From an optimization exercise on the open Yosys and OpenROAD flow, aimed at small area and a short achievable clock period; shortcuts taken in it are not production practice. In this exercise RTL edits were held to simulation tests only and were not proved equivalent to the original. Not every run is shown, and edits may drop behaviour that the tests do not exercise. Power figures rest on the tool's default switching activity, not on a simulated workload.

==> run.sh <==
#!/bin/bash
# synth_recipe.tcl (not shown) runs the flow's synth.tcl, then flattens the netlist and writes it again
# the make line also repeats each setting of config.mk as NAME=value (left out here)
make -C /OpenROAD-flow-scripts/flow DESIGN_CONFIG=/design/flow/config.mk WORK_HOME=/design/flow/orfs CLKGATE_MAP_FILE= SYNTH_SCRIPT=/design/flow/synth_recipe.tcl finish
==> config.mk <==
export PLATFORM = sky130hd
export DESIGN_NAME = PCPU
export DESIGN_NICKNAME = PCPU
export VERILOG_FILES = /design/flow/design.v
export SDC_FILE = /design/flow/constraint.sdc
export NUM_CORES = 4
export LEC_CHECK = 0
export CAP_MARGIN = 20
export CORE_MARGIN = 2
export CORE_UTILIZATION = 40
export SLEW_MARGIN = 20
==> constraint.sdc <==
create_clock -name core_clock -period 7.5 [get_ports {clock}]
set_input_delay 1.5000 -clock core_clock [delete_from_list [all_inputs] [get_ports {clock}]]
set_output_delay 1.5000 -clock core_clock [all_outputs]
set_load 0.01 [all_outputs]
==> design.v <==
`timescale 1ns / 1ps
module ALU(
	input [3:0] opcode,
	input [15:0] operandA,
	input [15:0] operandB,
	output reg [15:0] ALUo,
	output reg [2:0] flags
);
	always @(opcode or operandA or operandB) begin
		case(opcode)
			4'b0001: begin ALUo = operandA & operandB; flags[0] = 0; end
			4'b0000: begin ALUo = operandA | operandB; flags[0] = 0; end
			4'b0010: begin ALUo = ~operandA; flags[0]= 0; end
			4'b0011: begin ALUo = operandA ^ operandB; flags[0] = 0; end
			4'b0100: {flags[0], ALUo} = operandA + operandB;
			4'b0101: {flags[0], ALUo} = operandA + operandB + 1'b1;
			4'b0110: {flags[0], ALUo} = operandA - operandB;
			4'b0111: {flags[0], ALUo} = operandA - operandB - 1'b1;
			4'b1000: begin ALUo = operandA << operandB[4:0]; flags[0] = 0; end
			4'b1010: begin ALUo = {operandA[15], operandA[14:0] <<< operandB[3:0]}; flags[0] = 0; end
			4'b1001: begin ALUo = operandA >> operandB[4:0]; flags[0] = 0; end
			4'b1011: begin ALUo = $signed(operandA) >>> operandB[4:0]; flags[0] = 0; end
			default: begin ALUo = operandA & operandB; flags[0] = 0; end
		endcase
	end
	always @(ALUo) begin
		flags[2] = ALUo[15];
		flags[1] = ALUo == 16'd0;
	end
endmodule
`timescale 1ns / 1ps
module PCPU(
	input clock,
	input [15:0] d_datain,
	input enable,
	input [15:0] i_datain,
	input reset,
	input [3:0] select_y,
	input start,
	output [7:0] d_addr,
	output [15:0] d_dataout,
	output d_we,
	output [7:0] i_addr,
	output reg [15:0] y,
	input show_gr
);
	reg [7:0] pc;
	reg [15:0] id_ir, ex_ir, mem_ir, wb_ir;
	reg [15:0] reg_A, reg_B, reg_C, reg_C1;
	reg [15:0] smdr, smdr1;
	reg [2:0] flags;  
	reg dw;
	wire [15:0] w_ALUo;
	wire [2:0] w_flags;
	assign d_dataout = smdr1;
	assign d_we = dw;
	assign d_addr = reg_C[7:0];
	assign i_addr = pc;
	reg state, next_state;
	always @(posedge clock) begin
		if (reset)
			state <= 1'b0;
		else
			state <= next_state;
	end
	always @(*) begin
		case (state)
			1'b0 : 
				if ((enable == 1'b1) 
				&& (start == 1'b1))
					next_state = 1'b1;
				else    
					next_state = 1'b0;
			1'b1 :
				if ((enable == 1'b0)
				|| wb_ir[15:11] == 5'b00001)
					next_state = 1'b0;
				else
					next_state = 1'b1;
		endcase
	end
	reg [15:0] gr[0:7];
	always @(posedge clock or posedge reset) begin
		if (reset) begin
			gr[0] <= 0; gr[1] <= 0; gr[2] <= 0; gr[3] <= 0;
			gr[4] <= 0; gr[5] <= 0; gr[6] <= 0; gr[7] <= 0;
		end else if (state ==1'b1) begin
			case(wb_ir[15:11])
				5'b00010, 5'b10000, 5'b10100,
				5'b01000, 5'b01001, 5'b10001,
				5'b01010, 5'b01011, 5'b10010, 
				5'b10011, 5'b01101, 5'b01110, 5'b01111,
				5'b00100, 5'b00110, 5'b00101, 5'b00111:
					gr[wb_ir[10:8]] <= reg_C1;
			endcase
		end
	end
	wire w_data_miss;
	DetectLoadDataMiss pcpu_dldm_id(
		.peek_ir(i_datain),
		.prev_ir(id_ir),
		.miss(w_data_miss)
	);
	reg pc_jump;
	always @(*) begin
		case(mem_ir[15:11])
			5'b11000,
			5'b11001: pc_jump = 1'b1;
			5'b11010: pc_jump = (flags[1] == 1'b1) ? 1'b1 : 1'b0;
			5'b11011: pc_jump = (flags[1] == 1'b0) ? 1'b1 : 1'b0;
			5'b11100: pc_jump = (flags[2] == 1'b1) ? 1'b1 : 1'b0;
			5'b11101: pc_jump = (flags[2] == 1'b0) ? 1'b1 : 1'b0;
			5'b11110: pc_jump = (flags[0] == 1'b1) ? 1'b1 : 1'b0;
			5'b11111: pc_jump = (flags[0] == 1'b0) ? 1'b1 : 1'b0;
			default: pc_jump = 1'b0;
		endcase
	end
	always @(posedge clock or posedge reset) begin
		if (reset) begin
			id_ir <= 16'b0000_0000_0000_0000;
			pc <= 8'b0000_0000;
		end else if (state ==1'b1) begin
			id_ir <= (pc_jump || w_data_miss) ? {5'b00000, 11'd0} : i_datain;
			if (pc_jump) begin
				pc <= reg_C[7:0];
			end else begin
				if (wb_ir[15:11] != 5'b00001 && !w_data_miss)
					pc <= pc + 1'b1;
			end
		end
	end
	wire [3:0] w_rgra [1:2];
	wire [2:0] w_dirty [0:2];
	DetectWBData pcpu_dwbd_ex_0(
		.gra(id_ir[10:8]),
		.prev_ir(ex_ir),
		.dirty(w_dirty[0][0])
	);
	DetectWBData pcpu_dwbd_mem_0(
		.gra(id_ir[10:8]),
		.prev_ir(mem_ir),
		.dirty(w_dirty[0][1])
	);
	DetectWBData pcpu_dwbd_wb_0(
		.gra(id_ir[10:8]),
		.prev_ir(wb_ir),
		.dirty(w_dirty[0][2])
	);
	ParseReadGR pcpu_parseRGR(
		.ir(id_ir),
		.gra1(w_rgra[1]),
		.gra2(w_rgra[2])
	);
	DetectWBData pcpu_dwbd_ex_1(
		.gra(w_rgra[1][2:0]),
		.prev_ir(ex_ir),
		.dirty(w_dirty[1][0])
	);
	DetectWBData pcpu_dwbd_mem_1(
		.gra(w_rgra[1][2:0]),
		.prev_ir(mem_ir),
		.dirty(w_dirty[1][1])
	);
	DetectWBData pcpu_dwbd_wb_1(
		.gra(w_rgra[1][2:0]),
		.prev_ir(wb_ir),
		.dirty(w_dirty[1][2])
	);
	DetectWBData pcpu_dwbd_ex_2(
		.gra(w_rgra[2][2:0]),
		.prev_ir(ex_ir),
		.dirty(w_dirty[2][0])
	);
	DetectWBData pcpu_dwbd_mem_2(
		.gra(w_rgra[2][2:0]),
		.prev_ir(mem_ir),
		.dirty(w_dirty[2][1])
	);
	DetectWBData pcpu_dwbd_wb_2(
		.gra(w_rgra[2][2:0]),
		.prev_ir(wb_ir),
		.dirty(w_dirty[2][2])
	);
	always @(posedge clock or posedge reset) begin
		if (reset) begin
			ex_ir <= 16'd0;
			reg_A <= 16'd0;
			reg_B <= 16'd0;
		end else if (state ==1'b1) begin
			ex_ir <= pc_jump ? {5'b00000, 11'd0} : id_ir;
			if (id_ir[15:11] == 5'b00011) begin
			   if (w_dirty[0][0])
					smdr <= w_ALUo;
				else if (w_dirty[0][1])
					smdr <= reg_C;
				else if (w_dirty[0][2])
					smdr <= reg_C1;
				else
					smdr <= gr[id_ir[10:8]];
			end
			if (w_rgra[1][3]) begin
				case(w_rgra[1][2:0])
					3'b000: reg_A <= 16'd0;
					3'b001: reg_A <= id_ir[3:0];
					3'b010: reg_A <= id_ir[7:4];
					3'b011: reg_A <= id_ir[7:0];
					3'b111: reg_A <= {id_ir[7:0], 8'd0};
				endcase
			end else begin
				if (w_dirty[1][0])
					reg_A <= w_ALUo;
				else if (w_dirty[1][1])
					reg_A <= mem_ir[15:11] == 5'b00010 ? d_datain : reg_C;
				else if (w_dirty[1][2])
					reg_A <= reg_C1;
				else
					reg_A <= gr[w_rgra[1][2:0]];
			end
			if (w_rgra[2][3]) begin
				case(w_rgra[2][2:0])
					3'b000: reg_B <= 16'd0;
					3'b001: reg_B <= id_ir[3:0];
					3'b010: reg_B <= id_ir[7:4];
					3'b011: reg_B <= id_ir[7:0];
					3'b111: reg_B <= {id_ir[7:0], 8'd0};
				endcase
			end else begin
				if (w_dirty[2][0])
					reg_B <= w_ALUo;
				else if (w_dirty[2][1])
					reg_B <= mem_ir[15:11] == 5'b00010 ? d_datain : reg_C;
				else if (w_dirty[2][2])
					reg_B <= reg_C1;
				else
					reg_B <= gr[w_rgra[2][2:0]];
			end
		end
	end
	wire strAfterLd =
		ex_ir[15:11] == 5'b00011 &&
		mem_ir[15:11] == 5'b00010 &&
		ex_ir[10:8] == mem_ir[10:8];
	wire updateZFNF =
		!(ex_ir[15:11] == 5'b11100 || ex_ir[15:11] == 5'b11101 ||
			ex_ir[15:11] == 5'b11010 || ex_ir[15:11] == 5'b11011 ||
			ex_ir[15:11] == 5'b11110 || ex_ir[15:11] == 5'b11111);
	wire updateCF = 
		ex_ir[15:11] == 5'b01000  || ex_ir[15:11] == 5'b01010 ||
		ex_ir[15:11] == 5'b01001 || ex_ir[15:11] == 5'b01011 ||
		ex_ir[15:11] == 5'b10001 || ex_ir[15:11] == 5'b10010;
	wire dwCondition =
		mem_ir[15:11] != 5'b00001 &&
		wb_ir[15:11] != 5'b00001 &&
		!pc_jump && ex_ir[15:11] == 5'b00011;
	always @(posedge clock or posedge reset) begin
		if (reset) begin
			mem_ir <= 16'd0;
			reg_C <= 16'd0;
			flags <= 3'd0;
			dw <= 1'b0;
		end else if (state ==1'b1) begin
			mem_ir <= pc_jump ? {5'b00000, 11'd0} : ex_ir;
			reg_C <= w_ALUo;
			if (updateZFNF) begin
				flags[2:1] <= w_flags[2:1];
				if (updateCF)
					flags[0] <= w_flags[0];
			end
			smdr1 <= strAfterLd ? d_datain : smdr;
			if (dwCondition)
				dw <= 1'b1;
			else
				dw <= 1'b0;
		end
	end
	always @(posedge clock or posedge reset) begin
		if (reset) begin
			wb_ir <= 16'd0;
		end else if (state ==1'b1) begin
			if (wb_ir[15:11] != 5'b00001)
				wb_ir <= pc_jump ? {5'b00000, 11'd0} : mem_ir;
			if (mem_ir[15:11] == 5'b00010)
				reg_C1 <= d_datain;
			else
				reg_C1 <= reg_C;
		end
	end
	reg [3:0] ALUop;
	always @(ex_ir or flags) begin
		case(ex_ir[15:11])
			5'b00010,5'b00011,5'b10000,5'b11010,5'b11011,
			5'b11100,5'b11101,5'b11110,5'b11111,5'b01000,
			5'b01001: ALUop = 4'b0100;
			5'b10001: ALUop = flags[0] == 1'b1 ? 4'b0101 : 4'b0100;
			5'b01010, 5'b01011,
			5'b01100: ALUop = 4'b0110;
			5'b10010: ALUop = flags[0] == 1'b1 ? 4'b0111 : 4'b0110;
			5'b01101: ALUop = 4'b0001;
			5'b01111: ALUop = 4'b0011;
			5'b10011: ALUop = 4'b0010;
			5'b00100: ALUop = 4'b1000;
			5'b00110: ALUop = 4'b1010;
			5'b00101: ALUop = 4'b1001;
			5'b00111: ALUop = 4'b1011;
			 default: ALUop = 4'b0000;
		endcase
	end
	ALU alu(
		.opcode(ALUop),
		.operandA(reg_A),
		.operandB(reg_B),
		.ALUo(w_ALUo),
		.flags(w_flags)
	);
	always @(*) begin
		if (show_gr == 1'b1) begin
			case (select_y[2:0])
				3'b000: y = gr[0];
				3'b001: y = gr[1];
				3'b010: y = gr[2];
				3'b011: y = gr[3];
				3'b100: y = gr[4];
				3'b101: y = gr[5];
				3'b110: y = gr[6];
				3'b111: y = gr[7];
			endcase
		end else begin
			case (select_y)
				4'd0: y = pc;     
				4'd1: y = id_ir;
				4'd2: y = ex_ir;
				4'd3: y = mem_ir;
				4'd4: y = wb_ir;
				4'd5: y = reg_A;
				4'd6: y = reg_B;
				4'd7: y = reg_C;
				4'd8: y = flags;
				4'd9: y = dw;
				4'd10: y = smdr;
				4'd11: y = smdr1;
				4'd12: y = reg_C1;
				default: y = pc;
			endcase
		end
	end
endmodule
module ParseReadGR(
	input [15:0] ir,
	output reg [3:0] gra1,
	output reg [3:0] gra2
);
	always @(*) begin
		case(ir[15:11])
			5'b00000,
			5'b00001: {gra1, gra2} = {1'b1, 3'd0, 1'b1, 3'd0};
			5'b10000: {gra1, gra2} = {1'b0, ir[10:8], 1'b1, 3'b111};
			5'b11000,5'b10100: {gra1, gra2} = {1'b1, 3'b000, 1'b1, 3'b011};
			5'b10011: {gra1, gra2} = {1'b0, ir[6:4], 1'b1, 3'b000};
			5'b01000,5'b10001,5'b01010,5'b10010,5'b01100,5'b01101,5'b01110,
			5'b01111: {gra1, gra2} = {1'b0, ir[6:4], 1'b0, ir[2:0]};
			5'b01001,5'b01011,5'b11001,5'b11010,5'b11011,5'b11100,5'b11101,5'b11110,
			5'b11111: {gra1, gra2} = {1'b0, ir[10:8], 1'b1, 3'b011};
			5'b00100, 5'b00110, 5'b00101,5'b00111,5'b00010,
			5'b00011: {gra1, gra2} = {1'b0, ir[6:4], 1'b1, 3'b001};
			default: {gra1, gra2} = {1'b1, 3'b000, 1'b1, 3'b000};
		endcase
	end
endmodule
module ParseWriteGR(
	input [15:0] ir,
	output reg [3:0] gra
);
	always @(*) begin
		case(ir[15:11])
			5'b00010,5'b10000,5'b01000,5'b01001,5'b10001,5'b01010,5'b01011,5'b10010,
			5'b01101,5'b01111,5'b01110,5'b10011,5'b00100,5'b00110,5'b00101,5'b00111:
				gra = {1'b0, ir[10:8]};
			default: gra = 4'b1000;
		endcase
	end
endmodule
module DetectLoadDataMiss(
	input [15:0] peek_ir,
	input [15:0] prev_ir,
	output miss
);
	wire nre1, nre2;
	wire [2:0] rgr1, rgr2;
	ParseReadGR l_parseRGR(
		.ir(peek_ir),
		.gra1({nre1, rgr1}),
		.gra2({nre2, rgr2})
	);
	assign miss = 
	(prev_ir[15:11] == 5'b00010 &&
		((!nre1 && prev_ir[10:8] == rgr1) ||
		 (!nre2 && prev_ir[10:8] == rgr2) 
  ) ) ?
	1'b1 : 1'b0;
endmodule
module DetectWBData(
	input [2:0] gra,
	input [15:0] prev_ir,
	output dirty
);
	wire nwe;
	wire [2:0] wgra;
	assign dirty = !nwe && gra == wgra;
	ParseWriteGR wb_parseWGR(
		.ir(prev_ir),
		.gra({nwe, wgra})
	);
endmodule
==> run_1/met2.png <==
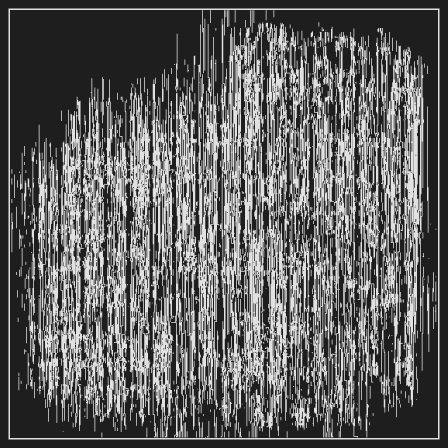
The layer holds 42% of the routed length. The longest straight run is 102 um. 2343 nets have wire on it. The layer carries 51.7 mm of wire.
vias: 25.8k
Post-Route WL: 123000 um
grt met2 use: 55.1%

==> run_1/met3.png <==
Cells faint in the background.
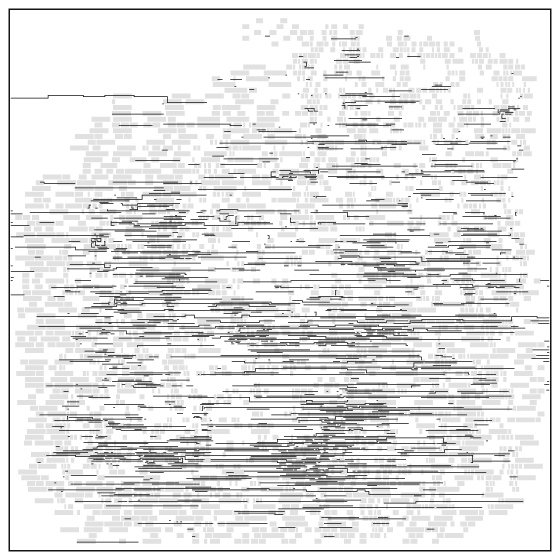
The layer carries 15400 um of wire. 570 nets have wire on it.
met3 usage: 11.2%

==> run_1/layout.png <==
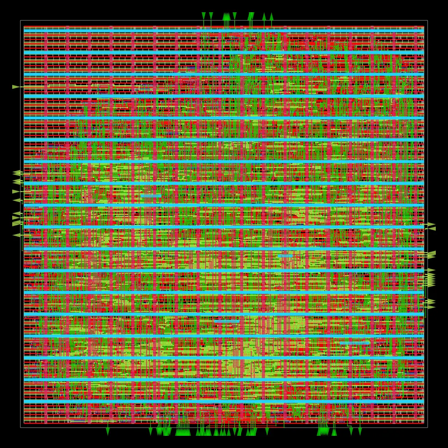
die width: 254 um
die footprint: 64500 um^2

==> run 1: power by group <==
group,leakage (uW),total (uW),internal (uW),switching (uW)
clock,0.000624,1880,1090,792
sequential,0.00378,3030,2070,968
combinational,0.00661,7080,2460,4620
==> run 1: cell families after synthesis <==
kind of cell	share of synthesized area, %
DFF	31.1
AOI/OAI and AO/OA	24.3
xor gates and xnor gates	2.59
and+or+nand+nor	15.4
adders and majority gates	2.96
buffers and inverters	5.45
muxes	18.3
==> run 1: area by class of cell <==
type,instances,area share (%)
Antenna cell,3,0.0268
Sequential cell,301,27.8
Multi-Input combinational cell,2163,57.3
Clock buffer,49,3.84
Timing Repair Buffer,173,5.41
Clock inverter,17,0.590
Inverter,95,1.29
Tap cell,837,3.74
==> run 1: stage by stage <==
step           cells  util (%)
6_report        3638      45.3
5_1_grt         3635      45.3
4_1_cts         3635      45.3
3_5_place_dp    3569      43.3
3_3_place_gp    3569      43.3
2_1_floorplan   2810         -
==> run 1: cell usage after synthesis, types with 21 or more instances <==
master / number
a2111oi_0: 22
a211oi_1: 47
a21oi_1: 171
a221oi_1: 55
a22o_1: 23
a22oi_1: 58
a31oi_1: 27
buf_1: 32
clkbuf_1: 192
dfrtp_1: 252
edfxtp_1: 48
ha_1: 56
inv_1: 91
mux2_2: 195
mux2i_1: 73
mux4_2: 67
nand2_1: 240
nand3_1: 84
nand4_1: 21
nor2_1: 227
nor3_1: 56
nor4_1: 22
o211ai_1: 31
o21ai_0: 186
o22ai_1: 48
o2bb2ai_1: 34
xnor2_1: 48
xor2_1: 26
==> run 1: state kept, by name (all words and copies together) (netlist names), 16 cells and up <==
| register | cells |
|---|---|
| reg_A | 16 |
| mem_ir | 16 |
| reg_C1 | 16 |
| id_ir | 16 |
| reg_B | 16 |
| gr | 128 |
| ex_ir | 16 |
| smdr | 16 |
| reg_C | 16 |
| wb_ir | 16 |
| smdr1 | 16 |
==> run 1: worst max path at each step <==
stage                start  endpoint  slack (ps)  cells past startpoint
6_report       select_y[0]      y[4]        1120                      7
5_1_grt        select_y[0]      y[2]        1170                      7
4_1_cts        select_y[0]      y[1]        1250                     11
3_5_place_dp   select_y[0]      y[1]        1240                     11
3_3_place_gp   select_y[0]      y[1]        1370                     11
2_1_floorplan        reset     state        1690                      2
==> flow_summary.toml, run 1 <==
[timing]
fmaxAchievable_ghz = 0.157
finalWorstSetupSlack_ps = 1120
finalHoldViolCount = 0
worst_pin_slew_ps = 1250
rsz0062_at_grt = "false"
fin_crit_sh_pct = 85.1
period_minus_slack_ps = 6380
hold_ws_ps = 534
drv_slew = 0
slew-limit-headroom_pct = 16.4
setup_viol = 0
fin_skew_ps = 22.6
finalSetupTns_ps = 0

[cts]
cts_tree = "done"
ctsHoldBuffers = 0
post_cts_resized = 0
insertion_delay_ps = 580
clockBufferDepth = 3
cts_root_buffer = "clkbuf_16"
post_cts_buffers = 0
numCtsBuffers = 37
htreeDepth = 2
clk_pin_slew_ps = 60
clock-sinks = 301

[routing]
drtPass1Iterations = 7
drt-wirelength-per-cell_um = 33.9
wl_met3_um = 15400
dr.first_iter.drc_count = 4018
route.detailed.vias_per_inst = 7.08
drtAntennaViolNets = 0
met1_length_um = 48900
drc = 0
met2_length_um = 51700
highest_layer = "met5"

[status]
status = "no timing/DRC/antenna violations"

[synthesis]
yosysWarnings = 6
ys_top_cells_by_area = "dfrtp_1 25%, mux2_2 8.8%, mux4_2 6.0%"
post-synth-top-area-cell = "dfrtp_1"
synth_seq_area_share_pct = 31.1
syn_nets = 2909
synth-async-reset-ratio_pct = 83.7
synth_area_per_cell_um2 = 8.90
synth_cell_type_count = 92
synth_edf_count = 48
ys_ff_latch = 301
syn-cell-area_um2 = 25000
synth_top_area_share_pct = 25.2
syn_inst = 2810
synth-main-ff-cell = "dfrtp_1"

[worst_setup_path]
rr_worst_depth = 9
ff2ff_setup_slack_ps = 1910
cp.arrival_ps = 4880
reg2reg_to = "reg_B[4]"
rr_startpoint = "id_ir[13]"
cp_slowest_cell = "o22ai_1"
cp-start-kind = "input pin"
critPathMaxFanout = 23
crit_chain = "buf_2 -> nor2_1 -> nand2_1 -> o22ai_1 -> a2111oi_0 -> a21oi_1 -> clkdlybuf4s50_1"
path_buf_inv = 2
path_class = "input pin to output pin"
cp_slowest_stage_delay_ps = 890
required_ps = 6000
crit_family = "compound AO/OA/AOI/OAI gates"
endpoint_kind = "output pin"

[hold_path]
hold_end = "mem_ir[3]"
hp-start = "ex_ir[3]"
hold_path_depth = 2
hold_path.class = "register to register"

[placement]
dp_hpwl_um = 89900
place_ws_ps = 1240
port_buffers = 89
place_area_um2 = 26700
gp_congestion = 1.06

[die]
start_util_pct = 40.5
pin_count = 90
num_rows = 91
fp.coreArea_um2 = 61700

[pwr]
power_leakage_uw = 0.0110
finalPower_uw = 12000
vdd_drop_max_mv = 0.186
powerDensity_nw_per_um2 = 429

[cells_and_area]
fin_area_um2 = 28000
final_cell_mix = "250 x dfrtp_1, 239 x nand2_1, 225 x nor2_1, 195 x mux2_2, 185 x o21ai_0"
drive_gt1_share_pct = 16.9
fillers = 5991
ff_latch_area_um2 = 7770
fin_nets = 2870
layout_commonest_cell = "dfrtp_1"
syn_to_final_growth_pct = 11.9
multi_input_area_um2 = 16000

[grt]
grt_overflow = 0
grt_pass1_wl_um = 177000
grt_max_degree = 140
grt_pass1_vias = 24300
top_usage_layer = "met2"
antenna_found_initial = 8
grt_util_met1_pct = 50.9
track_usage_pct = 37.9

[job]
drv_cap = 0
--- run 2 (changed files replaced; the others as in run 1) ---
==> design.v <==
`timescale 1ns / 1ps
module ALU(
	input [4:0] op,
	input cf,
	input [15:0] operandA,
	input [15:0] operandB,
	output reg [15:0] ALUo,
	output cout
);
	wire is_sub  = op == 5'b01010 || op == 5'b01011 || op == 5'b01100 || op == 5'b10010;
	wire is_arith = op == 5'b00010 || op == 5'b00011 || op == 5'b10000 ||
		op == 5'b01000 || op == 5'b01001 || op == 5'b10001 || is_sub ||
		op[4:1] == 4'b1101 || op[4:2] == 3'b111;
	wire cin = op == 5'b10001 ? cf :
		op == 5'b10010 ? !cf : is_sub;
	wire [15:0] bx = operandB ^ {16{is_sub}};
	wire [17:0] s = {1'b0, operandA, 1'b1} + {1'b0, bx, cin};
	wire [15:0] sum = s[16:1];
	assign cout = s[17] ^ is_sub;
	wire [3:0] sh = operandB[3:0];
	wire [15:0] shl = operandA << sh;
	wire [15:0] shr = $signed({op == 5'b00111 && operandA[15], operandA}) >>> sh;
	always @(*) begin
		case (op)
			5'b01101: ALUo = operandA & operandB;
			5'b01111: ALUo = operandA ^ operandB;
			5'b10011: ALUo = ~operandA;
			5'b00100: ALUo = shl;
			5'b00110: ALUo = {operandA[15], shl[14:0]};
			5'b00101, 5'b00111: ALUo = shr;
			default: ALUo = is_arith ? sum : (operandA | operandB);
		endcase
	end
endmodule
`timescale 1ns / 1ps
module PCPU(
	input clock,
	input [15:0] d_datain,
	input enable,
	input [15:0] i_datain,
	input reset,
	input [3:0] select_y,
	input start,
	output [7:0] d_addr,
	output [15:0] d_dataout,
	output d_we,
	output [7:0] i_addr,
	output reg [15:0] y,
	input show_gr
);
	reg [7:0] pc;
	reg [15:0] id_ir;
	reg [4:0] ex_op, mem_op;
	reg [2:0] ex_r1, mem_r1, wb_r1;
	reg wb_halt, wb_we, wb_fw;	 
	reg [15:0] reg_A, reg_B, reg_C, reg_C1;
	reg [15:0] smdr, smdr1;
	reg [2:0] flags;  
	reg dw;
	reg state;
	reg [15:0] gr[0:7];
	wire run = state == 1'b1;
	assign d_dataout = smdr1;
	assign d_we = dw;
	assign d_addr = reg_C[7:0];
	assign i_addr = pc;
	always @(posedge clock) begin
		if (reset)
			state <= 1'b0;
		else if (state == 1'b0)
			state <= enable && start;
		else
			state <= enable && !wb_halt;
	end
	function fwd_op(input [4:0] op);
		fwd_op = op == 5'b00010 || op[4:2] == 3'b001 ||
			(op[4:3] == 2'b01 && op != 5'b01100) || op[4:2] == 3'b100;
	endfunction
	always @(posedge clock or posedge reset) begin
		if (reset) begin
			gr[0] <= 0; gr[1] <= 0; gr[2] <= 0; gr[3] <= 0;
			gr[4] <= 0; gr[5] <= 0; gr[6] <= 0; gr[7] <= 0;
		end else if (run && wb_we) begin
			gr[wb_r1] <= reg_C1;
		end
	end
	wire [4:0] id_op = id_ir[15:11];
	wire [2:0] id_r1 = id_ir[10:8];
	wire [4:0] pk_op = i_datain[15:11];
	wire pk_rr = pk_op == 5'b01000 || pk_op == 5'b10001 || pk_op == 5'b01010 ||
		pk_op == 5'b10010 || pk_op[4:2] == 3'b011;
	wire pk_a_r1 = pk_op == 5'b10000 || pk_op == 5'b01001 || pk_op == 5'b01011 ||
		pk_op == 5'b11001 || pk_op[4:1] == 4'b1101 || pk_op[4:2] == 3'b111;
	wire pk_a_none = pk_op[4:1] == 4'b0000 || pk_op == 5'b11000 ||
		pk_op[4:2] == 3'b101;
	wire [2:0] pk_ra = pk_a_r1 ? i_datain[10:8] : i_datain[6:4];
	wire miss = id_op == 5'b00010 &&
		((!pk_a_none && id_r1 == pk_ra) || (pk_rr && id_r1 == i_datain[2:0]));
	reg pc_jump;
	always @(*) begin
		case (mem_op)
			5'b11000, 5'b11001: pc_jump = 1'b1;
			5'b11010:  pc_jump = flags[1];
			5'b11011: pc_jump = !flags[1];
			5'b11100:  pc_jump = flags[2];
			5'b11101: pc_jump = !flags[2];
			5'b11110:  pc_jump = flags[0];
			5'b11111: pc_jump = !flags[0];
			default: pc_jump = 1'b0;
		endcase
	end
	always @(posedge clock or posedge reset) begin
		if (reset) begin
			id_ir <= 16'd0;
			pc <= 8'd0;
		end else if (run) begin
			id_ir <= (pc_jump || miss) ? 16'd0 : i_datain;
			if (pc_jump)
				pc <= reg_C[7:0];
			else if (!wb_halt && !miss)
				pc <= pc + 8'd1;
		end
	end
	wire [15:0] w_ALUo;
	wire w_cout;
	wire id_store = id_op == 5'b00011;
	wire id_rr = id_op == 5'b01000 || id_op == 5'b10001 || id_op == 5'b01010 ||
		id_op == 5'b10010 || id_op[4:2] == 3'b011;
	wire id_a_r1 = id_op == 5'b10000 || id_op == 5'b01001 || id_op == 5'b01011 ||
		id_op == 5'b11001 || id_op[4:1] == 4'b1101 || id_op[4:2] == 3'b111;
	wire id_a_none = id_op[4:1] == 4'b0000 || id_op == 5'b11000 ||
		id_op[4:2] == 3'b101;
	wire id_b_imm = id_op == 5'b11000 || id_op == 5'b10100 || id_op == 5'b01001 ||
		id_op == 5'b01011 || id_op == 5'b11001 || id_op[4:1] == 4'b1101 ||
		id_op[4:2] == 3'b111;
	wire id_b_himm = id_op == 5'b10000;
	wire id_b_val3 = id_op[4:2] == 3'b001 || id_op[4:1] == 4'b0001;
	wire [2:0] ra = id_a_r1 ? id_r1 : id_ir[6:4];
	wire [2:0] rb = id_store ? id_r1 : id_ir[2:0];
	wire ex_fw = fwd_op(ex_op);
	wire mem_fw = fwd_op(mem_op);
	wire mem_load = mem_op == 5'b00010;
	wire a_ex = ex_fw && ra == ex_r1;
	wire a_mem = mem_fw && ra == mem_r1;
	wire a_wb = wb_fw && ra == wb_r1;
	wire b_ex = ex_fw && rb == ex_r1;
	wire b_mem = mem_fw && rb == mem_r1;
	wire b_wb = wb_fw && rb == wb_r1;
	wire [15:0] fwd_a = a_ex ? w_ALUo :
		a_mem ? (mem_load ? d_datain : reg_C) :
		a_wb ? reg_C1 : gr[ra];
	wire [15:0] fwd_b = b_ex ? w_ALUo :
		b_mem ? ((mem_load && !id_store) ? d_datain : reg_C) :
		b_wb ? reg_C1 : gr[rb];
	always @(posedge clock or posedge reset) begin
		if (reset) begin
			ex_op <= 5'b00000;
			ex_r1 <= 3'd0;
			reg_A <= 16'd0;
			reg_B <= 16'd0;
		end else if (run) begin
			ex_op <= pc_jump ? 5'b00000 : id_op;
			ex_r1 <= id_r1;
			reg_A <= id_a_none ? 16'd0 : fwd_a;
			reg_B <= id_rr ? fwd_b :
				id_b_imm ? {8'd0, id_ir[7:0]} :
				id_b_himm ? {id_ir[7:0], 8'd0} :
				id_b_val3 ? {12'd0, id_ir[3:0]} : 16'd0;
		end
	end
	always @(posedge clock) begin
		if (run)
			smdr <= fwd_b;
	end
	ALU alu(
		.op(ex_op),
		.cf(flags[0]),
		.operandA(reg_A),
		.operandB(reg_B),
		.ALUo(w_ALUo),
		.cout(w_cout)
	);
	wire ex_store = ex_op == 5'b00011;
	wire strAfterLd = ex_store && mem_load && ex_r1 == mem_r1;
	wire updateZFNF = !(ex_op[4:1] == 4'b1101 || ex_op[4:2] == 3'b111);
	wire updateCF = ex_op[4:2] == 3'b010 || ex_op == 5'b10001 || ex_op == 5'b10010;
	wire dwCondition = mem_op != 5'b00001 && !wb_halt && !pc_jump && ex_store;
	always @(posedge clock or posedge reset) begin
		if (reset) begin
			mem_op <= 5'b00000;
			mem_r1 <= 3'd0;
			reg_C <= 16'd0;
			flags <= 3'd0;
			dw <= 1'b0;
		end else if (run) begin
			mem_op <= pc_jump ? 5'b00000 : ex_op;
			mem_r1 <= ex_r1;
			reg_C <= w_ALUo;
			if (updateZFNF) begin
				flags[2] <= w_ALUo[15];
				flags[1] <= w_ALUo == 16'd0;
				if (updateCF)
					flags[0] <= w_cout;
			end
			dw <= dwCondition;
		end
	end
	always @(posedge clock) begin
		if (run)
			smdr1 <= strAfterLd ? d_datain : smdr;
	end
	wire mem_we = fwd_op(mem_op) || mem_op == 5'b10100;
	always @(posedge clock or posedge reset) begin
		if (reset) begin
			wb_halt <= 1'b0;
			wb_we <= 1'b0;
			wb_fw <= 1'b0;
			wb_r1 <= 3'd0;
		end else if (run && !wb_halt) begin
			wb_halt <= !pc_jump && mem_op == 5'b00001;
			wb_we <= !pc_jump && mem_we;
			wb_fw <= !pc_jump && mem_fw;
			wb_r1 <= mem_r1;
		end
	end
	always @(posedge clock) begin
		if (run)
			reg_C1 <= mem_load ? d_datain : reg_C;
	end
	always @(*) begin
		if (show_gr)
			y = gr[select_y[2:0]];
		else
			y = {8'd0, pc};
	end
endmodule
==> config.mk <==
export PLATFORM = sky130hd
export DESIGN_NAME = PCPU
export DESIGN_NICKNAME = PCPU
export VERILOG_FILES = /design/flow/design.v
export SDC_FILE = /design/flow/constraint.sdc
export NUM_CORES = 4
export LEC_CHECK = 0
export CAP_MARGIN = 20
export CORE_MARGIN = 2
export CORE_UTILIZATION = 40
export SETUP_SLACK_MARGIN = 3.5
export SLEW_MARGIN = 20
==> run_2/cell_classes.png <==
Fill, decap, tap and diode cells in gray.
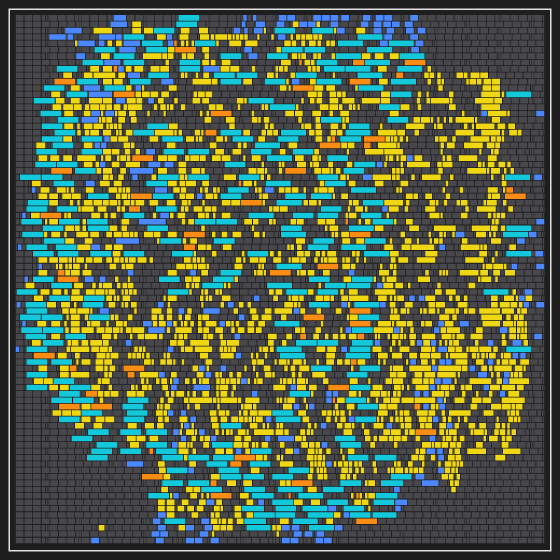
Key: all other logic = yellow [cells 1729, share of their area 56%]; other buffers and delay cells = blue [cells 249, share of their area 10%]; flops = cyan [cells 275, share of their area 29%]; clock drivers and dummy loads = orange [cells 62, share of their area 4.5%]
Rows: 83
Core Util, Final: 49.3%
final non-filler cell area: 25100 um^2
Core ar.: 51000 um^2
Seq area share: 28.4%

==> run_2/zoom.png <==
Region (33, 148) to (83, 198) um. Cells in gray, sequential cells in the stronger gray; small squares are vias.
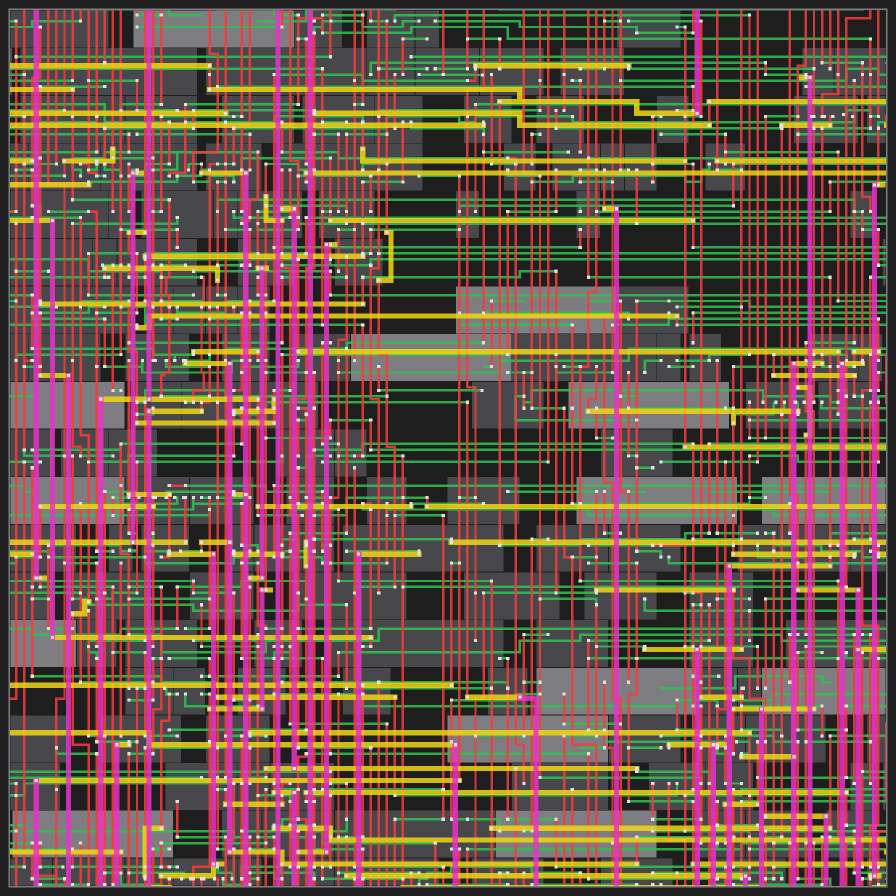
Key: met2 = red; met4 = magenta; met3 = yellow; met1 = green
Netlist names of flops here include gr (13). Most frequent: mux2_2 (20), nand2_1 (14), dfrtp_1 (13). 165 logic cells have their middle in the window. Sequential cells in the window: 13.

==> flow_summary.toml, run 2 <==
[worst_setup_path]
rr_worst_depth = 18
cp-start-kind = "input pin"
ff2ff_setup_slack_ps = 3440
critPathMaxFanout = 4
endpoint_kind = "output pin"
path_class = "input pin to output pin"
required_ps = 6000
cp.arrival_ps = 3060
reg2reg_to = "flags[1]"
rr_startpoint = "ex_op[3]"

[pwr]
pwr-share-comb_pct = 57.9
power_leakage_uw = 0.00999
p_int_uw = 5530
powerDensity_nw_per_um2 = 426
p_sw_uw = 5170
clock_power_share_pct = 15.3
p_seq_share_pct = 26.8
switching_share_pct = 48.3
finalPower_uw = 10700
vdd_drop_max_mv = 0.181

[synthesis]
yosys-mux-area-fraction_pct = 18.0
synth_xor_area_share_pct = 2.05
post-synth-top-area-cell = "dfrtp_1"
synth_top_family_by_area = "compound AO/OA/AOI/OAI gates"
yosys.cell_count.top_type = "dfrtp_1"
synth_seq_area_share_pct = 34.7
synth-async-reset-ratio_pct = 82.2
synth_commonest_cells = "226 x dfrtp_1, 202 x mux2_2, 172 x nand2_1"
syn_inst = 2193
synth_cell_type_count = 94
synth_top_area_share_pct = 27.6
yosys.area_share.simple_pct = 13.8
synthAdderAreaFrac_pct = 3.15
synth_area_per_cell_um2 = 9.36
yosysWarnings = 3
synth_edf_count = 48
synth_compound_area_share_pct = 23.1
ys_ff_latch = 275
syn-cell-area_um2 = 20500
ys_top_cells_by_area = "dfrtp_1 28%, mux2_2 11%, edfxtp_1 7.0%"
synth-main-ff-cell = "dfrtp_1"
syn_nets = 2285

[timing]
hold_ws_ps = 504
rsz0062_at_grt = "true"
fmaxAchievable_ghz = 0.219
setup_viol = 0
fin_skew_ps = 33.8
drv_slew = 0
finalWorstSetupSlack_ps = 2940
worst_pin_slew_ps = 1060
finalHoldViolCount = 0
finalSetupTns_ps = 0
period_minus_slack_ps = 4560
slew-limit-headroom_pct = 29.6
fin_crit_sh_pct = 60.8

[routing]
drtPass1Iterations = 10
dr.first_iter.drc_count = 2322
drtAntennaViolNets = 0
wl_met3_um = 7020
met2_length_um = 40900
highest_layer = "met4"
drt-wirelength-per-cell_um = 29.7
num_vias = 20000
met1_length_um = 34100
drc = 0
route.detailed.vias_per_inst = 6.67

[cells_and_area]
fin_nets = 2382
largest_register = "gr"
layout_commonest_cell = "dfrtp_1"
fillers = 4667
final_cell_mix = "217 x dfrtp_1, 198 x mux2_2, 157 x nand2_1, 144 x nor2_1, 133 x o21ai_0"
diodes = 0
syn_to_final_growth_pct = 22.5
largest_register_ffs = 128
drive_gt1_share_pct = 28.4

[placement]
place_ws_ps = 1620
port_buffers = 88
dp_hpwl_um = 60600
gp_congestion = 0.991

[cts]
clk_pin_slew_ps = 50
clock-sinks = 275
htreeDepth = 2
insertion_delay_ps = 570
clockBufferDepth = 3
cts_root_buffer = "clkbuf_16"
ctsHoldBuffers = 0
cts_tree = "done"
numCtsBuffers = 35

[grt]
grt_pass1_vias = 19200
grt_max_degree = 137
grt_pass1_wl_um = 129000
grt_overflow = 0
track_usage_pct = 32.6
antenna_found_initial = 0

[hold_path]
hold_path_depth = 1
hp-start = "gr[1][15]"
hold_path.class = "register to register"
hold_end = "gr[1][15]"

[die]
die-area_um2 = 53100
die_w_um = 230
die-height_um = 230
start_util_pct = 40.2
pin_count = 90

[job]
drv_cap = 0

[status]
status = "no timing/DRC/antenna violations"
==> run_2/met3.png <==
Cells faint in the background.
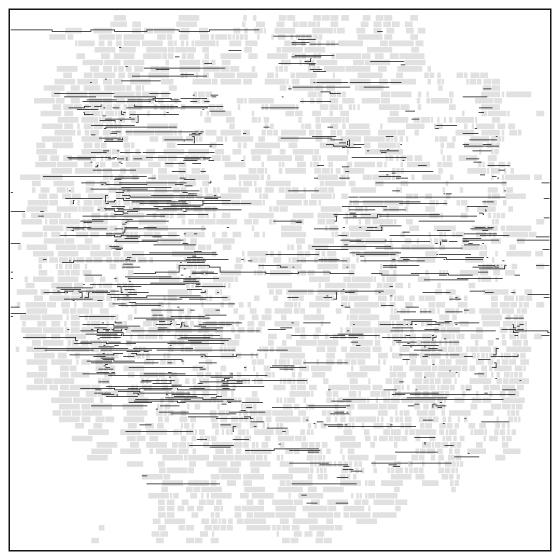
392 nets have wire on it. The layer holds 7.9% of the routed length. The longest straight run is 68.3 um. The wires run mostly horizontal. The layer carries 7020 um of wire.
Post-Route WL: 88900 um
met3 usage: 4.71%

## run 2: repair_timing
item / CTS / global route
pin swaps: 44 / 57
gates cloned: 4 / 0
gates resized for setup: 222 / 130
buffers inserted: 59 / 38
endpoints found under the setup margin: 96 / 59
## run 2: worst max path at each step
stage                        to  slack (ps)         from
after global placement     y[1]        1630  select_y[2]
after floorplan           state        2090        reset
after detailed placement   y[1]        1620  select_y[2]
after CTS                  y[6]        2910  select_y[0]
final                      y[6]        2940  select_y[0]
after global routing       y[6]        2910  select_y[0]
## run 2: per-stage QoR
step	instances	utilization (%)	area (um^2)
finish	2995	49.3	25100
global route	2995	49.3	25100
CTS	2957	47.7	24300
detailed placement	2832	43.1	22000
global placement	2831	43.1	22000
floorplan	2193	-	20600
## run 2: cell families after synthesis
| group | after synthesis |
|---|---|
| buf+inv | 265 |
| mux | 297 |
| xor+xnor | 48 |
| simple gates | 583 |
| fa+ha+maj | 51 |
| flops | 275 |
| compound gates | 674 |
## run 2: power by group through the flow
| stage | Clock, uW | Sequential, uW | Combinational, uW |
|---|---|---|---|
| 2_1_floorplan | 0 | 2360 | 3650 |
| 3_3_place_gp | 0 | 2820 | 5060 |
| 3_5_place_dp | 0 | 2840 | 5130 |
| 4_1_cts | 1650 | 2800 | 5660 |
| 5_1_grt | 1720 | 2910 | 6530 |
| 6_report | 1640 | 2860 | 6200 |
## run 2: per-layer routing
metal | track usage (%) | vias to the layer above
met1 | 41.0 | 9866
li1 | - | 8529
met5 | 0 | -
met3 | 4.71 | 366
met2 | 52.2 | 1207
met4 | 21.6 | 0
## run 2: critical path, cell delays in order
cell     delay, ps
buf_12          80
buf_12         110
mux4_2         500
nor2_2         110
a31oi_2         60
a31oi_2        170
o21ai_2        110
mux2_4         290
buf_6          120
## run 2: area by class of cell
cell class              instances  area (um^2)  share of cell area, %
clock buffers                  47          981                   3.90
well taps                     680          851                   3.39
multi-input cells            1654        13300                   52.9
clock inverters                15          110                  0.438
flip-flops and latches        275         7140                   28.4
repair buffers                249         2450                   9.75
inverters                      75          294                   1.17
==> run 2 -> run 3 <==
--- a/config.mk
+++ b/config.mk
@@ -9,4 +9,3 @@
 export CORE_MARGIN = 2
 export CORE_UTILIZATION = 40
-export SETUP_SLACK_MARGIN = 3.5
 export SLEW_MARGIN = 20
==> run_3/layout.png <==
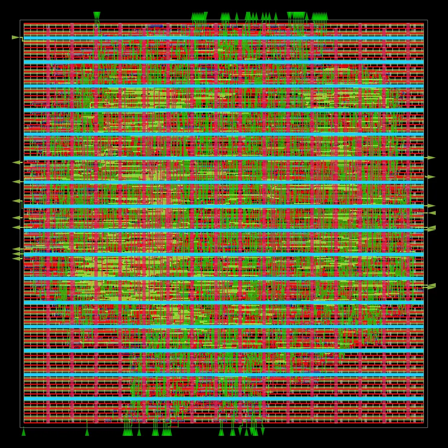
IO Pins: 90
die footprint: 53100 um^2

==> run_3/zoom.png <==
Region (33, 148) to (83, 198) um. Cells in gray, sequential cells in the stronger gray; small squares are vias.
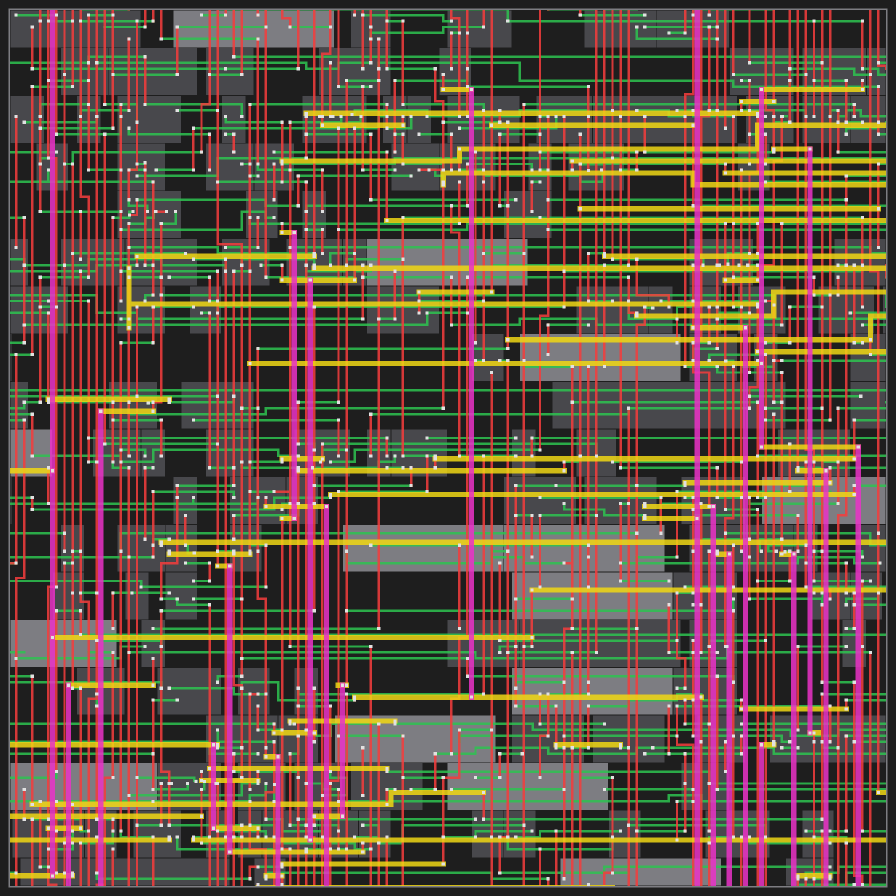
Key: met1 = green; met2 = red; met4 = magenta; met3 = yellow
Sequential cells in the window: 13. Netlist names of flops here include gr (13). Most frequent: mux2_2 (17), o21ai_0 (13), dfrtp_1 (13). 144 logic cells have their middle in the window.

==> flow_summary.toml, run 3 <==
[grt]
grt_pass1_vias = 18300
track_usage_pct = 30.1
grt_overflow = 0
grt_pass1_wl_um = 122000
grt_max_degree = 137
antenna_found_initial = 0

[synthesis]
synth_edf_count = 48
syn_nets = 2285
synth_area_per_cell_um2 = 9.36
synth_commonest_cells = "226 x dfrtp_1, 202 x mux2_2, 172 x nand2_1"
synth-main-ff-cell = "dfrtp_1"
syn-cell-area_um2 = 20500
syn_inst = 2193
synth_top_area_share_pct = 27.6
yosysWarnings = 3
ys_top_cells_by_area = "dfrtp_1 28%, mux2_2 11%, edfxtp_1 7.0%"
yosys.cell_count.top_type = "dfrtp_1"
synth_seq_area_share_pct = 34.7
post-synth-top-area-cell = "dfrtp_1"
synth_cell_type_count = 94
synth-async-reset-ratio_pct = 82.2
ys_ff_latch = 275

[timing]
finalSetupTns_ps = 0
fin_skew_ps = 15.5
finalHoldViolCount = 0
worst_pin_slew_ps = 1240
rsz0062_at_grt = "false"
finalWorstSetupSlack_ps = 1470
fmaxAchievable_ghz = 0.166
fin_crit_sh_pct = 80.5
slew-limit-headroom_pct = 15.0
period_minus_slack_ps = 6030
setup_viol = 0
drv_slew = 0

[worst_setup_path]
cp_slowest_stage_delay_ps = 780
endpoint_kind = "output pin"
cp_slowest_cell = "nand3_1"
cp-start-kind = "input pin"
crit_top_cell = "clkdlybuf4s50_1"
required_ps = 6000
cp.arrival_ps = 4530
path_buf_inv = 3
crit_chain = "clkdlybuf4s50_1 -> inv_1 -> nand3_1 -> o211ai_1 -> o21ai_0 -> clkdlybuf4s50_1"
crit_family = "buffers and inverters"
path_class = "input pin to output pin"
critPathMaxFanout = 14

[cells_and_area]
drive_gt1_share_pct = 17.8
fin_area_um2 = 23100
final_cell_mix = "225 x dfrtp_1, 202 x mux2_2, 172 x nand2_1, 158 x nor2_1, 152 x o21ai_0"
syn_to_final_growth_pct = 12.5
fin_nets = 2276
largest_register = "gr"
layout_commonest_cell = "dfrtp_1"
largest_register_ffs = 128
finish.utilization_pct = 45.3
diodes = 0

[placement]
gp_congestion = 0.992
place_area_um2 = 22000
port_buffers = 88
dp_hpwl_um = 58200
place_ws_ps = 1560

[routing]
drt-wirelength-per-cell_um = 28.2
drtAntennaViolNets = 0
dr.first_iter.drc_count = 2359
route.detailed.vias_per_inst = 6.55
drc = 0
drtPass1Iterations = 8
totalWireLength_um = 81400

[cts]
post_cts_buffers = 0
insertion_delay_ps = 590
cts_tree = "done"
clockBufferDepth = 3
clock-sinks = 275
ctsHoldBuffers = 0
post_cts_resized = 0
htreeDepth = 1
numCtsBuffers = 30
cts_root_buffer = "clkbuf_16"
clk_pin_slew_ps = 60

[die]
num_rows = 83
start_util_pct = 40.2
die_w_um = 230
die-height_um = 230
fp.coreArea_um2 = 51000

[job]
drv_cap = 0

[hold_path]
hold_path.class = "register to register"

[pwr]
finalPower_uw = 9720
powerDensity_nw_per_um2 = 421
power_leakage_uw = 0.00917
vdd_drop_max_mv = 0.241

[status]
status = "no timing/DRC/antenna violations"
==> run_3/met2.png <==
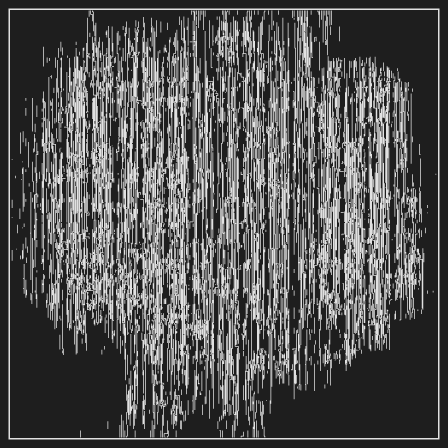
The layer holds 47% of the routed length. 1854 nets have wire on it. The layer carries 37.9 mm of wire. The wires run mostly vertical.
grt met2 use: 49.2%
vias: 18.9k

-- run 3: cell counts after synthesis --
Identical to the previous run, type by type.
-- run 3: per-layer routing --
layer,vias to the layer above,track usage [%],wire length (um)
met5,-,0,0
met4,0,15.2,4620
met3,243,3.61,6380
met2,1004,49.2,37900
met1,9375,39.3,32600
li1,8293,-,-
-- run 3: per-stage QoR --
step,hold WS [ps],instances
6_report,505,2887
5_1_grt,513,2887
4_1_cts,507,2887
3_5_place_dp,494,2832
3_3_place_gp,479,2832
2_1_floorplan,461,2193
-- run 3: final cells by class --
class / instances / area, um^2
Timing Repair Buffer: 149 / 1350
Inverter: 75 / 285
Clock inverter: 14 / 205
Clock buffer: 41 / 896
Fill cell: 4874 / 27900
Tap cell: 680 / 851
Multi-Input combinational cell: 1653 / 12400
Sequential cell: 275 / 7120
-- run 3: kinds of logic (layout without fill, tap and decap cells) --
group           after synthesis  after routing  share of synthesized area (%)
fa+ha+maj                    51             51                           3.15
compound gates              674            674                           23.1
xor+xnor                     48             48                           2.05
flops                       275            275                           34.7
buf+inv                     265            279                           5.32
mux                         297            297                           18.0
simple gates                583            583                           13.8
-- run 3: final timing paths --
kind	slack, ps	from	to	cells past startpoint
setup / recovery	1470	select_y[2]	y[1]	6
hold / removal	500	gr[1][15]	gr[1][15]	1
setup reg to reg	1970	ex_op[0]	flags[1]	16
hold reg to reg	500	gr[1][15]	gr[1][15]	1
max in group asynchronous	4810	reset	reg_B[1]	3
min in group asynchronous	1330	reset	id_ir[10]	2
-- run 3: power by group --
group	leakage (uW)	switching, uW	total [uW]	internal [uW]
logic	0.00518	3190	5290	2100
registers	0.00345	793	2790	1990
clock network	0.000541	638	1640	1010
==> run 3 -> run 4 <==
--- a/config.mk
+++ b/config.mk
@@ -8,4 +8,5 @@
 export CAP_MARGIN = 20
 export CORE_MARGIN = 2
-export CORE_UTILIZATION = 40
+export CORE_UTILIZATION = 60
+export SETUP_SLACK_MARGIN = 4.0
 export SLEW_MARGIN = 20
==> run_4/met3.png <==
Cells faint in the background.
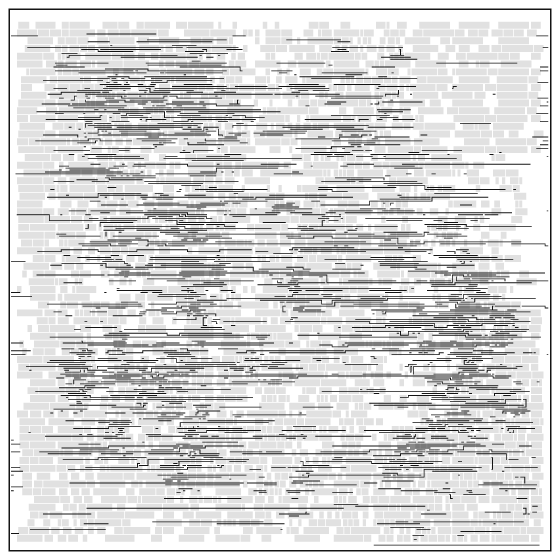
vias: 21.8k
met3 usage: 13.5%

==> run_4/cell_classes.png <==
Fill, decap, tap and diode cells in gray.
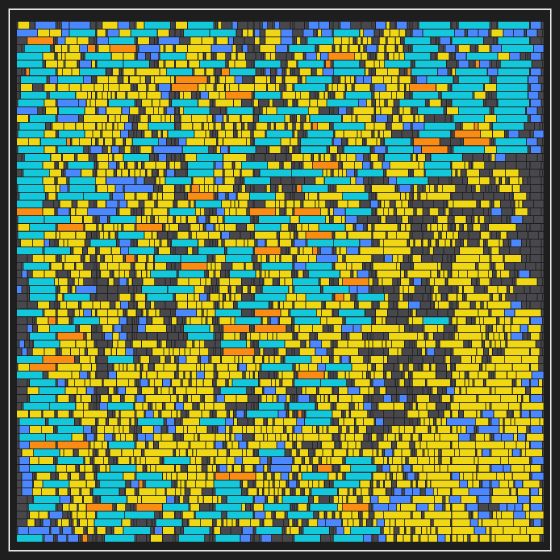
Key: flops = cyan [cells 275, share of their area 28%]; clock drivers and dummy loads = orange [cells 56, share of their area 4.1%]; all other logic = yellow [cells 1731, share of their area 56%]; other buffers and delay cells = blue [cells 330, share of their area 12%]
final non-filler cell area: 26300 um^2
Core Util, Final: 78.2%

==> flow_summary.toml, run 4 <==
[placement]
port_buffers = 88
gp_congestion = 1.03
dp_hpwl_um = 56600
place_ws_ps = 1800
placed_cells = 2593

[die]
num_rows = 67
die_w_um = 189
start_util_pct = 61.0
die-height_um = 189
die-area_um2 = 35700
pin_count = 90
fp.coreArea_um2 = 33600

[routing]
drc = 0
drtAntennaViolNets = 0
drtPass1Iterations = 9
dr.first_iter.drc_count = 3517
drt-wirelength-per-cell_um = 32.0
route.detailed.vias_per_inst = 7.65

[synthesis]
yosysWarnings = 3
synth-main-ff-cell = "dfrtp_1"
synth-async-reset-ratio_pct = 82.2
ys_ff_latch = 275
synth_cell_type_count = 94
post-synth-top-area-cell = "dfrtp_1"
synth_commonest_cells = "226 x dfrtp_1, 202 x mux2_2, 172 x nand2_1"
yosys.cell_count.top_type = "dfrtp_1"
syn_inst = 2193
synth_seq_area_share_pct = 34.7
synth_top_area_share_pct = 27.6
syn-cell-area_um2 = 20500
synth_edf_count = 48
ys_top_cells_by_area = "dfrtp_1 28%, mux2_2 11%, edfxtp_1 7.0%"
synth_area_per_cell_um2 = 9.36
syn_nets = 2285

[grt]
grt_pass1_vias = 20200
grt_max_degree = 139
track_usage_pct = 47.8
grt_pass1_wl_um = 129000
antenna_found_initial = 4
grt_overflow = 0

[cells_and_area]
final_cell_mix = "216 x dfrtp_1, 191 x mux2_2, 164 x buf_4, 154 x nand2_1, 135 x nor2_1"
ff_latch_area_um2 = 7140
fillers = 2133
syn_to_final_growth_pct = 28.2
fin_cells = 2843
drive_gt1_share_pct = 34.2
largest_register_ffs = 128
largest_register = "gr"
fin_nets = 2460
layout_commonest_cell = "dfrtp_1"
multi_input_area_um2 = 14100

[worst_setup_path]
cp-start-kind = "input pin"
endpoint_kind = "output pin"
cp.arrival_ps = 3060
cp_slowest_stage_delay_ps = 480
required_ps = 6000
path_class = "input pin to output pin"
critPathMaxFanout = 5
cp_slowest_cell = "mux4_2"
crit_chain = "buf_12 -> buf_12 -> mux4_2 -> nor2_1 -> a31oi_1 -> a31oi_1 -> o21ai_2 -> mux2_4 -> buf_6"

[timing]
period_minus_slack_ps = 4560
fin_crit_sh_pct = 60.8
fmaxAchievable_ghz = 0.219
hold_ws_ps = 509
worst_pin_slew_ps = 1120
fin_skew_ps = 16.3
finalSetupTns_ps = 0
rsz0062_at_grt = "true"
slew-limit-headroom_pct = 25.3
finalWorstSetupSlack_ps = 2940
drv_slew = 0
finalHoldViolCount = 0
setup_viol = 0

[cts]
clk_pin_slew_ps = 60
cts_root_buffer = "clkbuf_16"
htreeDepth = 1
clock-sinks = 275
cts_tree = "done"
numCtsBuffers = 30
insertion_delay_ps = 590
clockBufferDepth = 3
ctsHoldBuffers = 0

[hold_path]
hold_path.class = "register to register"

[status]
status = "no timing/DRC/antenna violations"

[pwr]
vdd_drop_max_mv = 0.368
power_leakage_uw = 0.0106
finalPower_uw = 12000
powerDensity_nw_per_um2 = 455

[job]
drv_cap = 0
==> run_4/met2.png <==
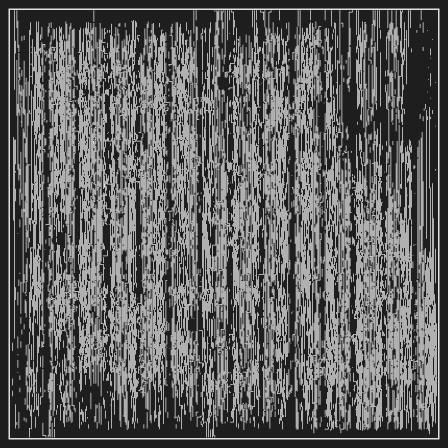
grt met2 use: 72.0%
Post-Route WL: 91100 um

[run 4: worst max-delay path, delay by kind of cell]
| kind | cells | cell delay (ps) |
|---|---|---|
| buffers and inverters | 3 | 310 |
| AO/OA/AOI/OAI | 3 | 380 |
| multiplexers | 2 | 760 |
| AND/OR/NAND/NOR | 1 | 100 |
[run 4: final cells by class]
type	count	area share, %
clock buffer	40	3.15
multi-input combinational	1656	53.4
sequential	275	27.2
timing repair buffer	330	12.1
clock inverter	16	0.847
inverter	75	1.16
tap	448	2.13
antenna	3	0.0285
[run 4: worst paths after layout]
path	depth (start not counted)	slack, ps	from	end
max in group asynchronous	3	4770	reset	gr[2][1]
setup / recovery	9	2940	select_y[0]	y[6]
hold / removal	2	510	reg_C[12]	reg_C[12]
hold reg to reg	2	510	reg_C[12]	reg_C[12]
min in group asynchronous	2	1440	reset	id_ir[2]
setup reg to reg	17	3150	ex_op[2]	reg_B[14]
[run 4: timing repair]
item	4_1_cts	5_1_grt
hold endpoints to repair	0	0
buffers inserted	126	58
pin swaps	78	58
cloned	5	2
setup endpoints to repair	106	101
resized for setup	337	164
[run 4: cell families (layout without fill, tap and decap cells)]
| family | count (synthesis) | count (layout) | synth area share [%] |
|---|---|---|---|
| AO/OA/AOI/OAI | 674 | 675 | 23.1 |
| XOR/XNOR | 48 | 48 | 2.05 |
| adder cells (fa/ha/maj) | 51 | 51 | 3.15 |
| buffers and inverters | 265 | 461 | 5.32 |
| flip-flops | 275 | 275 | 34.7 |
| multiplexers | 297 | 297 | 18.0 |
| other | 0 | 3 | 0 |
| AND/OR/NAND/NOR | 583 | 585 | 13.8 |
[run 4: stage by stage]
| step | util [%] | instance area, um^2 |
|---|---|---|
| after floorplan | - | 21000 |
| after global placement | 65.0 | 21800 |
| after detailed placement | 65.0 | 21800 |
| after CTS | 74.9 | 25200 |
| after global routing | 78.2 | 26300 |
| final | 78.2 | 26300 |
[run 4: per-layer routing]
metal	share of wire, %	track usage, %	vias up
met5	0.019	0	-
met4	11	35.6	2
met3	15	13.5	717
met2	42	72.0	2065
met1	33	58.8	10300
li1	-	-	8709
[run 4: where the power goes]
group | internal (uW) | leakage [uW] | switching, uW
registers | 2000 | 0.00344 | 805
logic | 3270 | 0.00665 | 4320
clock network | 921 | 0.000501 | 660
total | 6190 | 0.0106 | 5790
## Run 5: files that changed since run 4, shown whole
==> design.v <==
`timescale 1ns / 1ps
module ALU(
	input [4:0] op,
	input cf,
	input [15:0] operandA,
	input [15:0] operandB,
	input store,		 
	input [3:0] offset,
	output [15:0] ALUo,
	output cout
);
	wire is_sub = op == 5'b01010 || op == 5'b01011 || op == 5'b01100 || op == 5'b10010;
	wire is_arith = op == 5'b00010 || op == 5'b00011 || op == 5'b10000 ||
		op == 5'b01000 || op == 5'b01001 || op == 5'b10001 || is_sub ||
		op[4:1] == 4'b1101 || op[4:2] == 3'b111;
	wire is_and = op == 5'b01101;
	wire is_xor = op == 5'b01111;
	wire is_not = op == 5'b10011;
	wire is_sll = op == 5'b00100;
	wire is_sla = op == 5'b00110;
	wire is_shr = op == 5'b00101 || op == 5'b00111;
	wire is_or = !(is_arith || is_and || is_xor || is_not || is_sll ||
		is_sla || is_shr);
	wire cin = op == 5'b10001 ? cf :
		op == 5'b10010 ? !cf : is_sub;
	wire [15:0] badd = store ? {12'd0, offset} : operandB;
	wire [15:0] bx = badd ^ {16{is_sub}};
	wire [17:0] s = {1'b0, operandA, 1'b1} + {1'b0, bx, cin};
	wire [15:0] sum = s[16:1];
	assign cout = s[17] ^ is_sub;
	wire left = op[1:0] == 2'b00 || op[1:0] == 2'b10;	 
	reg [15:0] arev;
	integer i;
	always @(*)
		for (i = 0; i < 16; i = i + 1)
			arev[i] = operandA[15 - i];
	wire [15:0] sin = left ? arev : operandA;
	wire fill = op == 5'b00111 && operandA[15];
	wire [15:0] sr = $signed({fill, sin}) >>> operandB[3:0];
	reg [15:0] srrev;
	always @(*)
		for (i = 0; i < 16; i = i + 1)
			srrev[i] = sr[15 - i];
	wire [15:0] shl = {is_sla ? operandA[15] : srrev[15], srrev[14:0]};
	assign ALUo =
		({16{is_arith}} & sum) |
		({16{is_and}} & (operandA & operandB)) |
		({16{is_or}} & (operandA | operandB)) |
		({16{is_xor}} & (operandA ^ operandB)) |
		({16{is_not}} & ~operandA) |
		({16{is_sll || is_sla}} & shl) |
		({16{is_shr}} & sr);
endmodule
`timescale 1ns / 1ps
module PCPU(
	input clock,
	input [15:0] d_datain,
	input enable,
	input [15:0] i_datain,
	input reset,
	input [3:0] select_y,
	input start,
	output [7:0] d_addr,
	output [15:0] d_dataout,
	output d_we,
	output [7:0] i_addr,
	output [15:0] y,
	input show_gr
);
	reg [7:0] pc;
	reg [15:0] id_ir;
	reg [4:0] ex_op, mem_op;
	reg [2:0] ex_r1, mem_r1, wb_r1;
	reg wb_halt, wb_we, wb_fw;	 
	reg [15:0] reg_A, reg_B, reg_C, reg_C1;
	reg [15:0] smdr1;
	reg [3:0] ex_off;	 
	reg [2:0] flags;  
	reg dw;
	reg state;
	reg [15:0] gr[0:7];
	wire run = state == 1'b1;
	assign d_dataout = smdr1;
	assign d_we = dw;
	assign d_addr = reg_C[7:0];
	assign i_addr = pc;
	always @(posedge clock) begin
		if (reset)
			state <= 1'b0;
		else if (state == 1'b0)
			state <= enable && start;
		else
			state <= enable && !wb_halt;
	end
	function fwd_op(input [4:0] op);
		fwd_op = op == 5'b00010 || op[4:2] == 3'b001 ||
			(op[4:3] == 2'b01 && op != 5'b01100) || op[4:2] == 3'b100;
	endfunction
	function [7:0] dec8(input [2:0] r);
		dec8 = 8'd1 << r;
	endfunction
	function [15:0] grsel(input [7:0] s, input [127:0] g);
		integer k;
		begin
			grsel = 16'd0;
			for (k = 0; k < 8; k = k + 1)
				grsel = grsel | ({16{s[k]}} & g[16*k +: 16]);
		end
	endfunction
	wire [127:0] grv = {gr[7], gr[6], gr[5], gr[4], gr[3], gr[2], gr[1], gr[0]};
	always @(posedge clock or posedge reset) begin
		if (reset) begin
			gr[0] <= 0; gr[1] <= 0; gr[2] <= 0; gr[3] <= 0;
			gr[4] <= 0; gr[5] <= 0; gr[6] <= 0; gr[7] <= 0;
		end else if (run && wb_we) begin
			gr[wb_r1] <= reg_C1;
		end
	end
	wire [4:0] id_op = id_ir[15:11];
	wire [2:0] id_r1 = id_ir[10:8];
	wire [4:0] pk_op = i_datain[15:11];
	wire pk_rr = pk_op == 5'b01000 || pk_op == 5'b10001 || pk_op == 5'b01010 ||
		pk_op == 5'b10010 || pk_op[4:2] == 3'b011;
	wire pk_a_r1 = pk_op == 5'b10000 || pk_op == 5'b01001 || pk_op == 5'b01011 ||
		pk_op == 5'b11001 || pk_op[4:1] == 4'b1101 || pk_op[4:2] == 3'b111;
	wire pk_a_none = pk_op[4:1] == 4'b0000 || pk_op == 5'b11000 ||
		pk_op[4:2] == 3'b101;
	wire [2:0] pk_ra = pk_a_r1 ? i_datain[10:8] : i_datain[6:4];
	wire miss = id_op == 5'b00010 &&
		((!pk_a_none && id_r1 == pk_ra) || (pk_rr && id_r1 == i_datain[2:0]));
	reg pc_jump;
	always @(*) begin
		case (mem_op)
			5'b11000, 5'b11001: pc_jump = 1'b1;
			5'b11010:  pc_jump = flags[1];
			5'b11011: pc_jump = !flags[1];
			5'b11100:  pc_jump = flags[2];
			5'b11101: pc_jump = !flags[2];
			5'b11110:  pc_jump = flags[0];
			5'b11111: pc_jump = !flags[0];
			default: pc_jump = 1'b0;
		endcase
	end
	always @(posedge clock or posedge reset) begin
		if (reset) begin
			id_ir <= 16'd0;
			pc <= 8'd0;
		end else if (run) begin
			id_ir <= (pc_jump || miss) ? 16'd0 : i_datain;
			if (pc_jump)
				pc <= reg_C[7:0];
			else if (!wb_halt && !miss)
				pc <= pc + 8'd1;
		end
	end
	wire [15:0] w_ALUo;
	wire w_cout;
	wire id_store = id_op == 5'b00011;
	wire id_rr = id_op == 5'b01000 || id_op == 5'b10001 || id_op == 5'b01010 ||
		id_op == 5'b10010 || id_op[4:2] == 3'b011;
	wire id_a_r1 = id_op == 5'b10000 || id_op == 5'b01001 || id_op == 5'b01011 ||
		id_op == 5'b11001 || id_op[4:1] == 4'b1101 || id_op[4:2] == 3'b111;
	wire id_a_none = id_op[4:1] == 4'b0000 || id_op == 5'b11000 ||
		id_op[4:2] == 3'b101;
	wire id_b_imm = id_op == 5'b11000 || id_op == 5'b10100 || id_op == 5'b01001 ||
		id_op == 5'b01011 || id_op == 5'b11001 || id_op[4:1] == 4'b1101 ||
		id_op[4:2] == 3'b111;
	wire id_b_himm = id_op == 5'b10000;
	wire id_b_val3 = id_op[4:2] == 3'b001 || id_op == 5'b00010;
	wire [2:0] ra = id_a_r1 ? id_r1 : id_ir[6:4];
	wire [2:0] rb = id_store ? id_r1 : id_ir[2:0];
	wire ex_fw = fwd_op(ex_op);
	wire mem_fw = fwd_op(mem_op);
	wire mem_load = mem_op == 5'b00010;
	wire a_ex = ex_fw && ra == ex_r1;
	wire a_mem = !a_ex && mem_fw && ra == mem_r1;
	wire a_wb = !a_ex && !(mem_fw && ra == mem_r1) && wb_fw && ra == wb_r1;
	wire a_gr = !a_ex && !(mem_fw && ra == mem_r1) && !(wb_fw && ra == wb_r1);
	wire b_ex = ex_fw && rb == ex_r1;
	wire b_mem = !b_ex && mem_fw && rb == mem_r1;
	wire b_wb = !b_ex && !(mem_fw && rb == mem_r1) && wb_fw && rb == wb_r1;
	wire b_gr = !b_ex && !(mem_fw && rb == mem_r1) && !(wb_fw && rb == wb_r1);
	wire b_memd = b_mem && mem_load && !id_store;
	wire [15:0] fwd_a =
		({16{a_ex}} & w_ALUo) |
		({16{a_mem && mem_load}} & d_datain) |
		({16{a_mem && !mem_load}} & reg_C) |
		({16{a_wb}} & reg_C1) |
		grsel(dec8(ra) & {8{a_gr}}, grv);
	wire [15:0] fwd_b =
		({16{b_ex}} & w_ALUo) |
		({16{b_memd}} & d_datain) |
		({16{b_mem && !b_memd}} & reg_C) |
		({16{b_wb}} & reg_C1) |
		grsel(dec8(rb) & {8{b_gr}}, grv);
	always @(posedge clock or posedge reset) begin
		if (reset) begin
			ex_op <= 5'b00000;
			ex_r1 <= 3'd0;
			reg_A <= 16'd0;
			reg_B <= 16'd0;
		end else if (run) begin
			ex_op <= pc_jump ? 5'b00000 : id_op;
			ex_r1 <= id_r1;
			reg_A <= {16{!id_a_none}} & fwd_a;
			reg_B <= ({16{id_rr || id_store}} & fwd_b) |
				({16{id_b_imm}} & {8'd0, id_ir[7:0]}) |
				({16{id_b_himm}} & {id_ir[7:0], 8'd0}) |
				({16{id_b_val3}} & {12'd0, id_ir[3:0]});
		end
	end
	always @(posedge clock) begin
		if (run)
			ex_off <= id_ir[3:0];
	end
	wire ex_store = ex_op == 5'b00011;
	ALU alu(
		.op(ex_op),
		.cf(flags[0]),
		.operandA(reg_A),
		.operandB(reg_B),
		.store(ex_store),
		.offset(ex_off),
		.ALUo(w_ALUo),
		.cout(w_cout)
	);
	wire strAfterLd = ex_store && mem_load && ex_r1 == mem_r1;
	wire updateZFNF = !(ex_op[4:1] == 4'b1101 || ex_op[4:2] == 3'b111);
	wire updateCF = ex_op[4:2] == 3'b010 || ex_op == 5'b10001 || ex_op == 5'b10010;
	wire dwCondition = mem_op != 5'b00001 && !wb_halt && !pc_jump && ex_store;
	always @(posedge clock or posedge reset) begin
		if (reset) begin
			mem_op <= 5'b00000;
			mem_r1 <= 3'd0;
			reg_C <= 16'd0;
			flags <= 3'd0;
			dw <= 1'b0;
		end else if (run) begin
			mem_op <= pc_jump ? 5'b00000 : ex_op;
			mem_r1 <= ex_r1;
			reg_C <= w_ALUo;
			if (updateZFNF) begin
				flags[2] <= w_ALUo[15];
				flags[1] <= w_ALUo == 16'd0;
				if (updateCF)
					flags[0] <= w_cout;
			end
			dw <= dwCondition;
		end
	end
	always @(posedge clock) begin
		if (run)
			smdr1 <= strAfterLd ? d_datain : reg_B;
	end
	wire mem_we = fwd_op(mem_op) || mem_op == 5'b10100;
	always @(posedge clock or posedge reset) begin
		if (reset) begin
			wb_halt <= 1'b0;
			wb_we <= 1'b0;
			wb_fw <= 1'b0;
			wb_r1 <= 3'd0;
		end else if (run && !wb_halt) begin
			wb_halt <= !pc_jump && mem_op == 5'b00001;
			wb_we <= !pc_jump && mem_we;
			wb_fw <= !pc_jump && mem_fw;
			wb_r1 <= mem_r1;
		end
	end
	always @(posedge clock) begin
		if (run)
			reg_C1 <= mem_load ? d_datain : reg_C;
	end
	assign y = grsel(dec8(select_y[2:0]) & {8{show_gr}}, grv) |
		{8'd0, pc & {8{!show_gr}}};
endmodule
==> config.mk <==
export PLATFORM = sky130hd
export DESIGN_NAME = PCPU
export DESIGN_NICKNAME = PCPU
export VERILOG_FILES = /design/flow/design.v
export SDC_FILE = /design/flow/constraint.sdc
export NUM_CORES = 4
export LEC_CHECK = 0
export CAP_MARGIN = 20
export CORE_MARGIN = 2
export CORE_UTILIZATION = 40
export SETUP_SLACK_MARGIN = 3.2
export SLEW_MARGIN = 20
export TNS_END_PERCENT = 20
==> run_5/met2.png <==
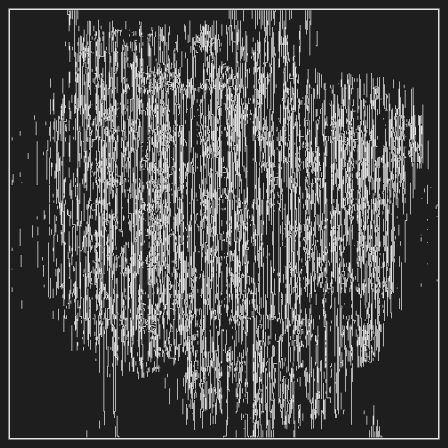
The longest straight run is 84.0 um. The layer holds 44% of the routed length. 1749 nets have wire on it. The layer carries 31.8 mm of wire.
grt met2 use: 43.5%
Post-Route WL: 72800 um
vias: 17.8k

==> run_5/cell_classes.png <==
Fill, decap, tap and diode cells in gray.
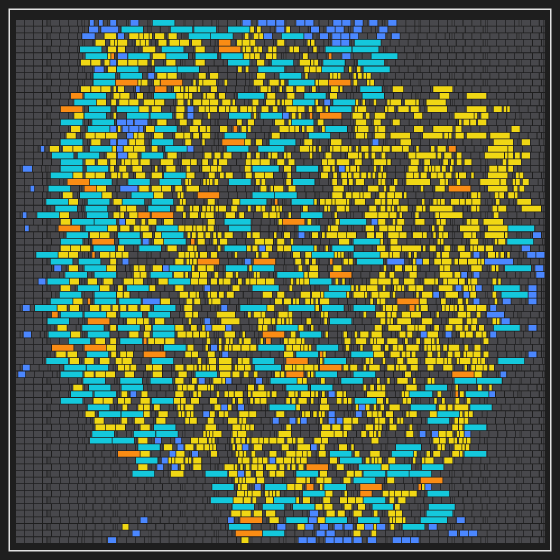
Seq area share: 31.0%
final non-filler cell area: 21900 um^2
Core Util, Final: 46.9%
Rows: 79
Core ar.: 46700 um^2

==> flow_summary.toml, run 5 <==
[worst_setup_path]
cp-start-kind = "input pin"
critPathMaxFanout = 16
required_ps = 6000
ff2ff_setup_slack_ps = 3240
rr_worst_depth = 14
reg2reg_to = "flags[1]"
rr_startpoint = "ex_op[3]"
path_class = "input pin to output pin"
cp.arrival_ps = 2840
endpoint_kind = "output pin"

[timing]
period_minus_slack_ps = 4340
finalHoldViolCount = 0
rsz0062_at_grt = "true"
fin_skew_ps = 18.8
drv_slew = 0
fmaxAchievable_ghz = 0.230
slew-limit-headroom_pct = 30.7
setup_viol = 0
worst_pin_slew_ps = 1030
finalSetupTns_ps = 0
fin_crit_sh_pct = 57.9

[pwr]
powerDensity_nw_per_um2 = 349
clock_power_share_pct = 19.7
p_sw_uw = 3470
p_seq_share_pct = 33.9
switching_share_pct = 45.5
power_leakage_uw = 0.00891
p_int_uw = 4160
pwr-share-comb_pct = 46.5
vdd_drop_max_mv = 0.202

[routing]
drtAntennaViolNets = 0
drt-wirelength-per-cell_um = 27.5
dr.first_iter.drc_count = 2443
drc = 0
drtPass1Iterations = 19
route.detailed.vias_per_inst = 6.72

[cells_and_area]
fillers = 4376
final_cell_mix = "221 x dfrtp_1, 196 x nand2_1, 160 x mux2_2, 102 x nor2_1, 94 x a22oi_1"
largest_register = "gr"
multi_input_area_um2 = 11400
largest_register_ffs = 128
layout_commonest_cell = "dfrtp_1"
fin_nets = 2111
diodes = 0
fin_cells = 2651
ff_latch_area_um2 = 6770
syn_to_final_growth_pct = 15.5
drive_gt1_share_pct = 21.5

[grt]
grt_pass1_vias = 16600
grt_overflow = 0
antenna_found_initial = 0
grt_pass1_wl_um = 109000
track_usage_pct = 28.7
grt_max_degree = 76

[die]
pin_count = 90
die-height_um = 222
die-area_um2 = 49100
start_util_pct = 40.6
die_w_um = 222

[synthesis]
synth-async-reset-ratio_pct = 85.9
synth_edf_count = 36
post-synth-top-area-cell = "dfrtp_1"
synth_top_area_share_pct = 29.9
ys_top_cells_by_area = "dfrtp_1 30%, mux2_2 9.6%, edfxtp_1 5.7%"
synth-main-ff-cell = "dfrtp_1"
syn_nets = 2071
synth_seq_area_share_pct = 35.7
syn_inst = 1980
ys_ff_latch = 263
synth_area_per_cell_um2 = 9.56
synth_commonest_cells = "226 x dfrtp_1, 198 x nand2_1, 161 x mux2_2"
syn-cell-area_um2 = 18900
synth_cell_type_count = 104
yosysWarnings = 3
yosys.cell_count.top_type = "dfrtp_1"

[cts]
clockBufferDepth = 3
insertion_delay_ps = 610
clock-sinks = 263
htreeDepth = 1
numCtsBuffers = 31
cts_root_buffer = "clkbuf_16"
cts_tree = "done"
clk_pin_slew_ps = 60

[placement]
port_buffers = 88
placed_cells = 2551
dp_hpwl_um = 52400
gp_congestion = 1.01

[job]
drv_cap = 0

[hold_path]
hp-start = "dw"
hold_end = "dw"
hold_path.class = "register to register"
hold_path_depth = 1

[status]
status = "no timing/DRC/antenna violations"
==> run_5/zoom.png <==
Region (30, 141) to (80, 191) um. Cells in gray, sequential cells in the stronger gray; small squares are vias.
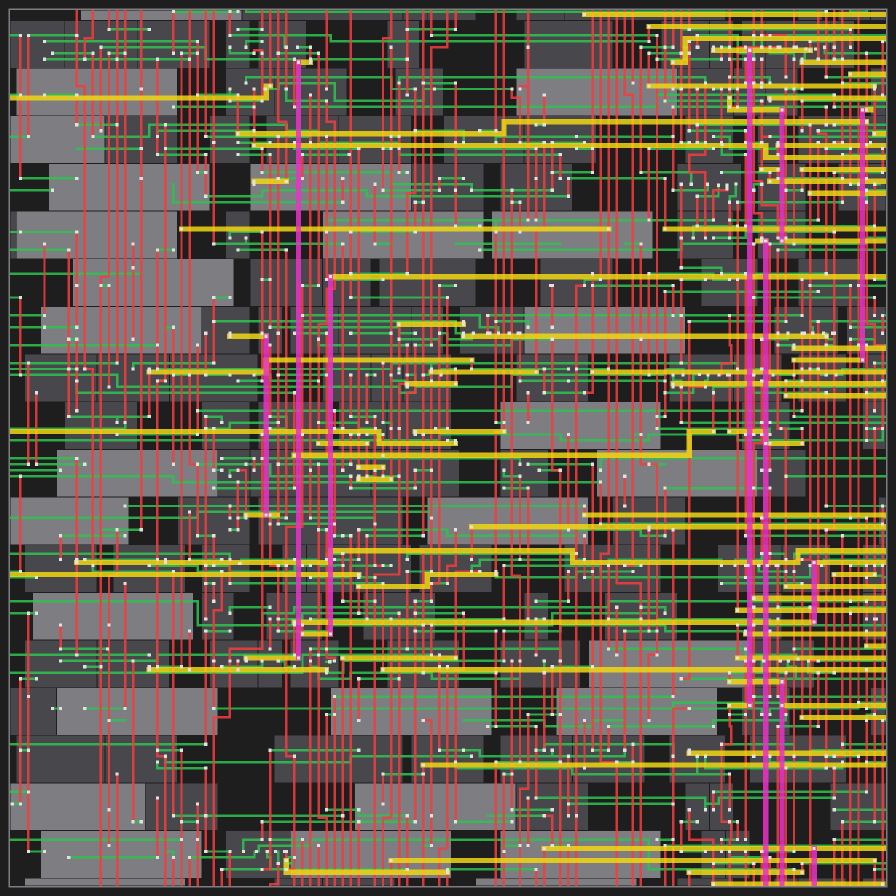
Key: met2 = red; met3 = yellow; met1 = green; met4 = magenta
Most frequent: mux2_2 (29), dfrtp_1 (26), a22oi_1 (17). 145 logic cells have their middle in the window. Sequential cells in the window: 26. Netlist names of flops here include gr (26).

## run 5: cell count changes after synthesis, sizes merged, moves of 16 or more
cell	change
a21oi	-30
a222oi	+16
a22oi	+60
buf	+23
clkbuf	-38
mux2	-42
nand2	+26
nor2	-53
o21ai	-58
o31ai	-20
xor2	+18
## run 5: critical path, cell delays in order
cell and delay [ps]:
buf_8 140, nand2b_4 140, nor2_1 50, buf_6 170
a22oi_2 200, nand2_1 80, a221oi_2 180, o21ai_1 100
clkdlybuf4s15_1 260
## run 5: logic make-up after synthesis
kind of cell | Yosys count | synth area share, %
multiplexers | 232 | 15.1
AO/OA/AOI/OAI | 606 | 23.7
adder cells (fa/ha/maj) | 50 | 3.34
buffers and inverters | 235 | 5.47
AND/OR/NAND/NOR | 543 | 14.3
XOR/XNOR | 51 | 2.36
flip-flops | 263 | 35.7
## run 5: worst max path at each step
stage	from	endpoint	slack, ps
floorplan	reset	state	2090
global placement	select_y[2]	y[7]	1700
detailed placement	select_y[2]	y[0]	1660
CTS	id_ir[14]	reg_B[3]	3070
global route	ex_op[3]	flags[1]	3090
finish	select_y[0]	y[1]	3160
## run 5: repair_timing
item	CTS	global route
pin swaps	10	12
setup endpoints to repair	52	52
gates resized for setup	112	36
endpoints found under the hold margin	0	0
cloned	3	0
hold buffers	0	0
setup buffers	18	22
## run 5: cell type report
type | instances | share of cell area (%)
timing repair buffer | 182 | 7.60
multi-input combinational | 1482 | 52.3
clock buffer | 48 | 4.12
sequential | 263 | 31.0
tap | 607 | 3.47
clock inverter | 9 | 0.446
inverter | 60 | 1.06
## run 5: power groups by stage
stage | Clock (uW) | Combinational (uW) | Sequential [uW]
floorplan | 0 | 2500 | 2140
global placement | 0 | 3220 | 2550
detailed placement | 0 | 3280 | 2560
CTS | 1520 | 3340 | 2550
global route | 1570 | 3790 | 2630
finish | 1500 | 3550 | 2590
## run 5: stage by stage
stage	setup slack, ps	cell area [um^2]	util [%]	hold WS, ps	total power (uW)
after floorplan	2090	18900	-	423	4640
after global placement	1700	20200	43.3	509	5770
after detailed placement	1660	20200	43.3	524	5840
after CTS	3070	21600	46.2	537	7400
after global routing	3090	21900	46.9	558	7990
final	3160	21900	46.9	517	7640
## run 5: layer usage
layer	wire length [um]	global-route usage, %	vias up
met2	31800	43.5	1192
met5	0	0	-
li1	-	-	7657
met3	8070	5.67	166
met4	2870	10.9	0
met1	30000	40.5	8797
==> run 5 -> run 6 <==
--- a/config.mk
+++ b/config.mk
@@ -11,3 +11,2 @@
 export SETUP_SLACK_MARGIN = 3.2
 export SLEW_MARGIN = 20
-export TNS_END_PERCENT = 20
==> run_6/layout.png <==
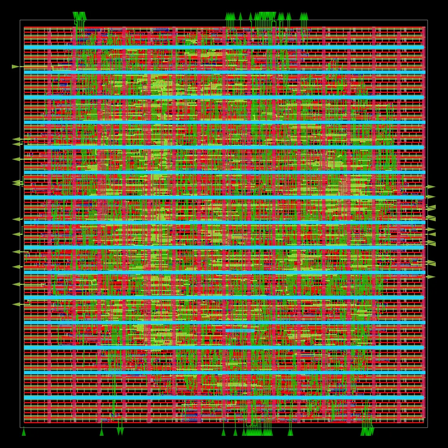
die footprint: 49100 um^2
die width: 222 um
Die Y: 222 um
Core Util, Final: 47.8%

==> run_6/cell_classes.png <==
Fill, decap, tap and diode cells in gray.
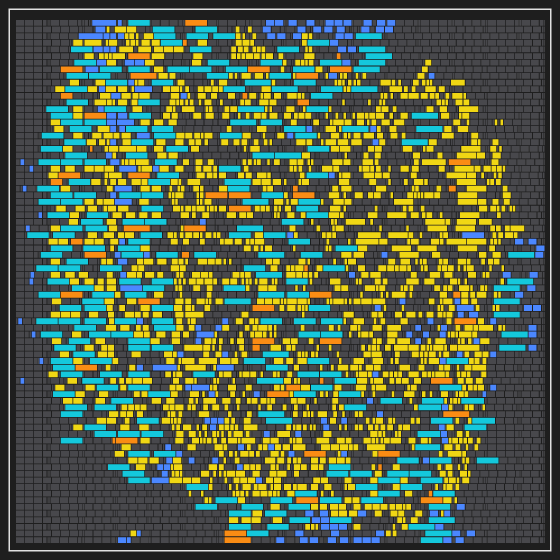
Key: flops = cyan [cells 263, share of their area 31%]; all other logic = yellow [cells 1542, share of their area 55%]; other buffers and delay cells = blue [cells 201, share of their area 8.9%]; clock drivers and dummy loads = orange [cells 55, share of their area 5.0%]
final non-filler cell area: 22300 um^2
Seq area share: 30.3%

==> flow_summary.toml, run 6 <==
[pwr]
switching_share_pct = 45.3
power_leakage_uw = 0.00910
p_int_uw = 4320
vdd_drop_max_mv = 0.168

[synthesis]
syn_inst = 1980
synth-main-ff-cell = "dfrtp_1"
synth_cell_type_count = 104
yosys.cell_count.top_type = "dfrtp_1"
post-synth-top-area-cell = "dfrtp_1"
synth-async-reset-ratio_pct = 85.9
syn-cell-area_um2 = 18900
synth_commonest_cells = "226 x dfrtp_1, 198 x nand2_1, 161 x mux2_2"
synth_top_family_by_area = "compound AO/OA/AOI/OAI gates"
yosys-mux-area-fraction_pct = 15.1
synth_xor_area_share_pct = 2.36
synth_seq_area_share_pct = 35.7
yosys.area_share.simple_pct = 14.3
synthAdderAreaFrac_pct = 3.34
synth_top_area_share_pct = 29.9
synth_compound_area_share_pct = 23.7
yosysWarnings = 3

[worst_setup_path]
crit_top_cell = "buf_6"
crit_chain = "buf_8 -> nand2b_4 -> buf_6 -> buf_6 -> nor2_4 -> buf_12 -> a22oi_2 -> nand3_1 -> a221o_1 -> buf_2"
rr_worst_depth = 16
cp_slowest_cell = "a221o_1"
crit_family = "buffers and inverters"
rr_startpoint = "ex_op[0]"
ff2ff_setup_slack_ps = 3230
path_class = "input pin to output pin"
cp.arrival_ps = 2880
path_buf_inv = 5
endpoint_kind = "output pin"

[routing]
route.detailed.vias_per_inst = 6.66
drtAntennaViolNets = 0
drc = 0
drt-wirelength-per-cell_um = 27.9
dr.first_iter.drc_count = 2508

[timing]
hold_ws_ps = 493
worst_pin_slew_ps = 985
slew-limit-headroom_pct = 32.4
fmaxAchievable_ghz = 0.228
finalSetupTns_ps = 0
finalHoldViolCount = 0
rsz0062_at_grt = "true"
fin_skew_ps = 15.4
setup_viol = 0
period_minus_slack_ps = 4380

[cts]
cts_root_buffer = "clkbuf_16"
insertion_delay_ps = 600
htreeDepth = 1
ctsHoldBuffers = 0
numCtsBuffers = 30
clock-sinks = 263
clockBufferDepth = 3
clk_pin_slew_ps = 60

[die]
fp.coreArea_um2 = 46700
pin_count = 90
start_util_pct = 40.6

[grt]
grt_util_met1_pct = 41.7
grt_pass1_wl_um = 112000
grt_overflow = 0
gr-usage-met3_pct = 4.68
antenna_found_initial = 2
grt_pass1_vias = 16900
top_usage_layer = "met2"

[placement]
gp_congestion = 1.01
port_buffers = 88
placed_cells = 2548

[cells_and_area]
final_cell_mix = "221 x dfrtp_1, 196 x nand2_1, 160 x mux2_2, 101 x nor2_1, 89 x buf_4"
syn_to_final_growth_pct = 17.9
layout_commonest_cell = "dfrtp_1"
largest_register = "gr"
fin_nets = 2129
drive_gt1_share_pct = 23.3

[hold_path]
hold_end = "dw"
hp-start = "dw"
hold_path.class = "register to register"

[job]
drv_cap = 0

[status]
status = "no timing/DRC/antenna violations"
==> run_6/met2.png <==
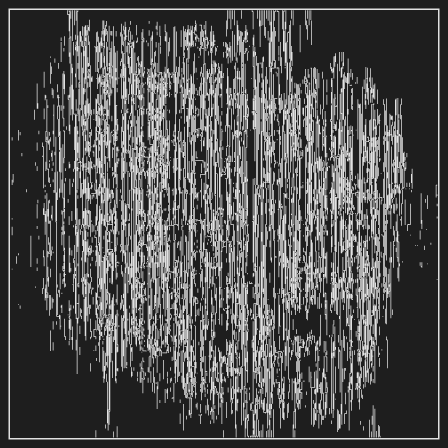
1763 nets have wire on it. The wires run mostly vertical. The longest straight run is 122 um.
Post-Route WL: 74400 um
vias: 17.8k
grt met2 use: 45.8%

run 6: cell counts after synthesis:
Identical to the previous run, type by type.
run 6: repair_timing:
| item | 4_1_cts | 5_1_grt |
|---|---|---|
| setup buffers | 42 | 20 |
| cloned | 0 | 2 |
| gates resized for setup | 149 | 41 |
| setup endpoints to repair | 52 | 43 |
| pin swaps | 21 | 22 |
run 6: area by class of cell:
| class | count | area [um^2] |
|---|---|---|
| clock inverter | 17 | 214 |
| fill | 4366 | 24300 |
| multi-input combinational | 1482 | 11600 |
| sequential | 263 | 6770 |
| clock buffer | 38 | 863 |
| timing repair buffer | 201 | 1920 |
| inverter | 60 | 233 |
| tap | 607 | 759 |
run 6: power groups by stage:
stage / registers, uW / clock network [uW] / logic [uW]
floorplan: 2140 / 0 / 2500
global placement: 2530 / 0 / 3320
detailed placement: 2550 / 0 / 3340
CTS: 2530 / 1640 / 3510
global route: 2600 / 1700 / 3940
finish: 2570 / 1620 / 3710
run 6: how the worst max path moves through the flow:
stage | cells past startpoint | to | startpoint
after floorplan | 2 | state | reset
after global placement | 8 | y[2] | select_y[2]
after detailed placement | 8 | y[6] | select_y[2]
after CTS | 9 | y[6] | select_y[0]
after global routing | 10 | y[0] | select_y[1]
final | 10 | y[4] | select_y[1]
run 6: kinds of logic (layout without fill, tap and decap cells):
| kind of cell | after synthesis | count (layout) |
|---|---|---|
| AO/OA/AOI/OAI | 606 | 606 |
| AND/OR/NAND/NOR | 543 | 543 |
| flip-flops | 263 | 263 |
| buffers and inverters | 235 | 316 |
| multiplexers | 232 | 232 |
| XOR/XNOR | 51 | 51 |
| adder cells (fa/ha/maj) | 50 | 50 |
run 6: per-stage QoR:
step	area (um^2)	worst slack, ps	power [uW]	util [%]
after floorplan	18900	2090	4640	-
after global placement	20200	1580	5850	43.3
after detailed placement	20200	1560	5900	43.3
after CTS	22000	3180	7670	47.1
after global routing	22300	3040	8240	47.8
final	22300	3120	7900	47.8
run 6: per-layer routing:
| layer | wire [um] | up-vias |
|---|---|---|
| met5 | 13 | - |
| met2 | 32700 | 1132 |
| met3 | 7160 | 202 |
| met1 | 31100 | 8745 |
| met4 | 3360 | 2 |
| li1 | - | 7681 |
==> run 6 -> run 7 <==
--- a/design.v
+++ b/design.v
@@ -79,5 +79,6 @@
 	reg dw;
 	reg state;
-	reg [15:0] gr[0:7];
+	reg [15:0] gr[0:7];	 
+	reg [7:0] gr_ok;	 
 	wire run = state == 1'b1;
 	assign d_dataout = smdr1;
@@ -110,10 +111,12 @@
 	wire [127:0] grv = {gr[7], gr[6], gr[5], gr[4], gr[3], gr[2], gr[1], gr[0]};
 	always @(posedge clock or posedge reset) begin
-		if (reset) begin
-			gr[0] <= 0; gr[1] <= 0; gr[2] <= 0; gr[3] <= 0;
-			gr[4] <= 0; gr[5] <= 0; gr[6] <= 0; gr[7] <= 0;
-		end else if (run && wb_we) begin
+		if (reset)
+			gr_ok <= 8'd0;
+		else if (run && wb_we)
+			gr_ok[wb_r1] <= 1'b1;
+	end
+	always @(posedge clock) begin
+		if (run && wb_we)
 			gr[wb_r1] <= reg_C1;
-		end
 	end
 	wire [4:0] id_op = id_ir[15:11];
@@ -187,5 +190,5 @@
 		({16{a_mem && !mem_load}} & reg_C) |
 		({16{a_wb}} & reg_C1) |
-		grsel(dec8(ra) & {8{a_gr}}, grv);
+		grsel(dec8(ra) & gr_ok & {8{a_gr}}, grv);
 	wire [15:0] fwd_b =
 		({16{b_ex}} & w_ALUo) |
@@ -193,5 +196,5 @@
 		({16{b_mem && !b_memd}} & reg_C) |
 		({16{b_wb}} & reg_C1) |
-		grsel(dec8(rb) & {8{b_gr}}, grv);
+		grsel(dec8(rb) & gr_ok & {8{b_gr}}, grv);
 	always @(posedge clock or posedge reset) begin
 		if (reset) begin
@@ -271,5 +274,5 @@
 			reg_C1 <= mem_load ? d_datain : reg_C;
 	end
-	assign y = grsel(dec8(select_y[2:0]) & {8{show_gr}}, grv) |
+	assign y = grsel(dec8(select_y[2:0]) & gr_ok & {8{show_gr}}, grv) |
 		{8'd0, pc & {8{!show_gr}}};
 endmodule
--- a/config.mk
+++ b/config.mk
@@ -9,4 +9,6 @@
 export CORE_MARGIN = 2
 export CORE_UTILIZATION = 40
+export CTS_BUF_LIST = sky130_fd_sc_hd__clkbuf_4 sky130_fd_sc_hd__clkbuf_8
 export SETUP_SLACK_MARGIN = 3.2
 export SLEW_MARGIN = 20
+export TNS_END_PERCENT = 20
==> run_7/zoom.png <==
Region (29, 137) to (79, 187) um. Cells in gray, sequential cells in the stronger gray; small squares are vias.
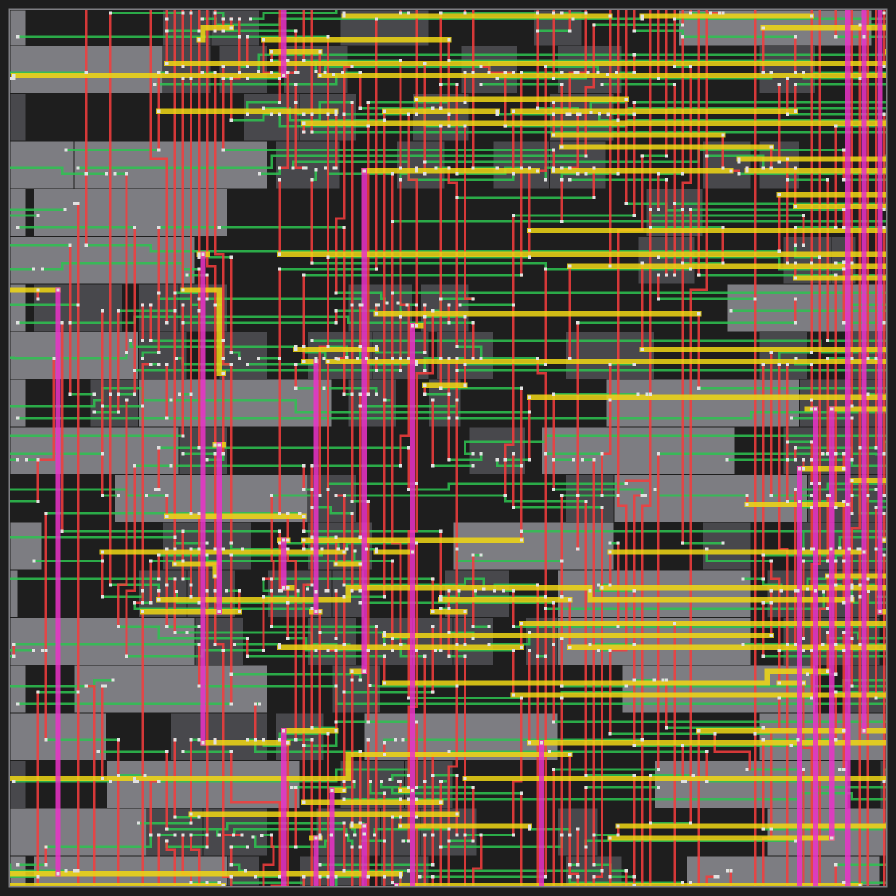
Key: met4 = magenta; met3 = yellow; met2 = red; met1 = green
113 logic cells have their middle in the window. Sequential cells in the window: 27. Netlist names of flops here include gr (24), reg_A (2). Most frequent: a22oi_1 (27), edfxtp_1 (24), a222oi_1 (14).

==> run_7/met3.png <==
Cells faint in the background.
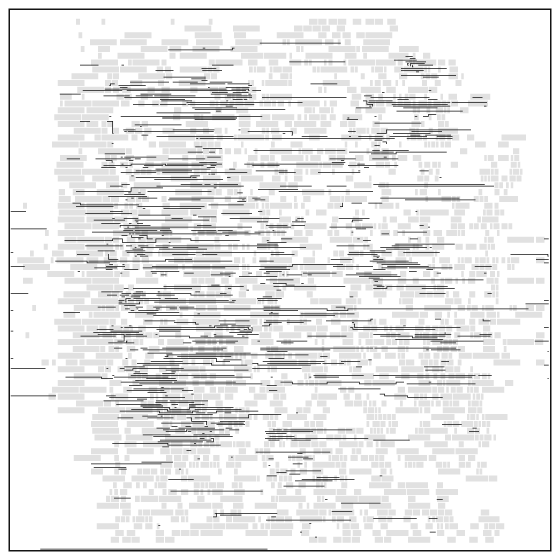
379 nets have wire on it. The layer holds 11% of the routed length. The longest straight run is 90.4 um. The layer carries 7920 um of wire. The wires run mostly horizontal.
met3 usage: 6.51%
vias: 17.4k
Post-Route WL: 74900 um

==> flow_summary.toml, run 7 <==
[status]
status = "no timing/DRC/antenna violations"

[cells_and_area]
final_cell_mix = "164 x edfxtp_1, 151 x nand2_1, 128 x nor2_1, 112 x buf_4, 101 x dfrtp_1"
largest_register = "gr"
multi_input_area_um2 = 10000
layout_commonest_cell = "edfxtp_1"
syn_to_final_growth_pct = 20.8
ff_latch_area_um2 = 7610
drive_gt1_share_pct = 19.9
fin_nets = 2039
largest_register_ffs = 128
fillers = 4026

[job]
drv_cap = 0

[grt]
track_usage_pct = 31.8
grt_pass1_vias = 16800
grt_max_degree = 75
grt_overflow = 0
antenna_found_initial = 2
grt_pass1_wl_um = 111000

[routing]
route.detailed.vias_per_inst = 6.74
dr.first_iter.drc_count = 2791
drc = 0
met2_length_um = 32400
drtAntennaViolNets = 0
met1_length_um = 29300
drt-wirelength-per-cell_um = 29.0
highest_layer = "met5"
drtPass1Iterations = 11
wl_met3_um = 7920

[worst_setup_path]
required_ps = 6000
cp.arrival_ps = 2920
critPathMaxFanout = 5
path_class = "input pin to output pin"
rr_worst_depth = 16
cp-start-kind = "input pin"
endpoint_kind = "output pin"

[timing]
finalHoldViolCount = 0
period_minus_slack_ps = 4420
fin_skew_ps = 32.9
fmaxAchievable_ghz = 0.226
finalSetupTns_ps = 0
drv_slew = 0
rsz0062_at_grt = "true"
slew-limit-headroom_pct = 22.2
hold_ws_ps = 476
fin_crit_sh_pct = 58.9
setup_viol = 0
worst_pin_slew_ps = 1160

[synthesis]
post-synth-top-area-cell = "edfxtp_1"
ys_top_cells_by_area = "edfxtp_1 28%, dfrtp_1 15%, ha_1 3.7%"
yosys.cell_count.top_type = "edfxtp_1"
syn_nets = 1907
syn_inst = 1812
synth_area_per_cell_um2 = 9.87
yosysWarnings = 2
synth_seq_area_share_pct = 42.5
synth_edf_count = 164
ys_ff_latch = 271
synth_top_area_share_pct = 27.5
synth_cell_type_count = 95
syn-cell-area_um2 = 17900
synth-main-ff-cell = "edfxtp_1"
synth-async-reset-ratio_pct = 39.1
synth_commonest_cells = "164 x edfxtp_1, 152 x nand2_1, 130 x nor2_1"

[die]
fp.coreArea_um2 = 44200
die-area_um2 = 46400
pin_count = 90
start_util_pct = 40.5
die-height_um = 215
die_w_um = 215
num_rows = 77

[pwr]
power_leakage_uw = 0.00780
switching_share_pct = 45.1
vdd_drop_max_mv = 0.141
p_seq_share_pct = 31.6
pwr-share-comb_pct = 48.4
clock_power_share_pct = 20.0
p_sw_uw = 3320
p_int_uw = 4040
powerDensity_nw_per_um2 = 341

[cts]
numCtsBuffers = 48
insertion_delay_ps = 640
cts_root_buffer = "clkbuf_8"
clock-sinks = 271
ctsHoldBuffers = 0
clk_pin_slew_ps = 60
clockBufferDepth = 3
cts_tree = "done"
htreeDepth = 2

[placement]
port_buffers = 88
dp_hpwl_um = 49800
gp_congestion = 1.01

[hold_path]
hold_path_depth = 1
hold_path.class = "register to register"
==> run_7/layout.png <==
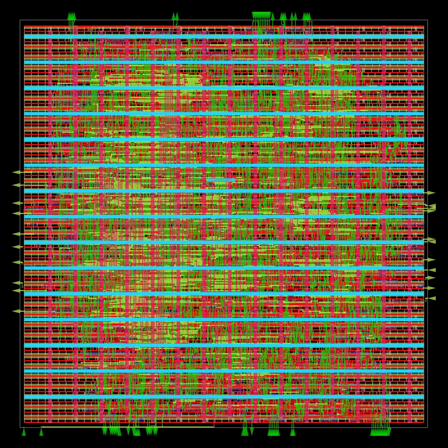
fin cells: 2578
Core Util, Final: 48.9%
final non-filler cell area: 21600 um^2

[run 7: changes by cell type after synthesis, moves of 20 or more]
cell and change:
edfxtp_1 +128, nand2_1 -46, dfrtp_1 -120, nor2_1 +23
buf_2 -20, mux2_2 -131, a221oi_1 +20
[run 7: layout make-up]
| class | count | area share [%] |
|---|---|---|
| multi-input cells | 1346 | 46.4 |
| flip-flops and latches | 271 | 35.2 |
| repair buffers | 219 | 9.31 |
| clock buffers | 66 | 3.85 |
| well taps | 592 | 3.43 |
| inverters | 58 | 1.02 |
| clock inverters | 24 | 0.776 |
| diodes | 2 | 0.0232 |
[run 7: per-stage QoR]
stage,instances,worst slack [ps],total power [uW],utilization [%],cell area [um^2]
global route,2577,3040,7690,48.9,21600
global placement,2407,1660,5430,44.0,19400
CTS,2559,3120,7100,48.2,21300
finish,2578,3080,7360,48.9,21600
floorplan,1812,3190,4250,-,17900
detailed placement,2407,1660,5460,44.0,19400
[run 7: power by group through the flow]
stage,registers (uW),logic (uW),clock network (uW)
after floorplan,2070,2190,0
after global placement,2330,3100,0
after detailed placement,2330,3130,0
after CTS,2300,3310,1490
after global routing,2350,3790,1550
final,2320,3570,1470
[run 7: per-layer routing]
layer	up-vias	global-route usage, %
met3	320	6.51
li1	7402	-
met4	2	18.9
met5	-	0
met1	8431	42.4
met2	1209	47.9
[run 7: cell families (layout without fill, tap and decap cells)]
group           Yosys count  in the layout  share of synthesized area (%)
other cells               0              2                              0
flops                   271            271                           42.5
mux                      95             95                           6.62
fa+ha+maj                54             54                           3.82
compound gates          606            606                           24.8
xor+xnor                 48             48                           2.35
simple gates            541            543                           15.4
buf+inv                 197            367                           4.51
[run 7: worst max-delay path, stage by stage]
cell and delay, ps:
buf_12 100, and2_4 180, and3_4 240, buf_6 140
a22o_1 190, a221oi_2 220, nand3_2 180, buf_6 170
[run 7: repair_timing]
action / 4_1_cts / 5_1_grt
pin swaps: 34 / 13
gates resized for setup: 164 / 30
endpoints found under the setup margin: 59 / 45
hold endpoints to repair: 0 / 0
cloned: 3 / 0
buffers inserted: 59 / 17
[run 7: path summary, 6_finish.rpt]
check,endpoint,from,slack [ps]
setup / recovery,y[7],show_gr,3080
hold / removal,wb_halt,wb_halt,480
setup reg to reg,flags[1],ex_op[4],3260
hold reg to reg,wb_halt,wb_halt,480
max in group asynchronous,reg_A[8],reset,4830
min in group asynchronous,id_ir[2],reset,1310
==> run 7 -> run 8 <==
--- a/config.mk
+++ b/config.mk
@@ -10,5 +10,5 @@
 export CORE_UTILIZATION = 40
 export CTS_BUF_LIST = sky130_fd_sc_hd__clkbuf_4 sky130_fd_sc_hd__clkbuf_8
-export SETUP_SLACK_MARGIN = 3.2
+export SETUP_SLACK_MARGIN = 2.9
 export SLEW_MARGIN = 20
 export TNS_END_PERCENT = 20
==> run_8/layout.png <==
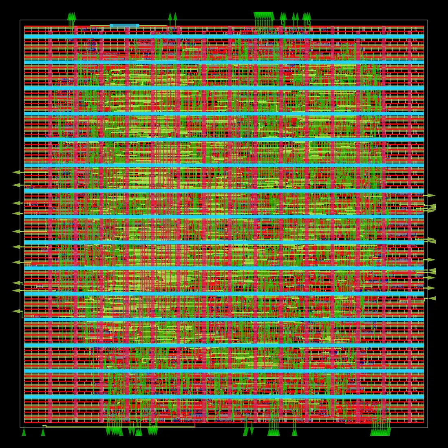
Core Util, Final: 47.9%
Die Y: 215 um

==> run_8/met2.png <==
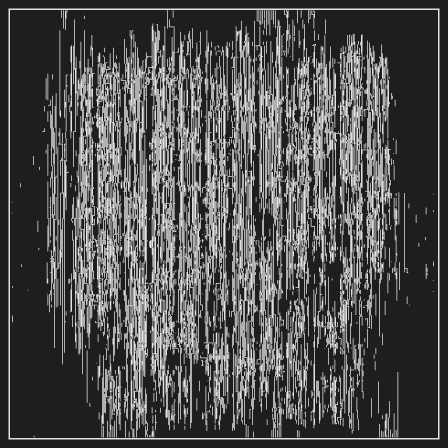
1682 nets have wire on it. The longest straight run is 96.9 um. The layer carries 32.2 mm of wire. The layer holds 44% of the routed length. The wires run mostly vertical.
Post-Route WL: 72400 um
grt met2 use: 47.0%
vias: 17.1k

==> flow_summary.toml, run 8 <==
[synthesis]
post-synth-top-area-cell = "edfxtp_1"
ys_top_cells_by_area = "edfxtp_1 28%, dfrtp_1 15%, ha_1 3.7%"
synth-main-ff-cell = "edfxtp_1"
synth_top_area_share_pct = 27.5
synth_commonest_cells = "164 x edfxtp_1, 152 x nand2_1, 130 x nor2_1"
syn-cell-area_um2 = 17900
yosys.cell_count.top_type = "edfxtp_1"
synth_cell_type_count = 95
ys_ff_latch = 271
synth_area_per_cell_um2 = 9.87
syn_nets = 1907
syn_inst = 1812
synth_edf_count = 164
synth_seq_area_share_pct = 42.5
synth-async-reset-ratio_pct = 39.1
yosysWarnings = 2

[timing]
finalSetupTns_ps = 0
setup_viol = 0
rsz0062_at_grt = "true"
fmaxAchievable_ghz = 0.211
finalHoldViolCount = 0
worst_pin_slew_ps = 1150
fin_skew_ps = 43.1
fin_crit_sh_pct = 63.3
finalWorstSetupSlack_ps = 2750
slew-limit-headroom_pct = 23.6
period_minus_slack_ps = 4750
drv_slew = 0

[pwr]
vdd_drop_max_mv = 0.142
p_sw_uw = 3210
switching_share_pct = 44.8
p_seq_share_pct = 32.4
pwr-share-comb_pct = 47.4
p_int_uw = 3960
clock_power_share_pct = 20.1
powerDensity_nw_per_um2 = 338
power_leakage_uw = 0.00760

[grt]
grt_pass1_vias = 16000
grt_overflow = 0
grt_pass1_wl_um = 107000
grt_max_degree = 82
track_usage_pct = 30.6
antenna_found_initial = 1

[routing]
dr.first_iter.drc_count = 2864
drtAntennaViolNets = 0
route.detailed.vias_per_inst = 6.70
drt-wirelength-per-cell_um = 28.4
drc = 0
drtPass1Iterations = 10

[cells_and_area]
fin_nets = 2012
largest_register = "gr"
drive_gt1_share_pct = 17.0
fin_cells = 2547
final_cell_mix = "164 x edfxtp_1, 151 x nand2_1, 130 x nor2_1, 102 x dfrtp_1, 93 x buf_4"
diodes = 0
layout_commonest_cell = "edfxtp_1"
largest_register_ffs = 128
syn_to_final_growth_pct = 18.4

[cts]
cts_tree = "done"
insertion_delay_ps = 660
clockBufferDepth = 3
htreeDepth = 2
ctsHoldBuffers = 0
cts_root_buffer = "clkbuf_8"
numCtsBuffers = 46
clock-sinks = 271
clk_pin_slew_ps = 60

[worst_setup_path]
cp_slowest_stage_delay_ps = 300
crit_chain = "dlygate4sd2_1 -> nor2b_4 -> and3_4 -> buf_6 -> buf_4 -> a22o_1 -> a221oi_2 -> nand3_2 -> buf_2"
cp_slowest_cell = "dlygate4sd2_1"
path_buf_inv = 4
crit_family = "buffers and inverters"
critPathMaxFanout = 5
required_ps = 6000
path_class = "input pin to output pin"
cp.arrival_ps = 3250
endpoint_kind = "output pin"
cp-start-kind = "input pin"

[hold_path]
hold_path.class = "register to register"

[die]
pin_count = 90
die-area_um2 = 46400
start_util_pct = 40.5
die_w_um = 215

[placement]
gp_congestion = 0.987
placed_cells = 2412
place_area_um2 = 19500
place_ws_ps = 1680
port_buffers = 88
dp_hpwl_um = 49100

[status]
status = "no timing/DRC/antenna violations"

[job]
drv_cap = 0
==> run_8/cell_classes.png <==
Fill, decap, tap and diode cells in gray.
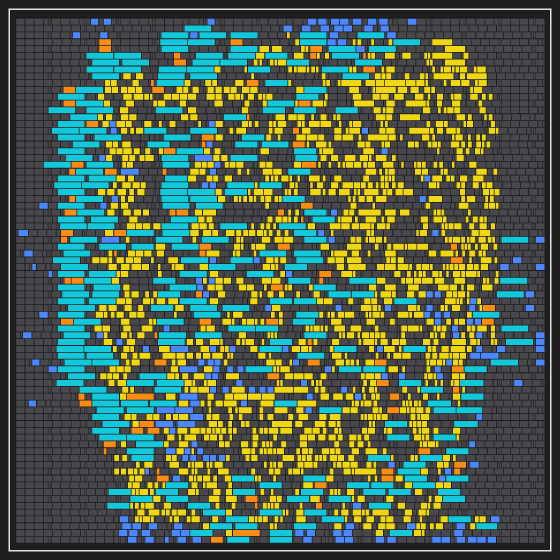
Key: other buffers and delay cells = blue [cells 195, share of their area 8.8%]; clock drivers and dummy loads = orange [cells 86, share of their area 4.9%]; flops = cyan [cells 271, share of their area 37%]; all other logic = yellow [cells 1403, share of their area 49%]
final non-filler cell area: 21200 um^2
Core ar.: 44200 um^2
Seq area share: 35.9%
Rows: 77

## run 8: path summary, 6_finish.rpt
path,to,slack (ps),start,cells past startpoint
max,y[7],2750,select_y[2],9
min,wb_halt,470,wb_halt,1
max reg2reg,reg_A[7],3050,id_ir[14],12
min reg2reg,wb_halt,470,wb_halt,1
max in group asynchronous,ex_op[3],4820,reset,3
min in group asynchronous,id_ir[13],1310,reset,2
## run 8: metrics by stage
| step | utilization (%) | hold slack, ps | power (uW) |
|---|---|---|---|
| 2_1_floorplan | - | 423 | 4250 |
| 3_3_place_gp | 44.1 | 458 | 5440 |
| 3_5_place_dp | 44.1 | 464 | 5470 |
| 4_1_cts | 47.5 | 478 | 7000 |
| 5_1_grt | 47.9 | 512 | 7500 |
| 6_report | 47.9 | 474 | 7170 |
## run 8: layout make-up
class                      count  area, um^2
tap                          592         741
sequential                   271        7610
clock buffer                  67         828
fill                        4041       23000
clock inverter                19         165
inverter                      58         220
timing repair buffer         195        1810
multi-input combinational   1345        9820
## run 8: cells by family (layout without fill, tap and decap cells)
family | Yosys count | after routing | share of synthesized area (%)
AOI/OAI and AO/OA | 606 | 606 | 24.8
muxes | 95 | 95 | 6.62
buffers and inverters | 197 | 339 | 4.51
and+or+nand+nor | 541 | 542 | 15.4
adders and majority gates | 54 | 54 | 3.82
DFF | 271 | 271 | 42.5
xor gates and xnor gates | 48 | 48 | 2.35
## run 8: metal layers
| layer | track usage, % | wire, um | up-vias | part of all wire [%] |
|---|---|---|---|---|
| met5 | 0 | 13 | - | 0.018 |
| met4 | 15.3 | 3940 | 2 | 5.4 |
| met3 | 6.79 | 8010 | 245 | 11 |
| met2 | 47.0 | 32200 | 1155 | 44 |
| met1 | 40.7 | 28200 | 8337 | 39 |
| li1 | - | - | 7335 | - |
## run 8: timing repair
action                     CTS  global route
pin swaps                   15             2
gates resized for setup     91            21
setup buffers               37            11
gates cloned                 1             0
setup endpoints to repair   47            29
## run 8: power by group through the flow
stage	clock, uW	sequential (uW)	combinational [uW]
3_5_place_dp	0	2330	3140
4_1_cts	1470	2310	3220
5_1_grt	1530	2350	3620
2_1_floorplan	0	2070	2190
6_report	1440	2320	3400
3_3_place_gp	0	2330	3110
==> run 8 -> run 9 <==
--- a/config.mk
+++ b/config.mk
@@ -9,6 +9,5 @@
 export CORE_MARGIN = 2
 export CORE_UTILIZATION = 40
-export CTS_BUF_LIST = sky130_fd_sc_hd__clkbuf_4 sky130_fd_sc_hd__clkbuf_8
-export SETUP_SLACK_MARGIN = 2.9
+export SETUP_SLACK_MARGIN = 3.2
 export SLEW_MARGIN = 20
 export TNS_END_PERCENT = 20
==> run_9/layout.png <==
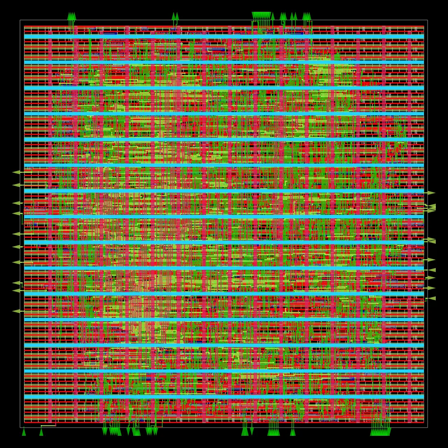
fin cells: 2556
final non-filler cell area: 21800 um^2
die width: 215 um
die footprint: 46400 um^2

==> run_9/zoom.png <==
Region (29, 137) to (79, 187) um. Cells in gray, sequential cells in the stronger gray; small squares are vias.
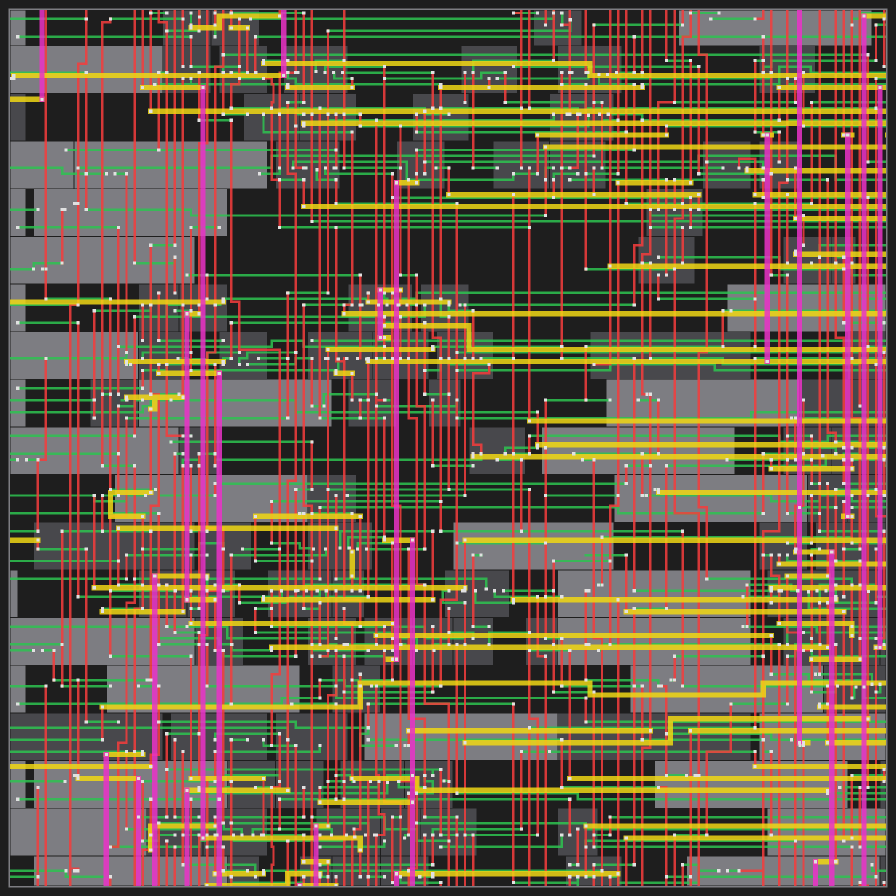
Key: met4 = magenta; met3 = yellow; met2 = red; met1 = green
Most frequent: a22oi_1 (27), edfxtp_1 (24), a222oi_1 (14). Sequential cells in the window: 27. 113 logic cells have their middle in the window. Netlist names of flops here include gr (24), reg_A (2).

==> flow_summary.toml, run 9 <==
[synthesis]
synth_cell_type_count = 95
synth_compound_area_share_pct = 24.8
post-synth-top-area-cell = "edfxtp_1"
yosys-mux-area-fraction_pct = 6.62
syn-cell-area_um2 = 17900
synth-async-reset-ratio_pct = 39.1
synth_edf_count = 164
ys_top_cells_by_area = "edfxtp_1 28%, dfrtp_1 15%, ha_1 3.7%"
synth_area_per_cell_um2 = 9.87
synth_seq_area_share_pct = 42.5
yosys.cell_count.top_type = "edfxtp_1"
yosysWarnings = 2
yosys.area_share.simple_pct = 15.4
syn_nets = 1907
synth-main-ff-cell = "edfxtp_1"
synth_commonest_cells = "164 x edfxtp_1, 152 x nand2_1, 130 x nor2_1"
ys_ff_latch = 271
syn_inst = 1812
synth_top_area_share_pct = 27.5
synth_top_family_by_area = "compound AO/OA/AOI/OAI gates"
synth_xor_area_share_pct = 2.35
synthAdderAreaFrac_pct = 3.82

[status]
status = "no timing/DRC/antenna violations"

[worst_setup_path]
cp-start-kind = "input pin"
critPathMaxFanout = 5
reg2reg_to = "reg_B[10]"
crit_top_cell = "buf_4"
required_ps = 6000
rr_startpoint = "id_ir[13]"
rr_worst_depth = 12
endpoint_kind = "output pin"
path_class = "input pin to output pin"
cp.arrival_ps = 3010
cp_slowest_cell = "dlygate4sd2_1"
cp_slowest_stage_delay_ps = 340
ff2ff_setup_slack_ps = 3180
crit_chain = "buf_12 -> and2_4 -> buf_4 -> and3_4 -> buf_4 -> a22oi_1 -> nand4_1 -> dlygate4sd2_1"

[timing]
fmaxAchievable_ghz = 0.222
finalHoldViolCount = 0
fin_crit_sh_pct = 60.1
drv_slew = 0
fin_skew_ps = 25.3
finalSetupTns_ps = 0
slew-limit-headroom_pct = 24.8
period_minus_slack_ps = 4510
rsz0062_at_grt = "true"
setup_viol = 0
worst_pin_slew_ps = 1120
finalWorstSetupSlack_ps = 2990

[placement]
place_ws_ps = 1660
place_area_um2 = 19400
dp_hpwl_um = 49800
gp_congestion = 1.01
port_buffers = 88

[die]
start_util_pct = 40.5
pin_count = 90
fp.coreArea_um2 = 44200
num_rows = 77

[hold_path]
hold_path_depth = 1
hold_path.class = "register to register"
hold_end = "wb_halt"
hp-start = "wb_halt"

[grt]
grt_pass1_vias = 16800
grt_pass1_wl_um = 112000
track_usage_pct = 32.1
antenna_found_initial = 0
grt_overflow = 0
grt_max_degree = 75

[cells_and_area]
ff_latch_area_um2 = 7610
drive_gt1_share_pct = 19.1
diodes = 0
fin_nets = 2037
largest_register_ffs = 128
multi_input_area_um2 = 10000
layout_commonest_cell = "edfxtp_1"
final_cell_mix = "164 x edfxtp_1, 151 x nand2_1, 128 x buf_4, 125 x nor2_1, 101 x dfrtp_1"
fillers = 3979
syn_to_final_growth_pct = 21.7
largest_register = "gr"

[job]
drv_cap = 0

[cts]
clock-sinks = 271
clk_pin_slew_ps = 60
clockBufferDepth = 3
ctsHoldBuffers = 0
cts_root_buffer = "clkbuf_16"
htreeDepth = 2
insertion_delay_ps = 560
numCtsBuffers = 34
cts_tree = "done"

[routing]
drt-wirelength-per-cell_um = 29.6
drtAntennaViolNets = 0
dr.first_iter.drc_count = 2752
num_vias = 17400
drc = 0
route.detailed.vias_per_inst = 6.82
totalWireLength_um = 75800
drtPass1Iterations = 10

[pwr]
power_leakage_uw = 0.00786
vdd_drop_max_mv = 0.144
powerDensity_nw_per_um2 = 350
==> run_9/cell_classes.png <==
Fill, decap, tap and diode cells in gray.
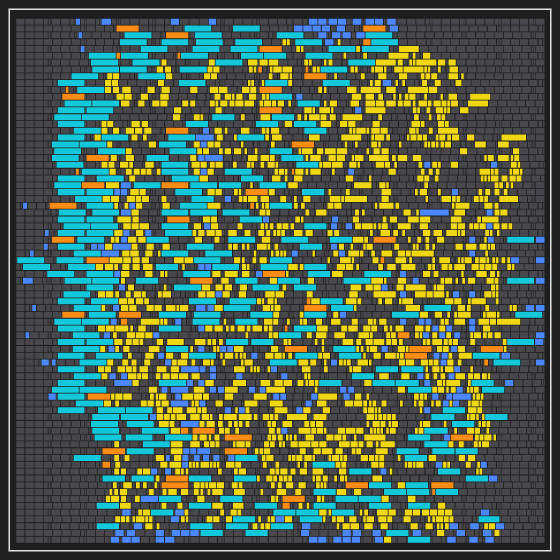
Key: all other logic = yellow [cells 1405, share of their area 49%]; flops = cyan [cells 271, share of their area 36%]; other buffers and delay cells = blue [cells 230, share of their area 9.8%]; clock drivers and dummy loads = orange [cells 58, share of their area 5.3%]
Seq area share: 34.9%
Core Util, Final: 49.2%

[run 9: timing repair]
action | 4_1_cts | 5_1_grt
resized for setup | 156 | 28
pin swaps | 29 | 22
setup buffers | 64 | 23
setup endpoints to repair | 59 | 43
gates cloned | 4 | 0
[run 9: cells by family after synthesis]
| kind of cell | Yosys count |
|---|---|
| buffers and inverters | 197 |
| DFF | 271 |
| adders and majority gates | 54 |
| and+or+nand+nor | 541 |
| AOI/OAI and AO/OA | 606 |
| muxes | 95 |
| xor gates and xnor gates | 48 |
[run 9: power by group]
part	leakage (uW)	switching (uW)	total [uW]	internal, uW
clock	0.000545	675	1680	1010
combinational	0.00447	2160	3600	1440
sequential	0.00285	488	2320	1840
[run 9: worst max path at each step]
stage               startpoint         to  slack [ps]  cells after the start
floorplan             ex_op[0]  reg_B[15]        3190                     19
global placement       show_gr       y[7]        1660                      7
detailed placement     show_gr       y[7]        1660                      7
CTS                    show_gr       y[0]        3070                      9
global route           show_gr       y[0]        2960                      9
finish                 show_gr      y[14]        2990                      8
[run 9: through the flow]
step / cells / total power [uW] / hold slack (ps)
2_1_floorplan: 1812 / 4250 / 423
3_3_place_gp: 2407 / 5430 / 454
3_5_place_dp: 2407 / 5460 / 470
4_1_cts: 2533 / 7310 / 483
5_1_grt: 2556 / 7920 / 510
6_report: 2556 / 7610 / 480
[run 9: final cells by class]
| type | count | area share (%) |
|---|---|---|
| inverters | 58 | 1.01 |
| clock inverters | 15 | 0.885 |
| clock buffers | 43 | 4.21 |
| flip-flops and latches | 271 | 34.9 |
| well taps | 592 | 3.40 |
| multi-input cells | 1347 | 46.0 |
| repair buffers | 230 | 9.50 |
[run 9: layer usage]
layer	track usage, %	vias up	wire [um]
met1	42.3	8477	29300
met4	20.0	0	5680
li1	-	7384	-
met3	6.93	323	8210
met5	0	-	0
met2	48.2	1259	32500
[run 9: worst max-delay path, delay by kind of cell]
family | cells | cell delay [ps]
AO/OA/AOI/OAI | 1 | 190
buffers and inverters | 4 | 730
AND/OR/NAND/NOR | 3 | 570

==> screenshots <==
Signal wires on met3.
Cells faint in the background.
image #1
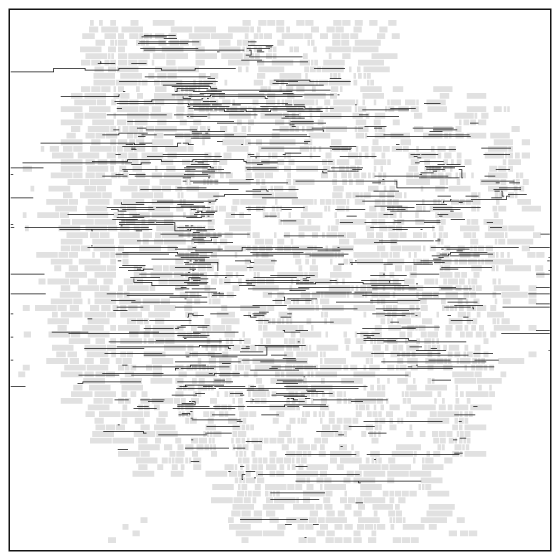
image #2
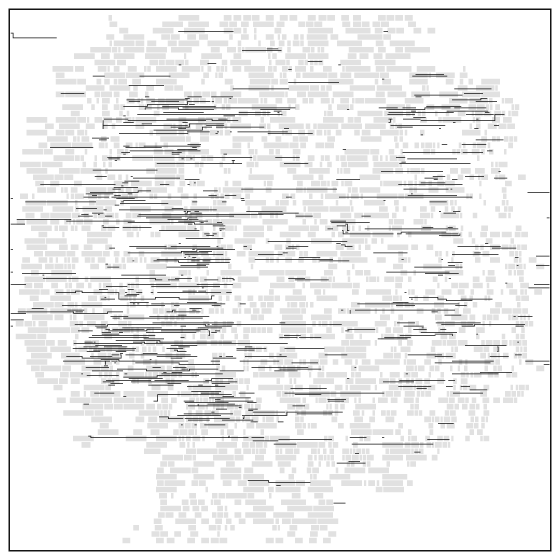
run 3: image #2
run 5: image #1

Key to image #2:
The layer holds 7.8% of the routed length. The layer carries 6380 um of wire. The wires run mostly horizontal. 311 nets have wire on it.

[port drivers added, routing unchanged]
How much do the figures lean on ideal ports? The routed layouts below were timed once more, with nothing changed but the port constraints.
Step 1 assumes that a clkbuf_16 drives the clock port and a buf_2 every other input.
Step 2 also shifts input and output timing later by t, the mid clock arrival at the registers, as if the neighbouring blocks saw the same clock.
a / b / c = ideal ports / drivers / drivers and shift; a / b = the first two.
| run | t (ns) | slack for setup (ns) | cell pins on the clock port's net |
|---|---|---|---|
| run 1 | 0.629 | 1.118 / 1.100 / 1.100 | 1 |
| run 2 | 0.610 | 2.939 / 2.875 / 2.875 | 1 |
| run 3 | 0.639 | 1.465 / 1.439 / 1.439 | 1 |
| run 4 | 0.637 | 2.937 / 2.860 / 2.860 | 1 |
| run 5 | 0.651 | 3.158 / 3.104 / 2.880 | 1 |
| run 6 | 0.651 | 3.117 / 3.044 / 2.899 | 1 |
| run 7 | 0.680 | 3.079 / 3.026 / 2.821 | 1 |
| run 8 | 0.682 | 2.752 / 2.715 / 2.715 | 1 |
| run 9 | 0.601 | 2.995 / 2.941 / 2.851 | 1 |
After both steps setup and hold are still met in every run listed. The setup slack of run 5, which loses most, moves by -0.054 ns with the drivers and by -0.278 ns with both steps.
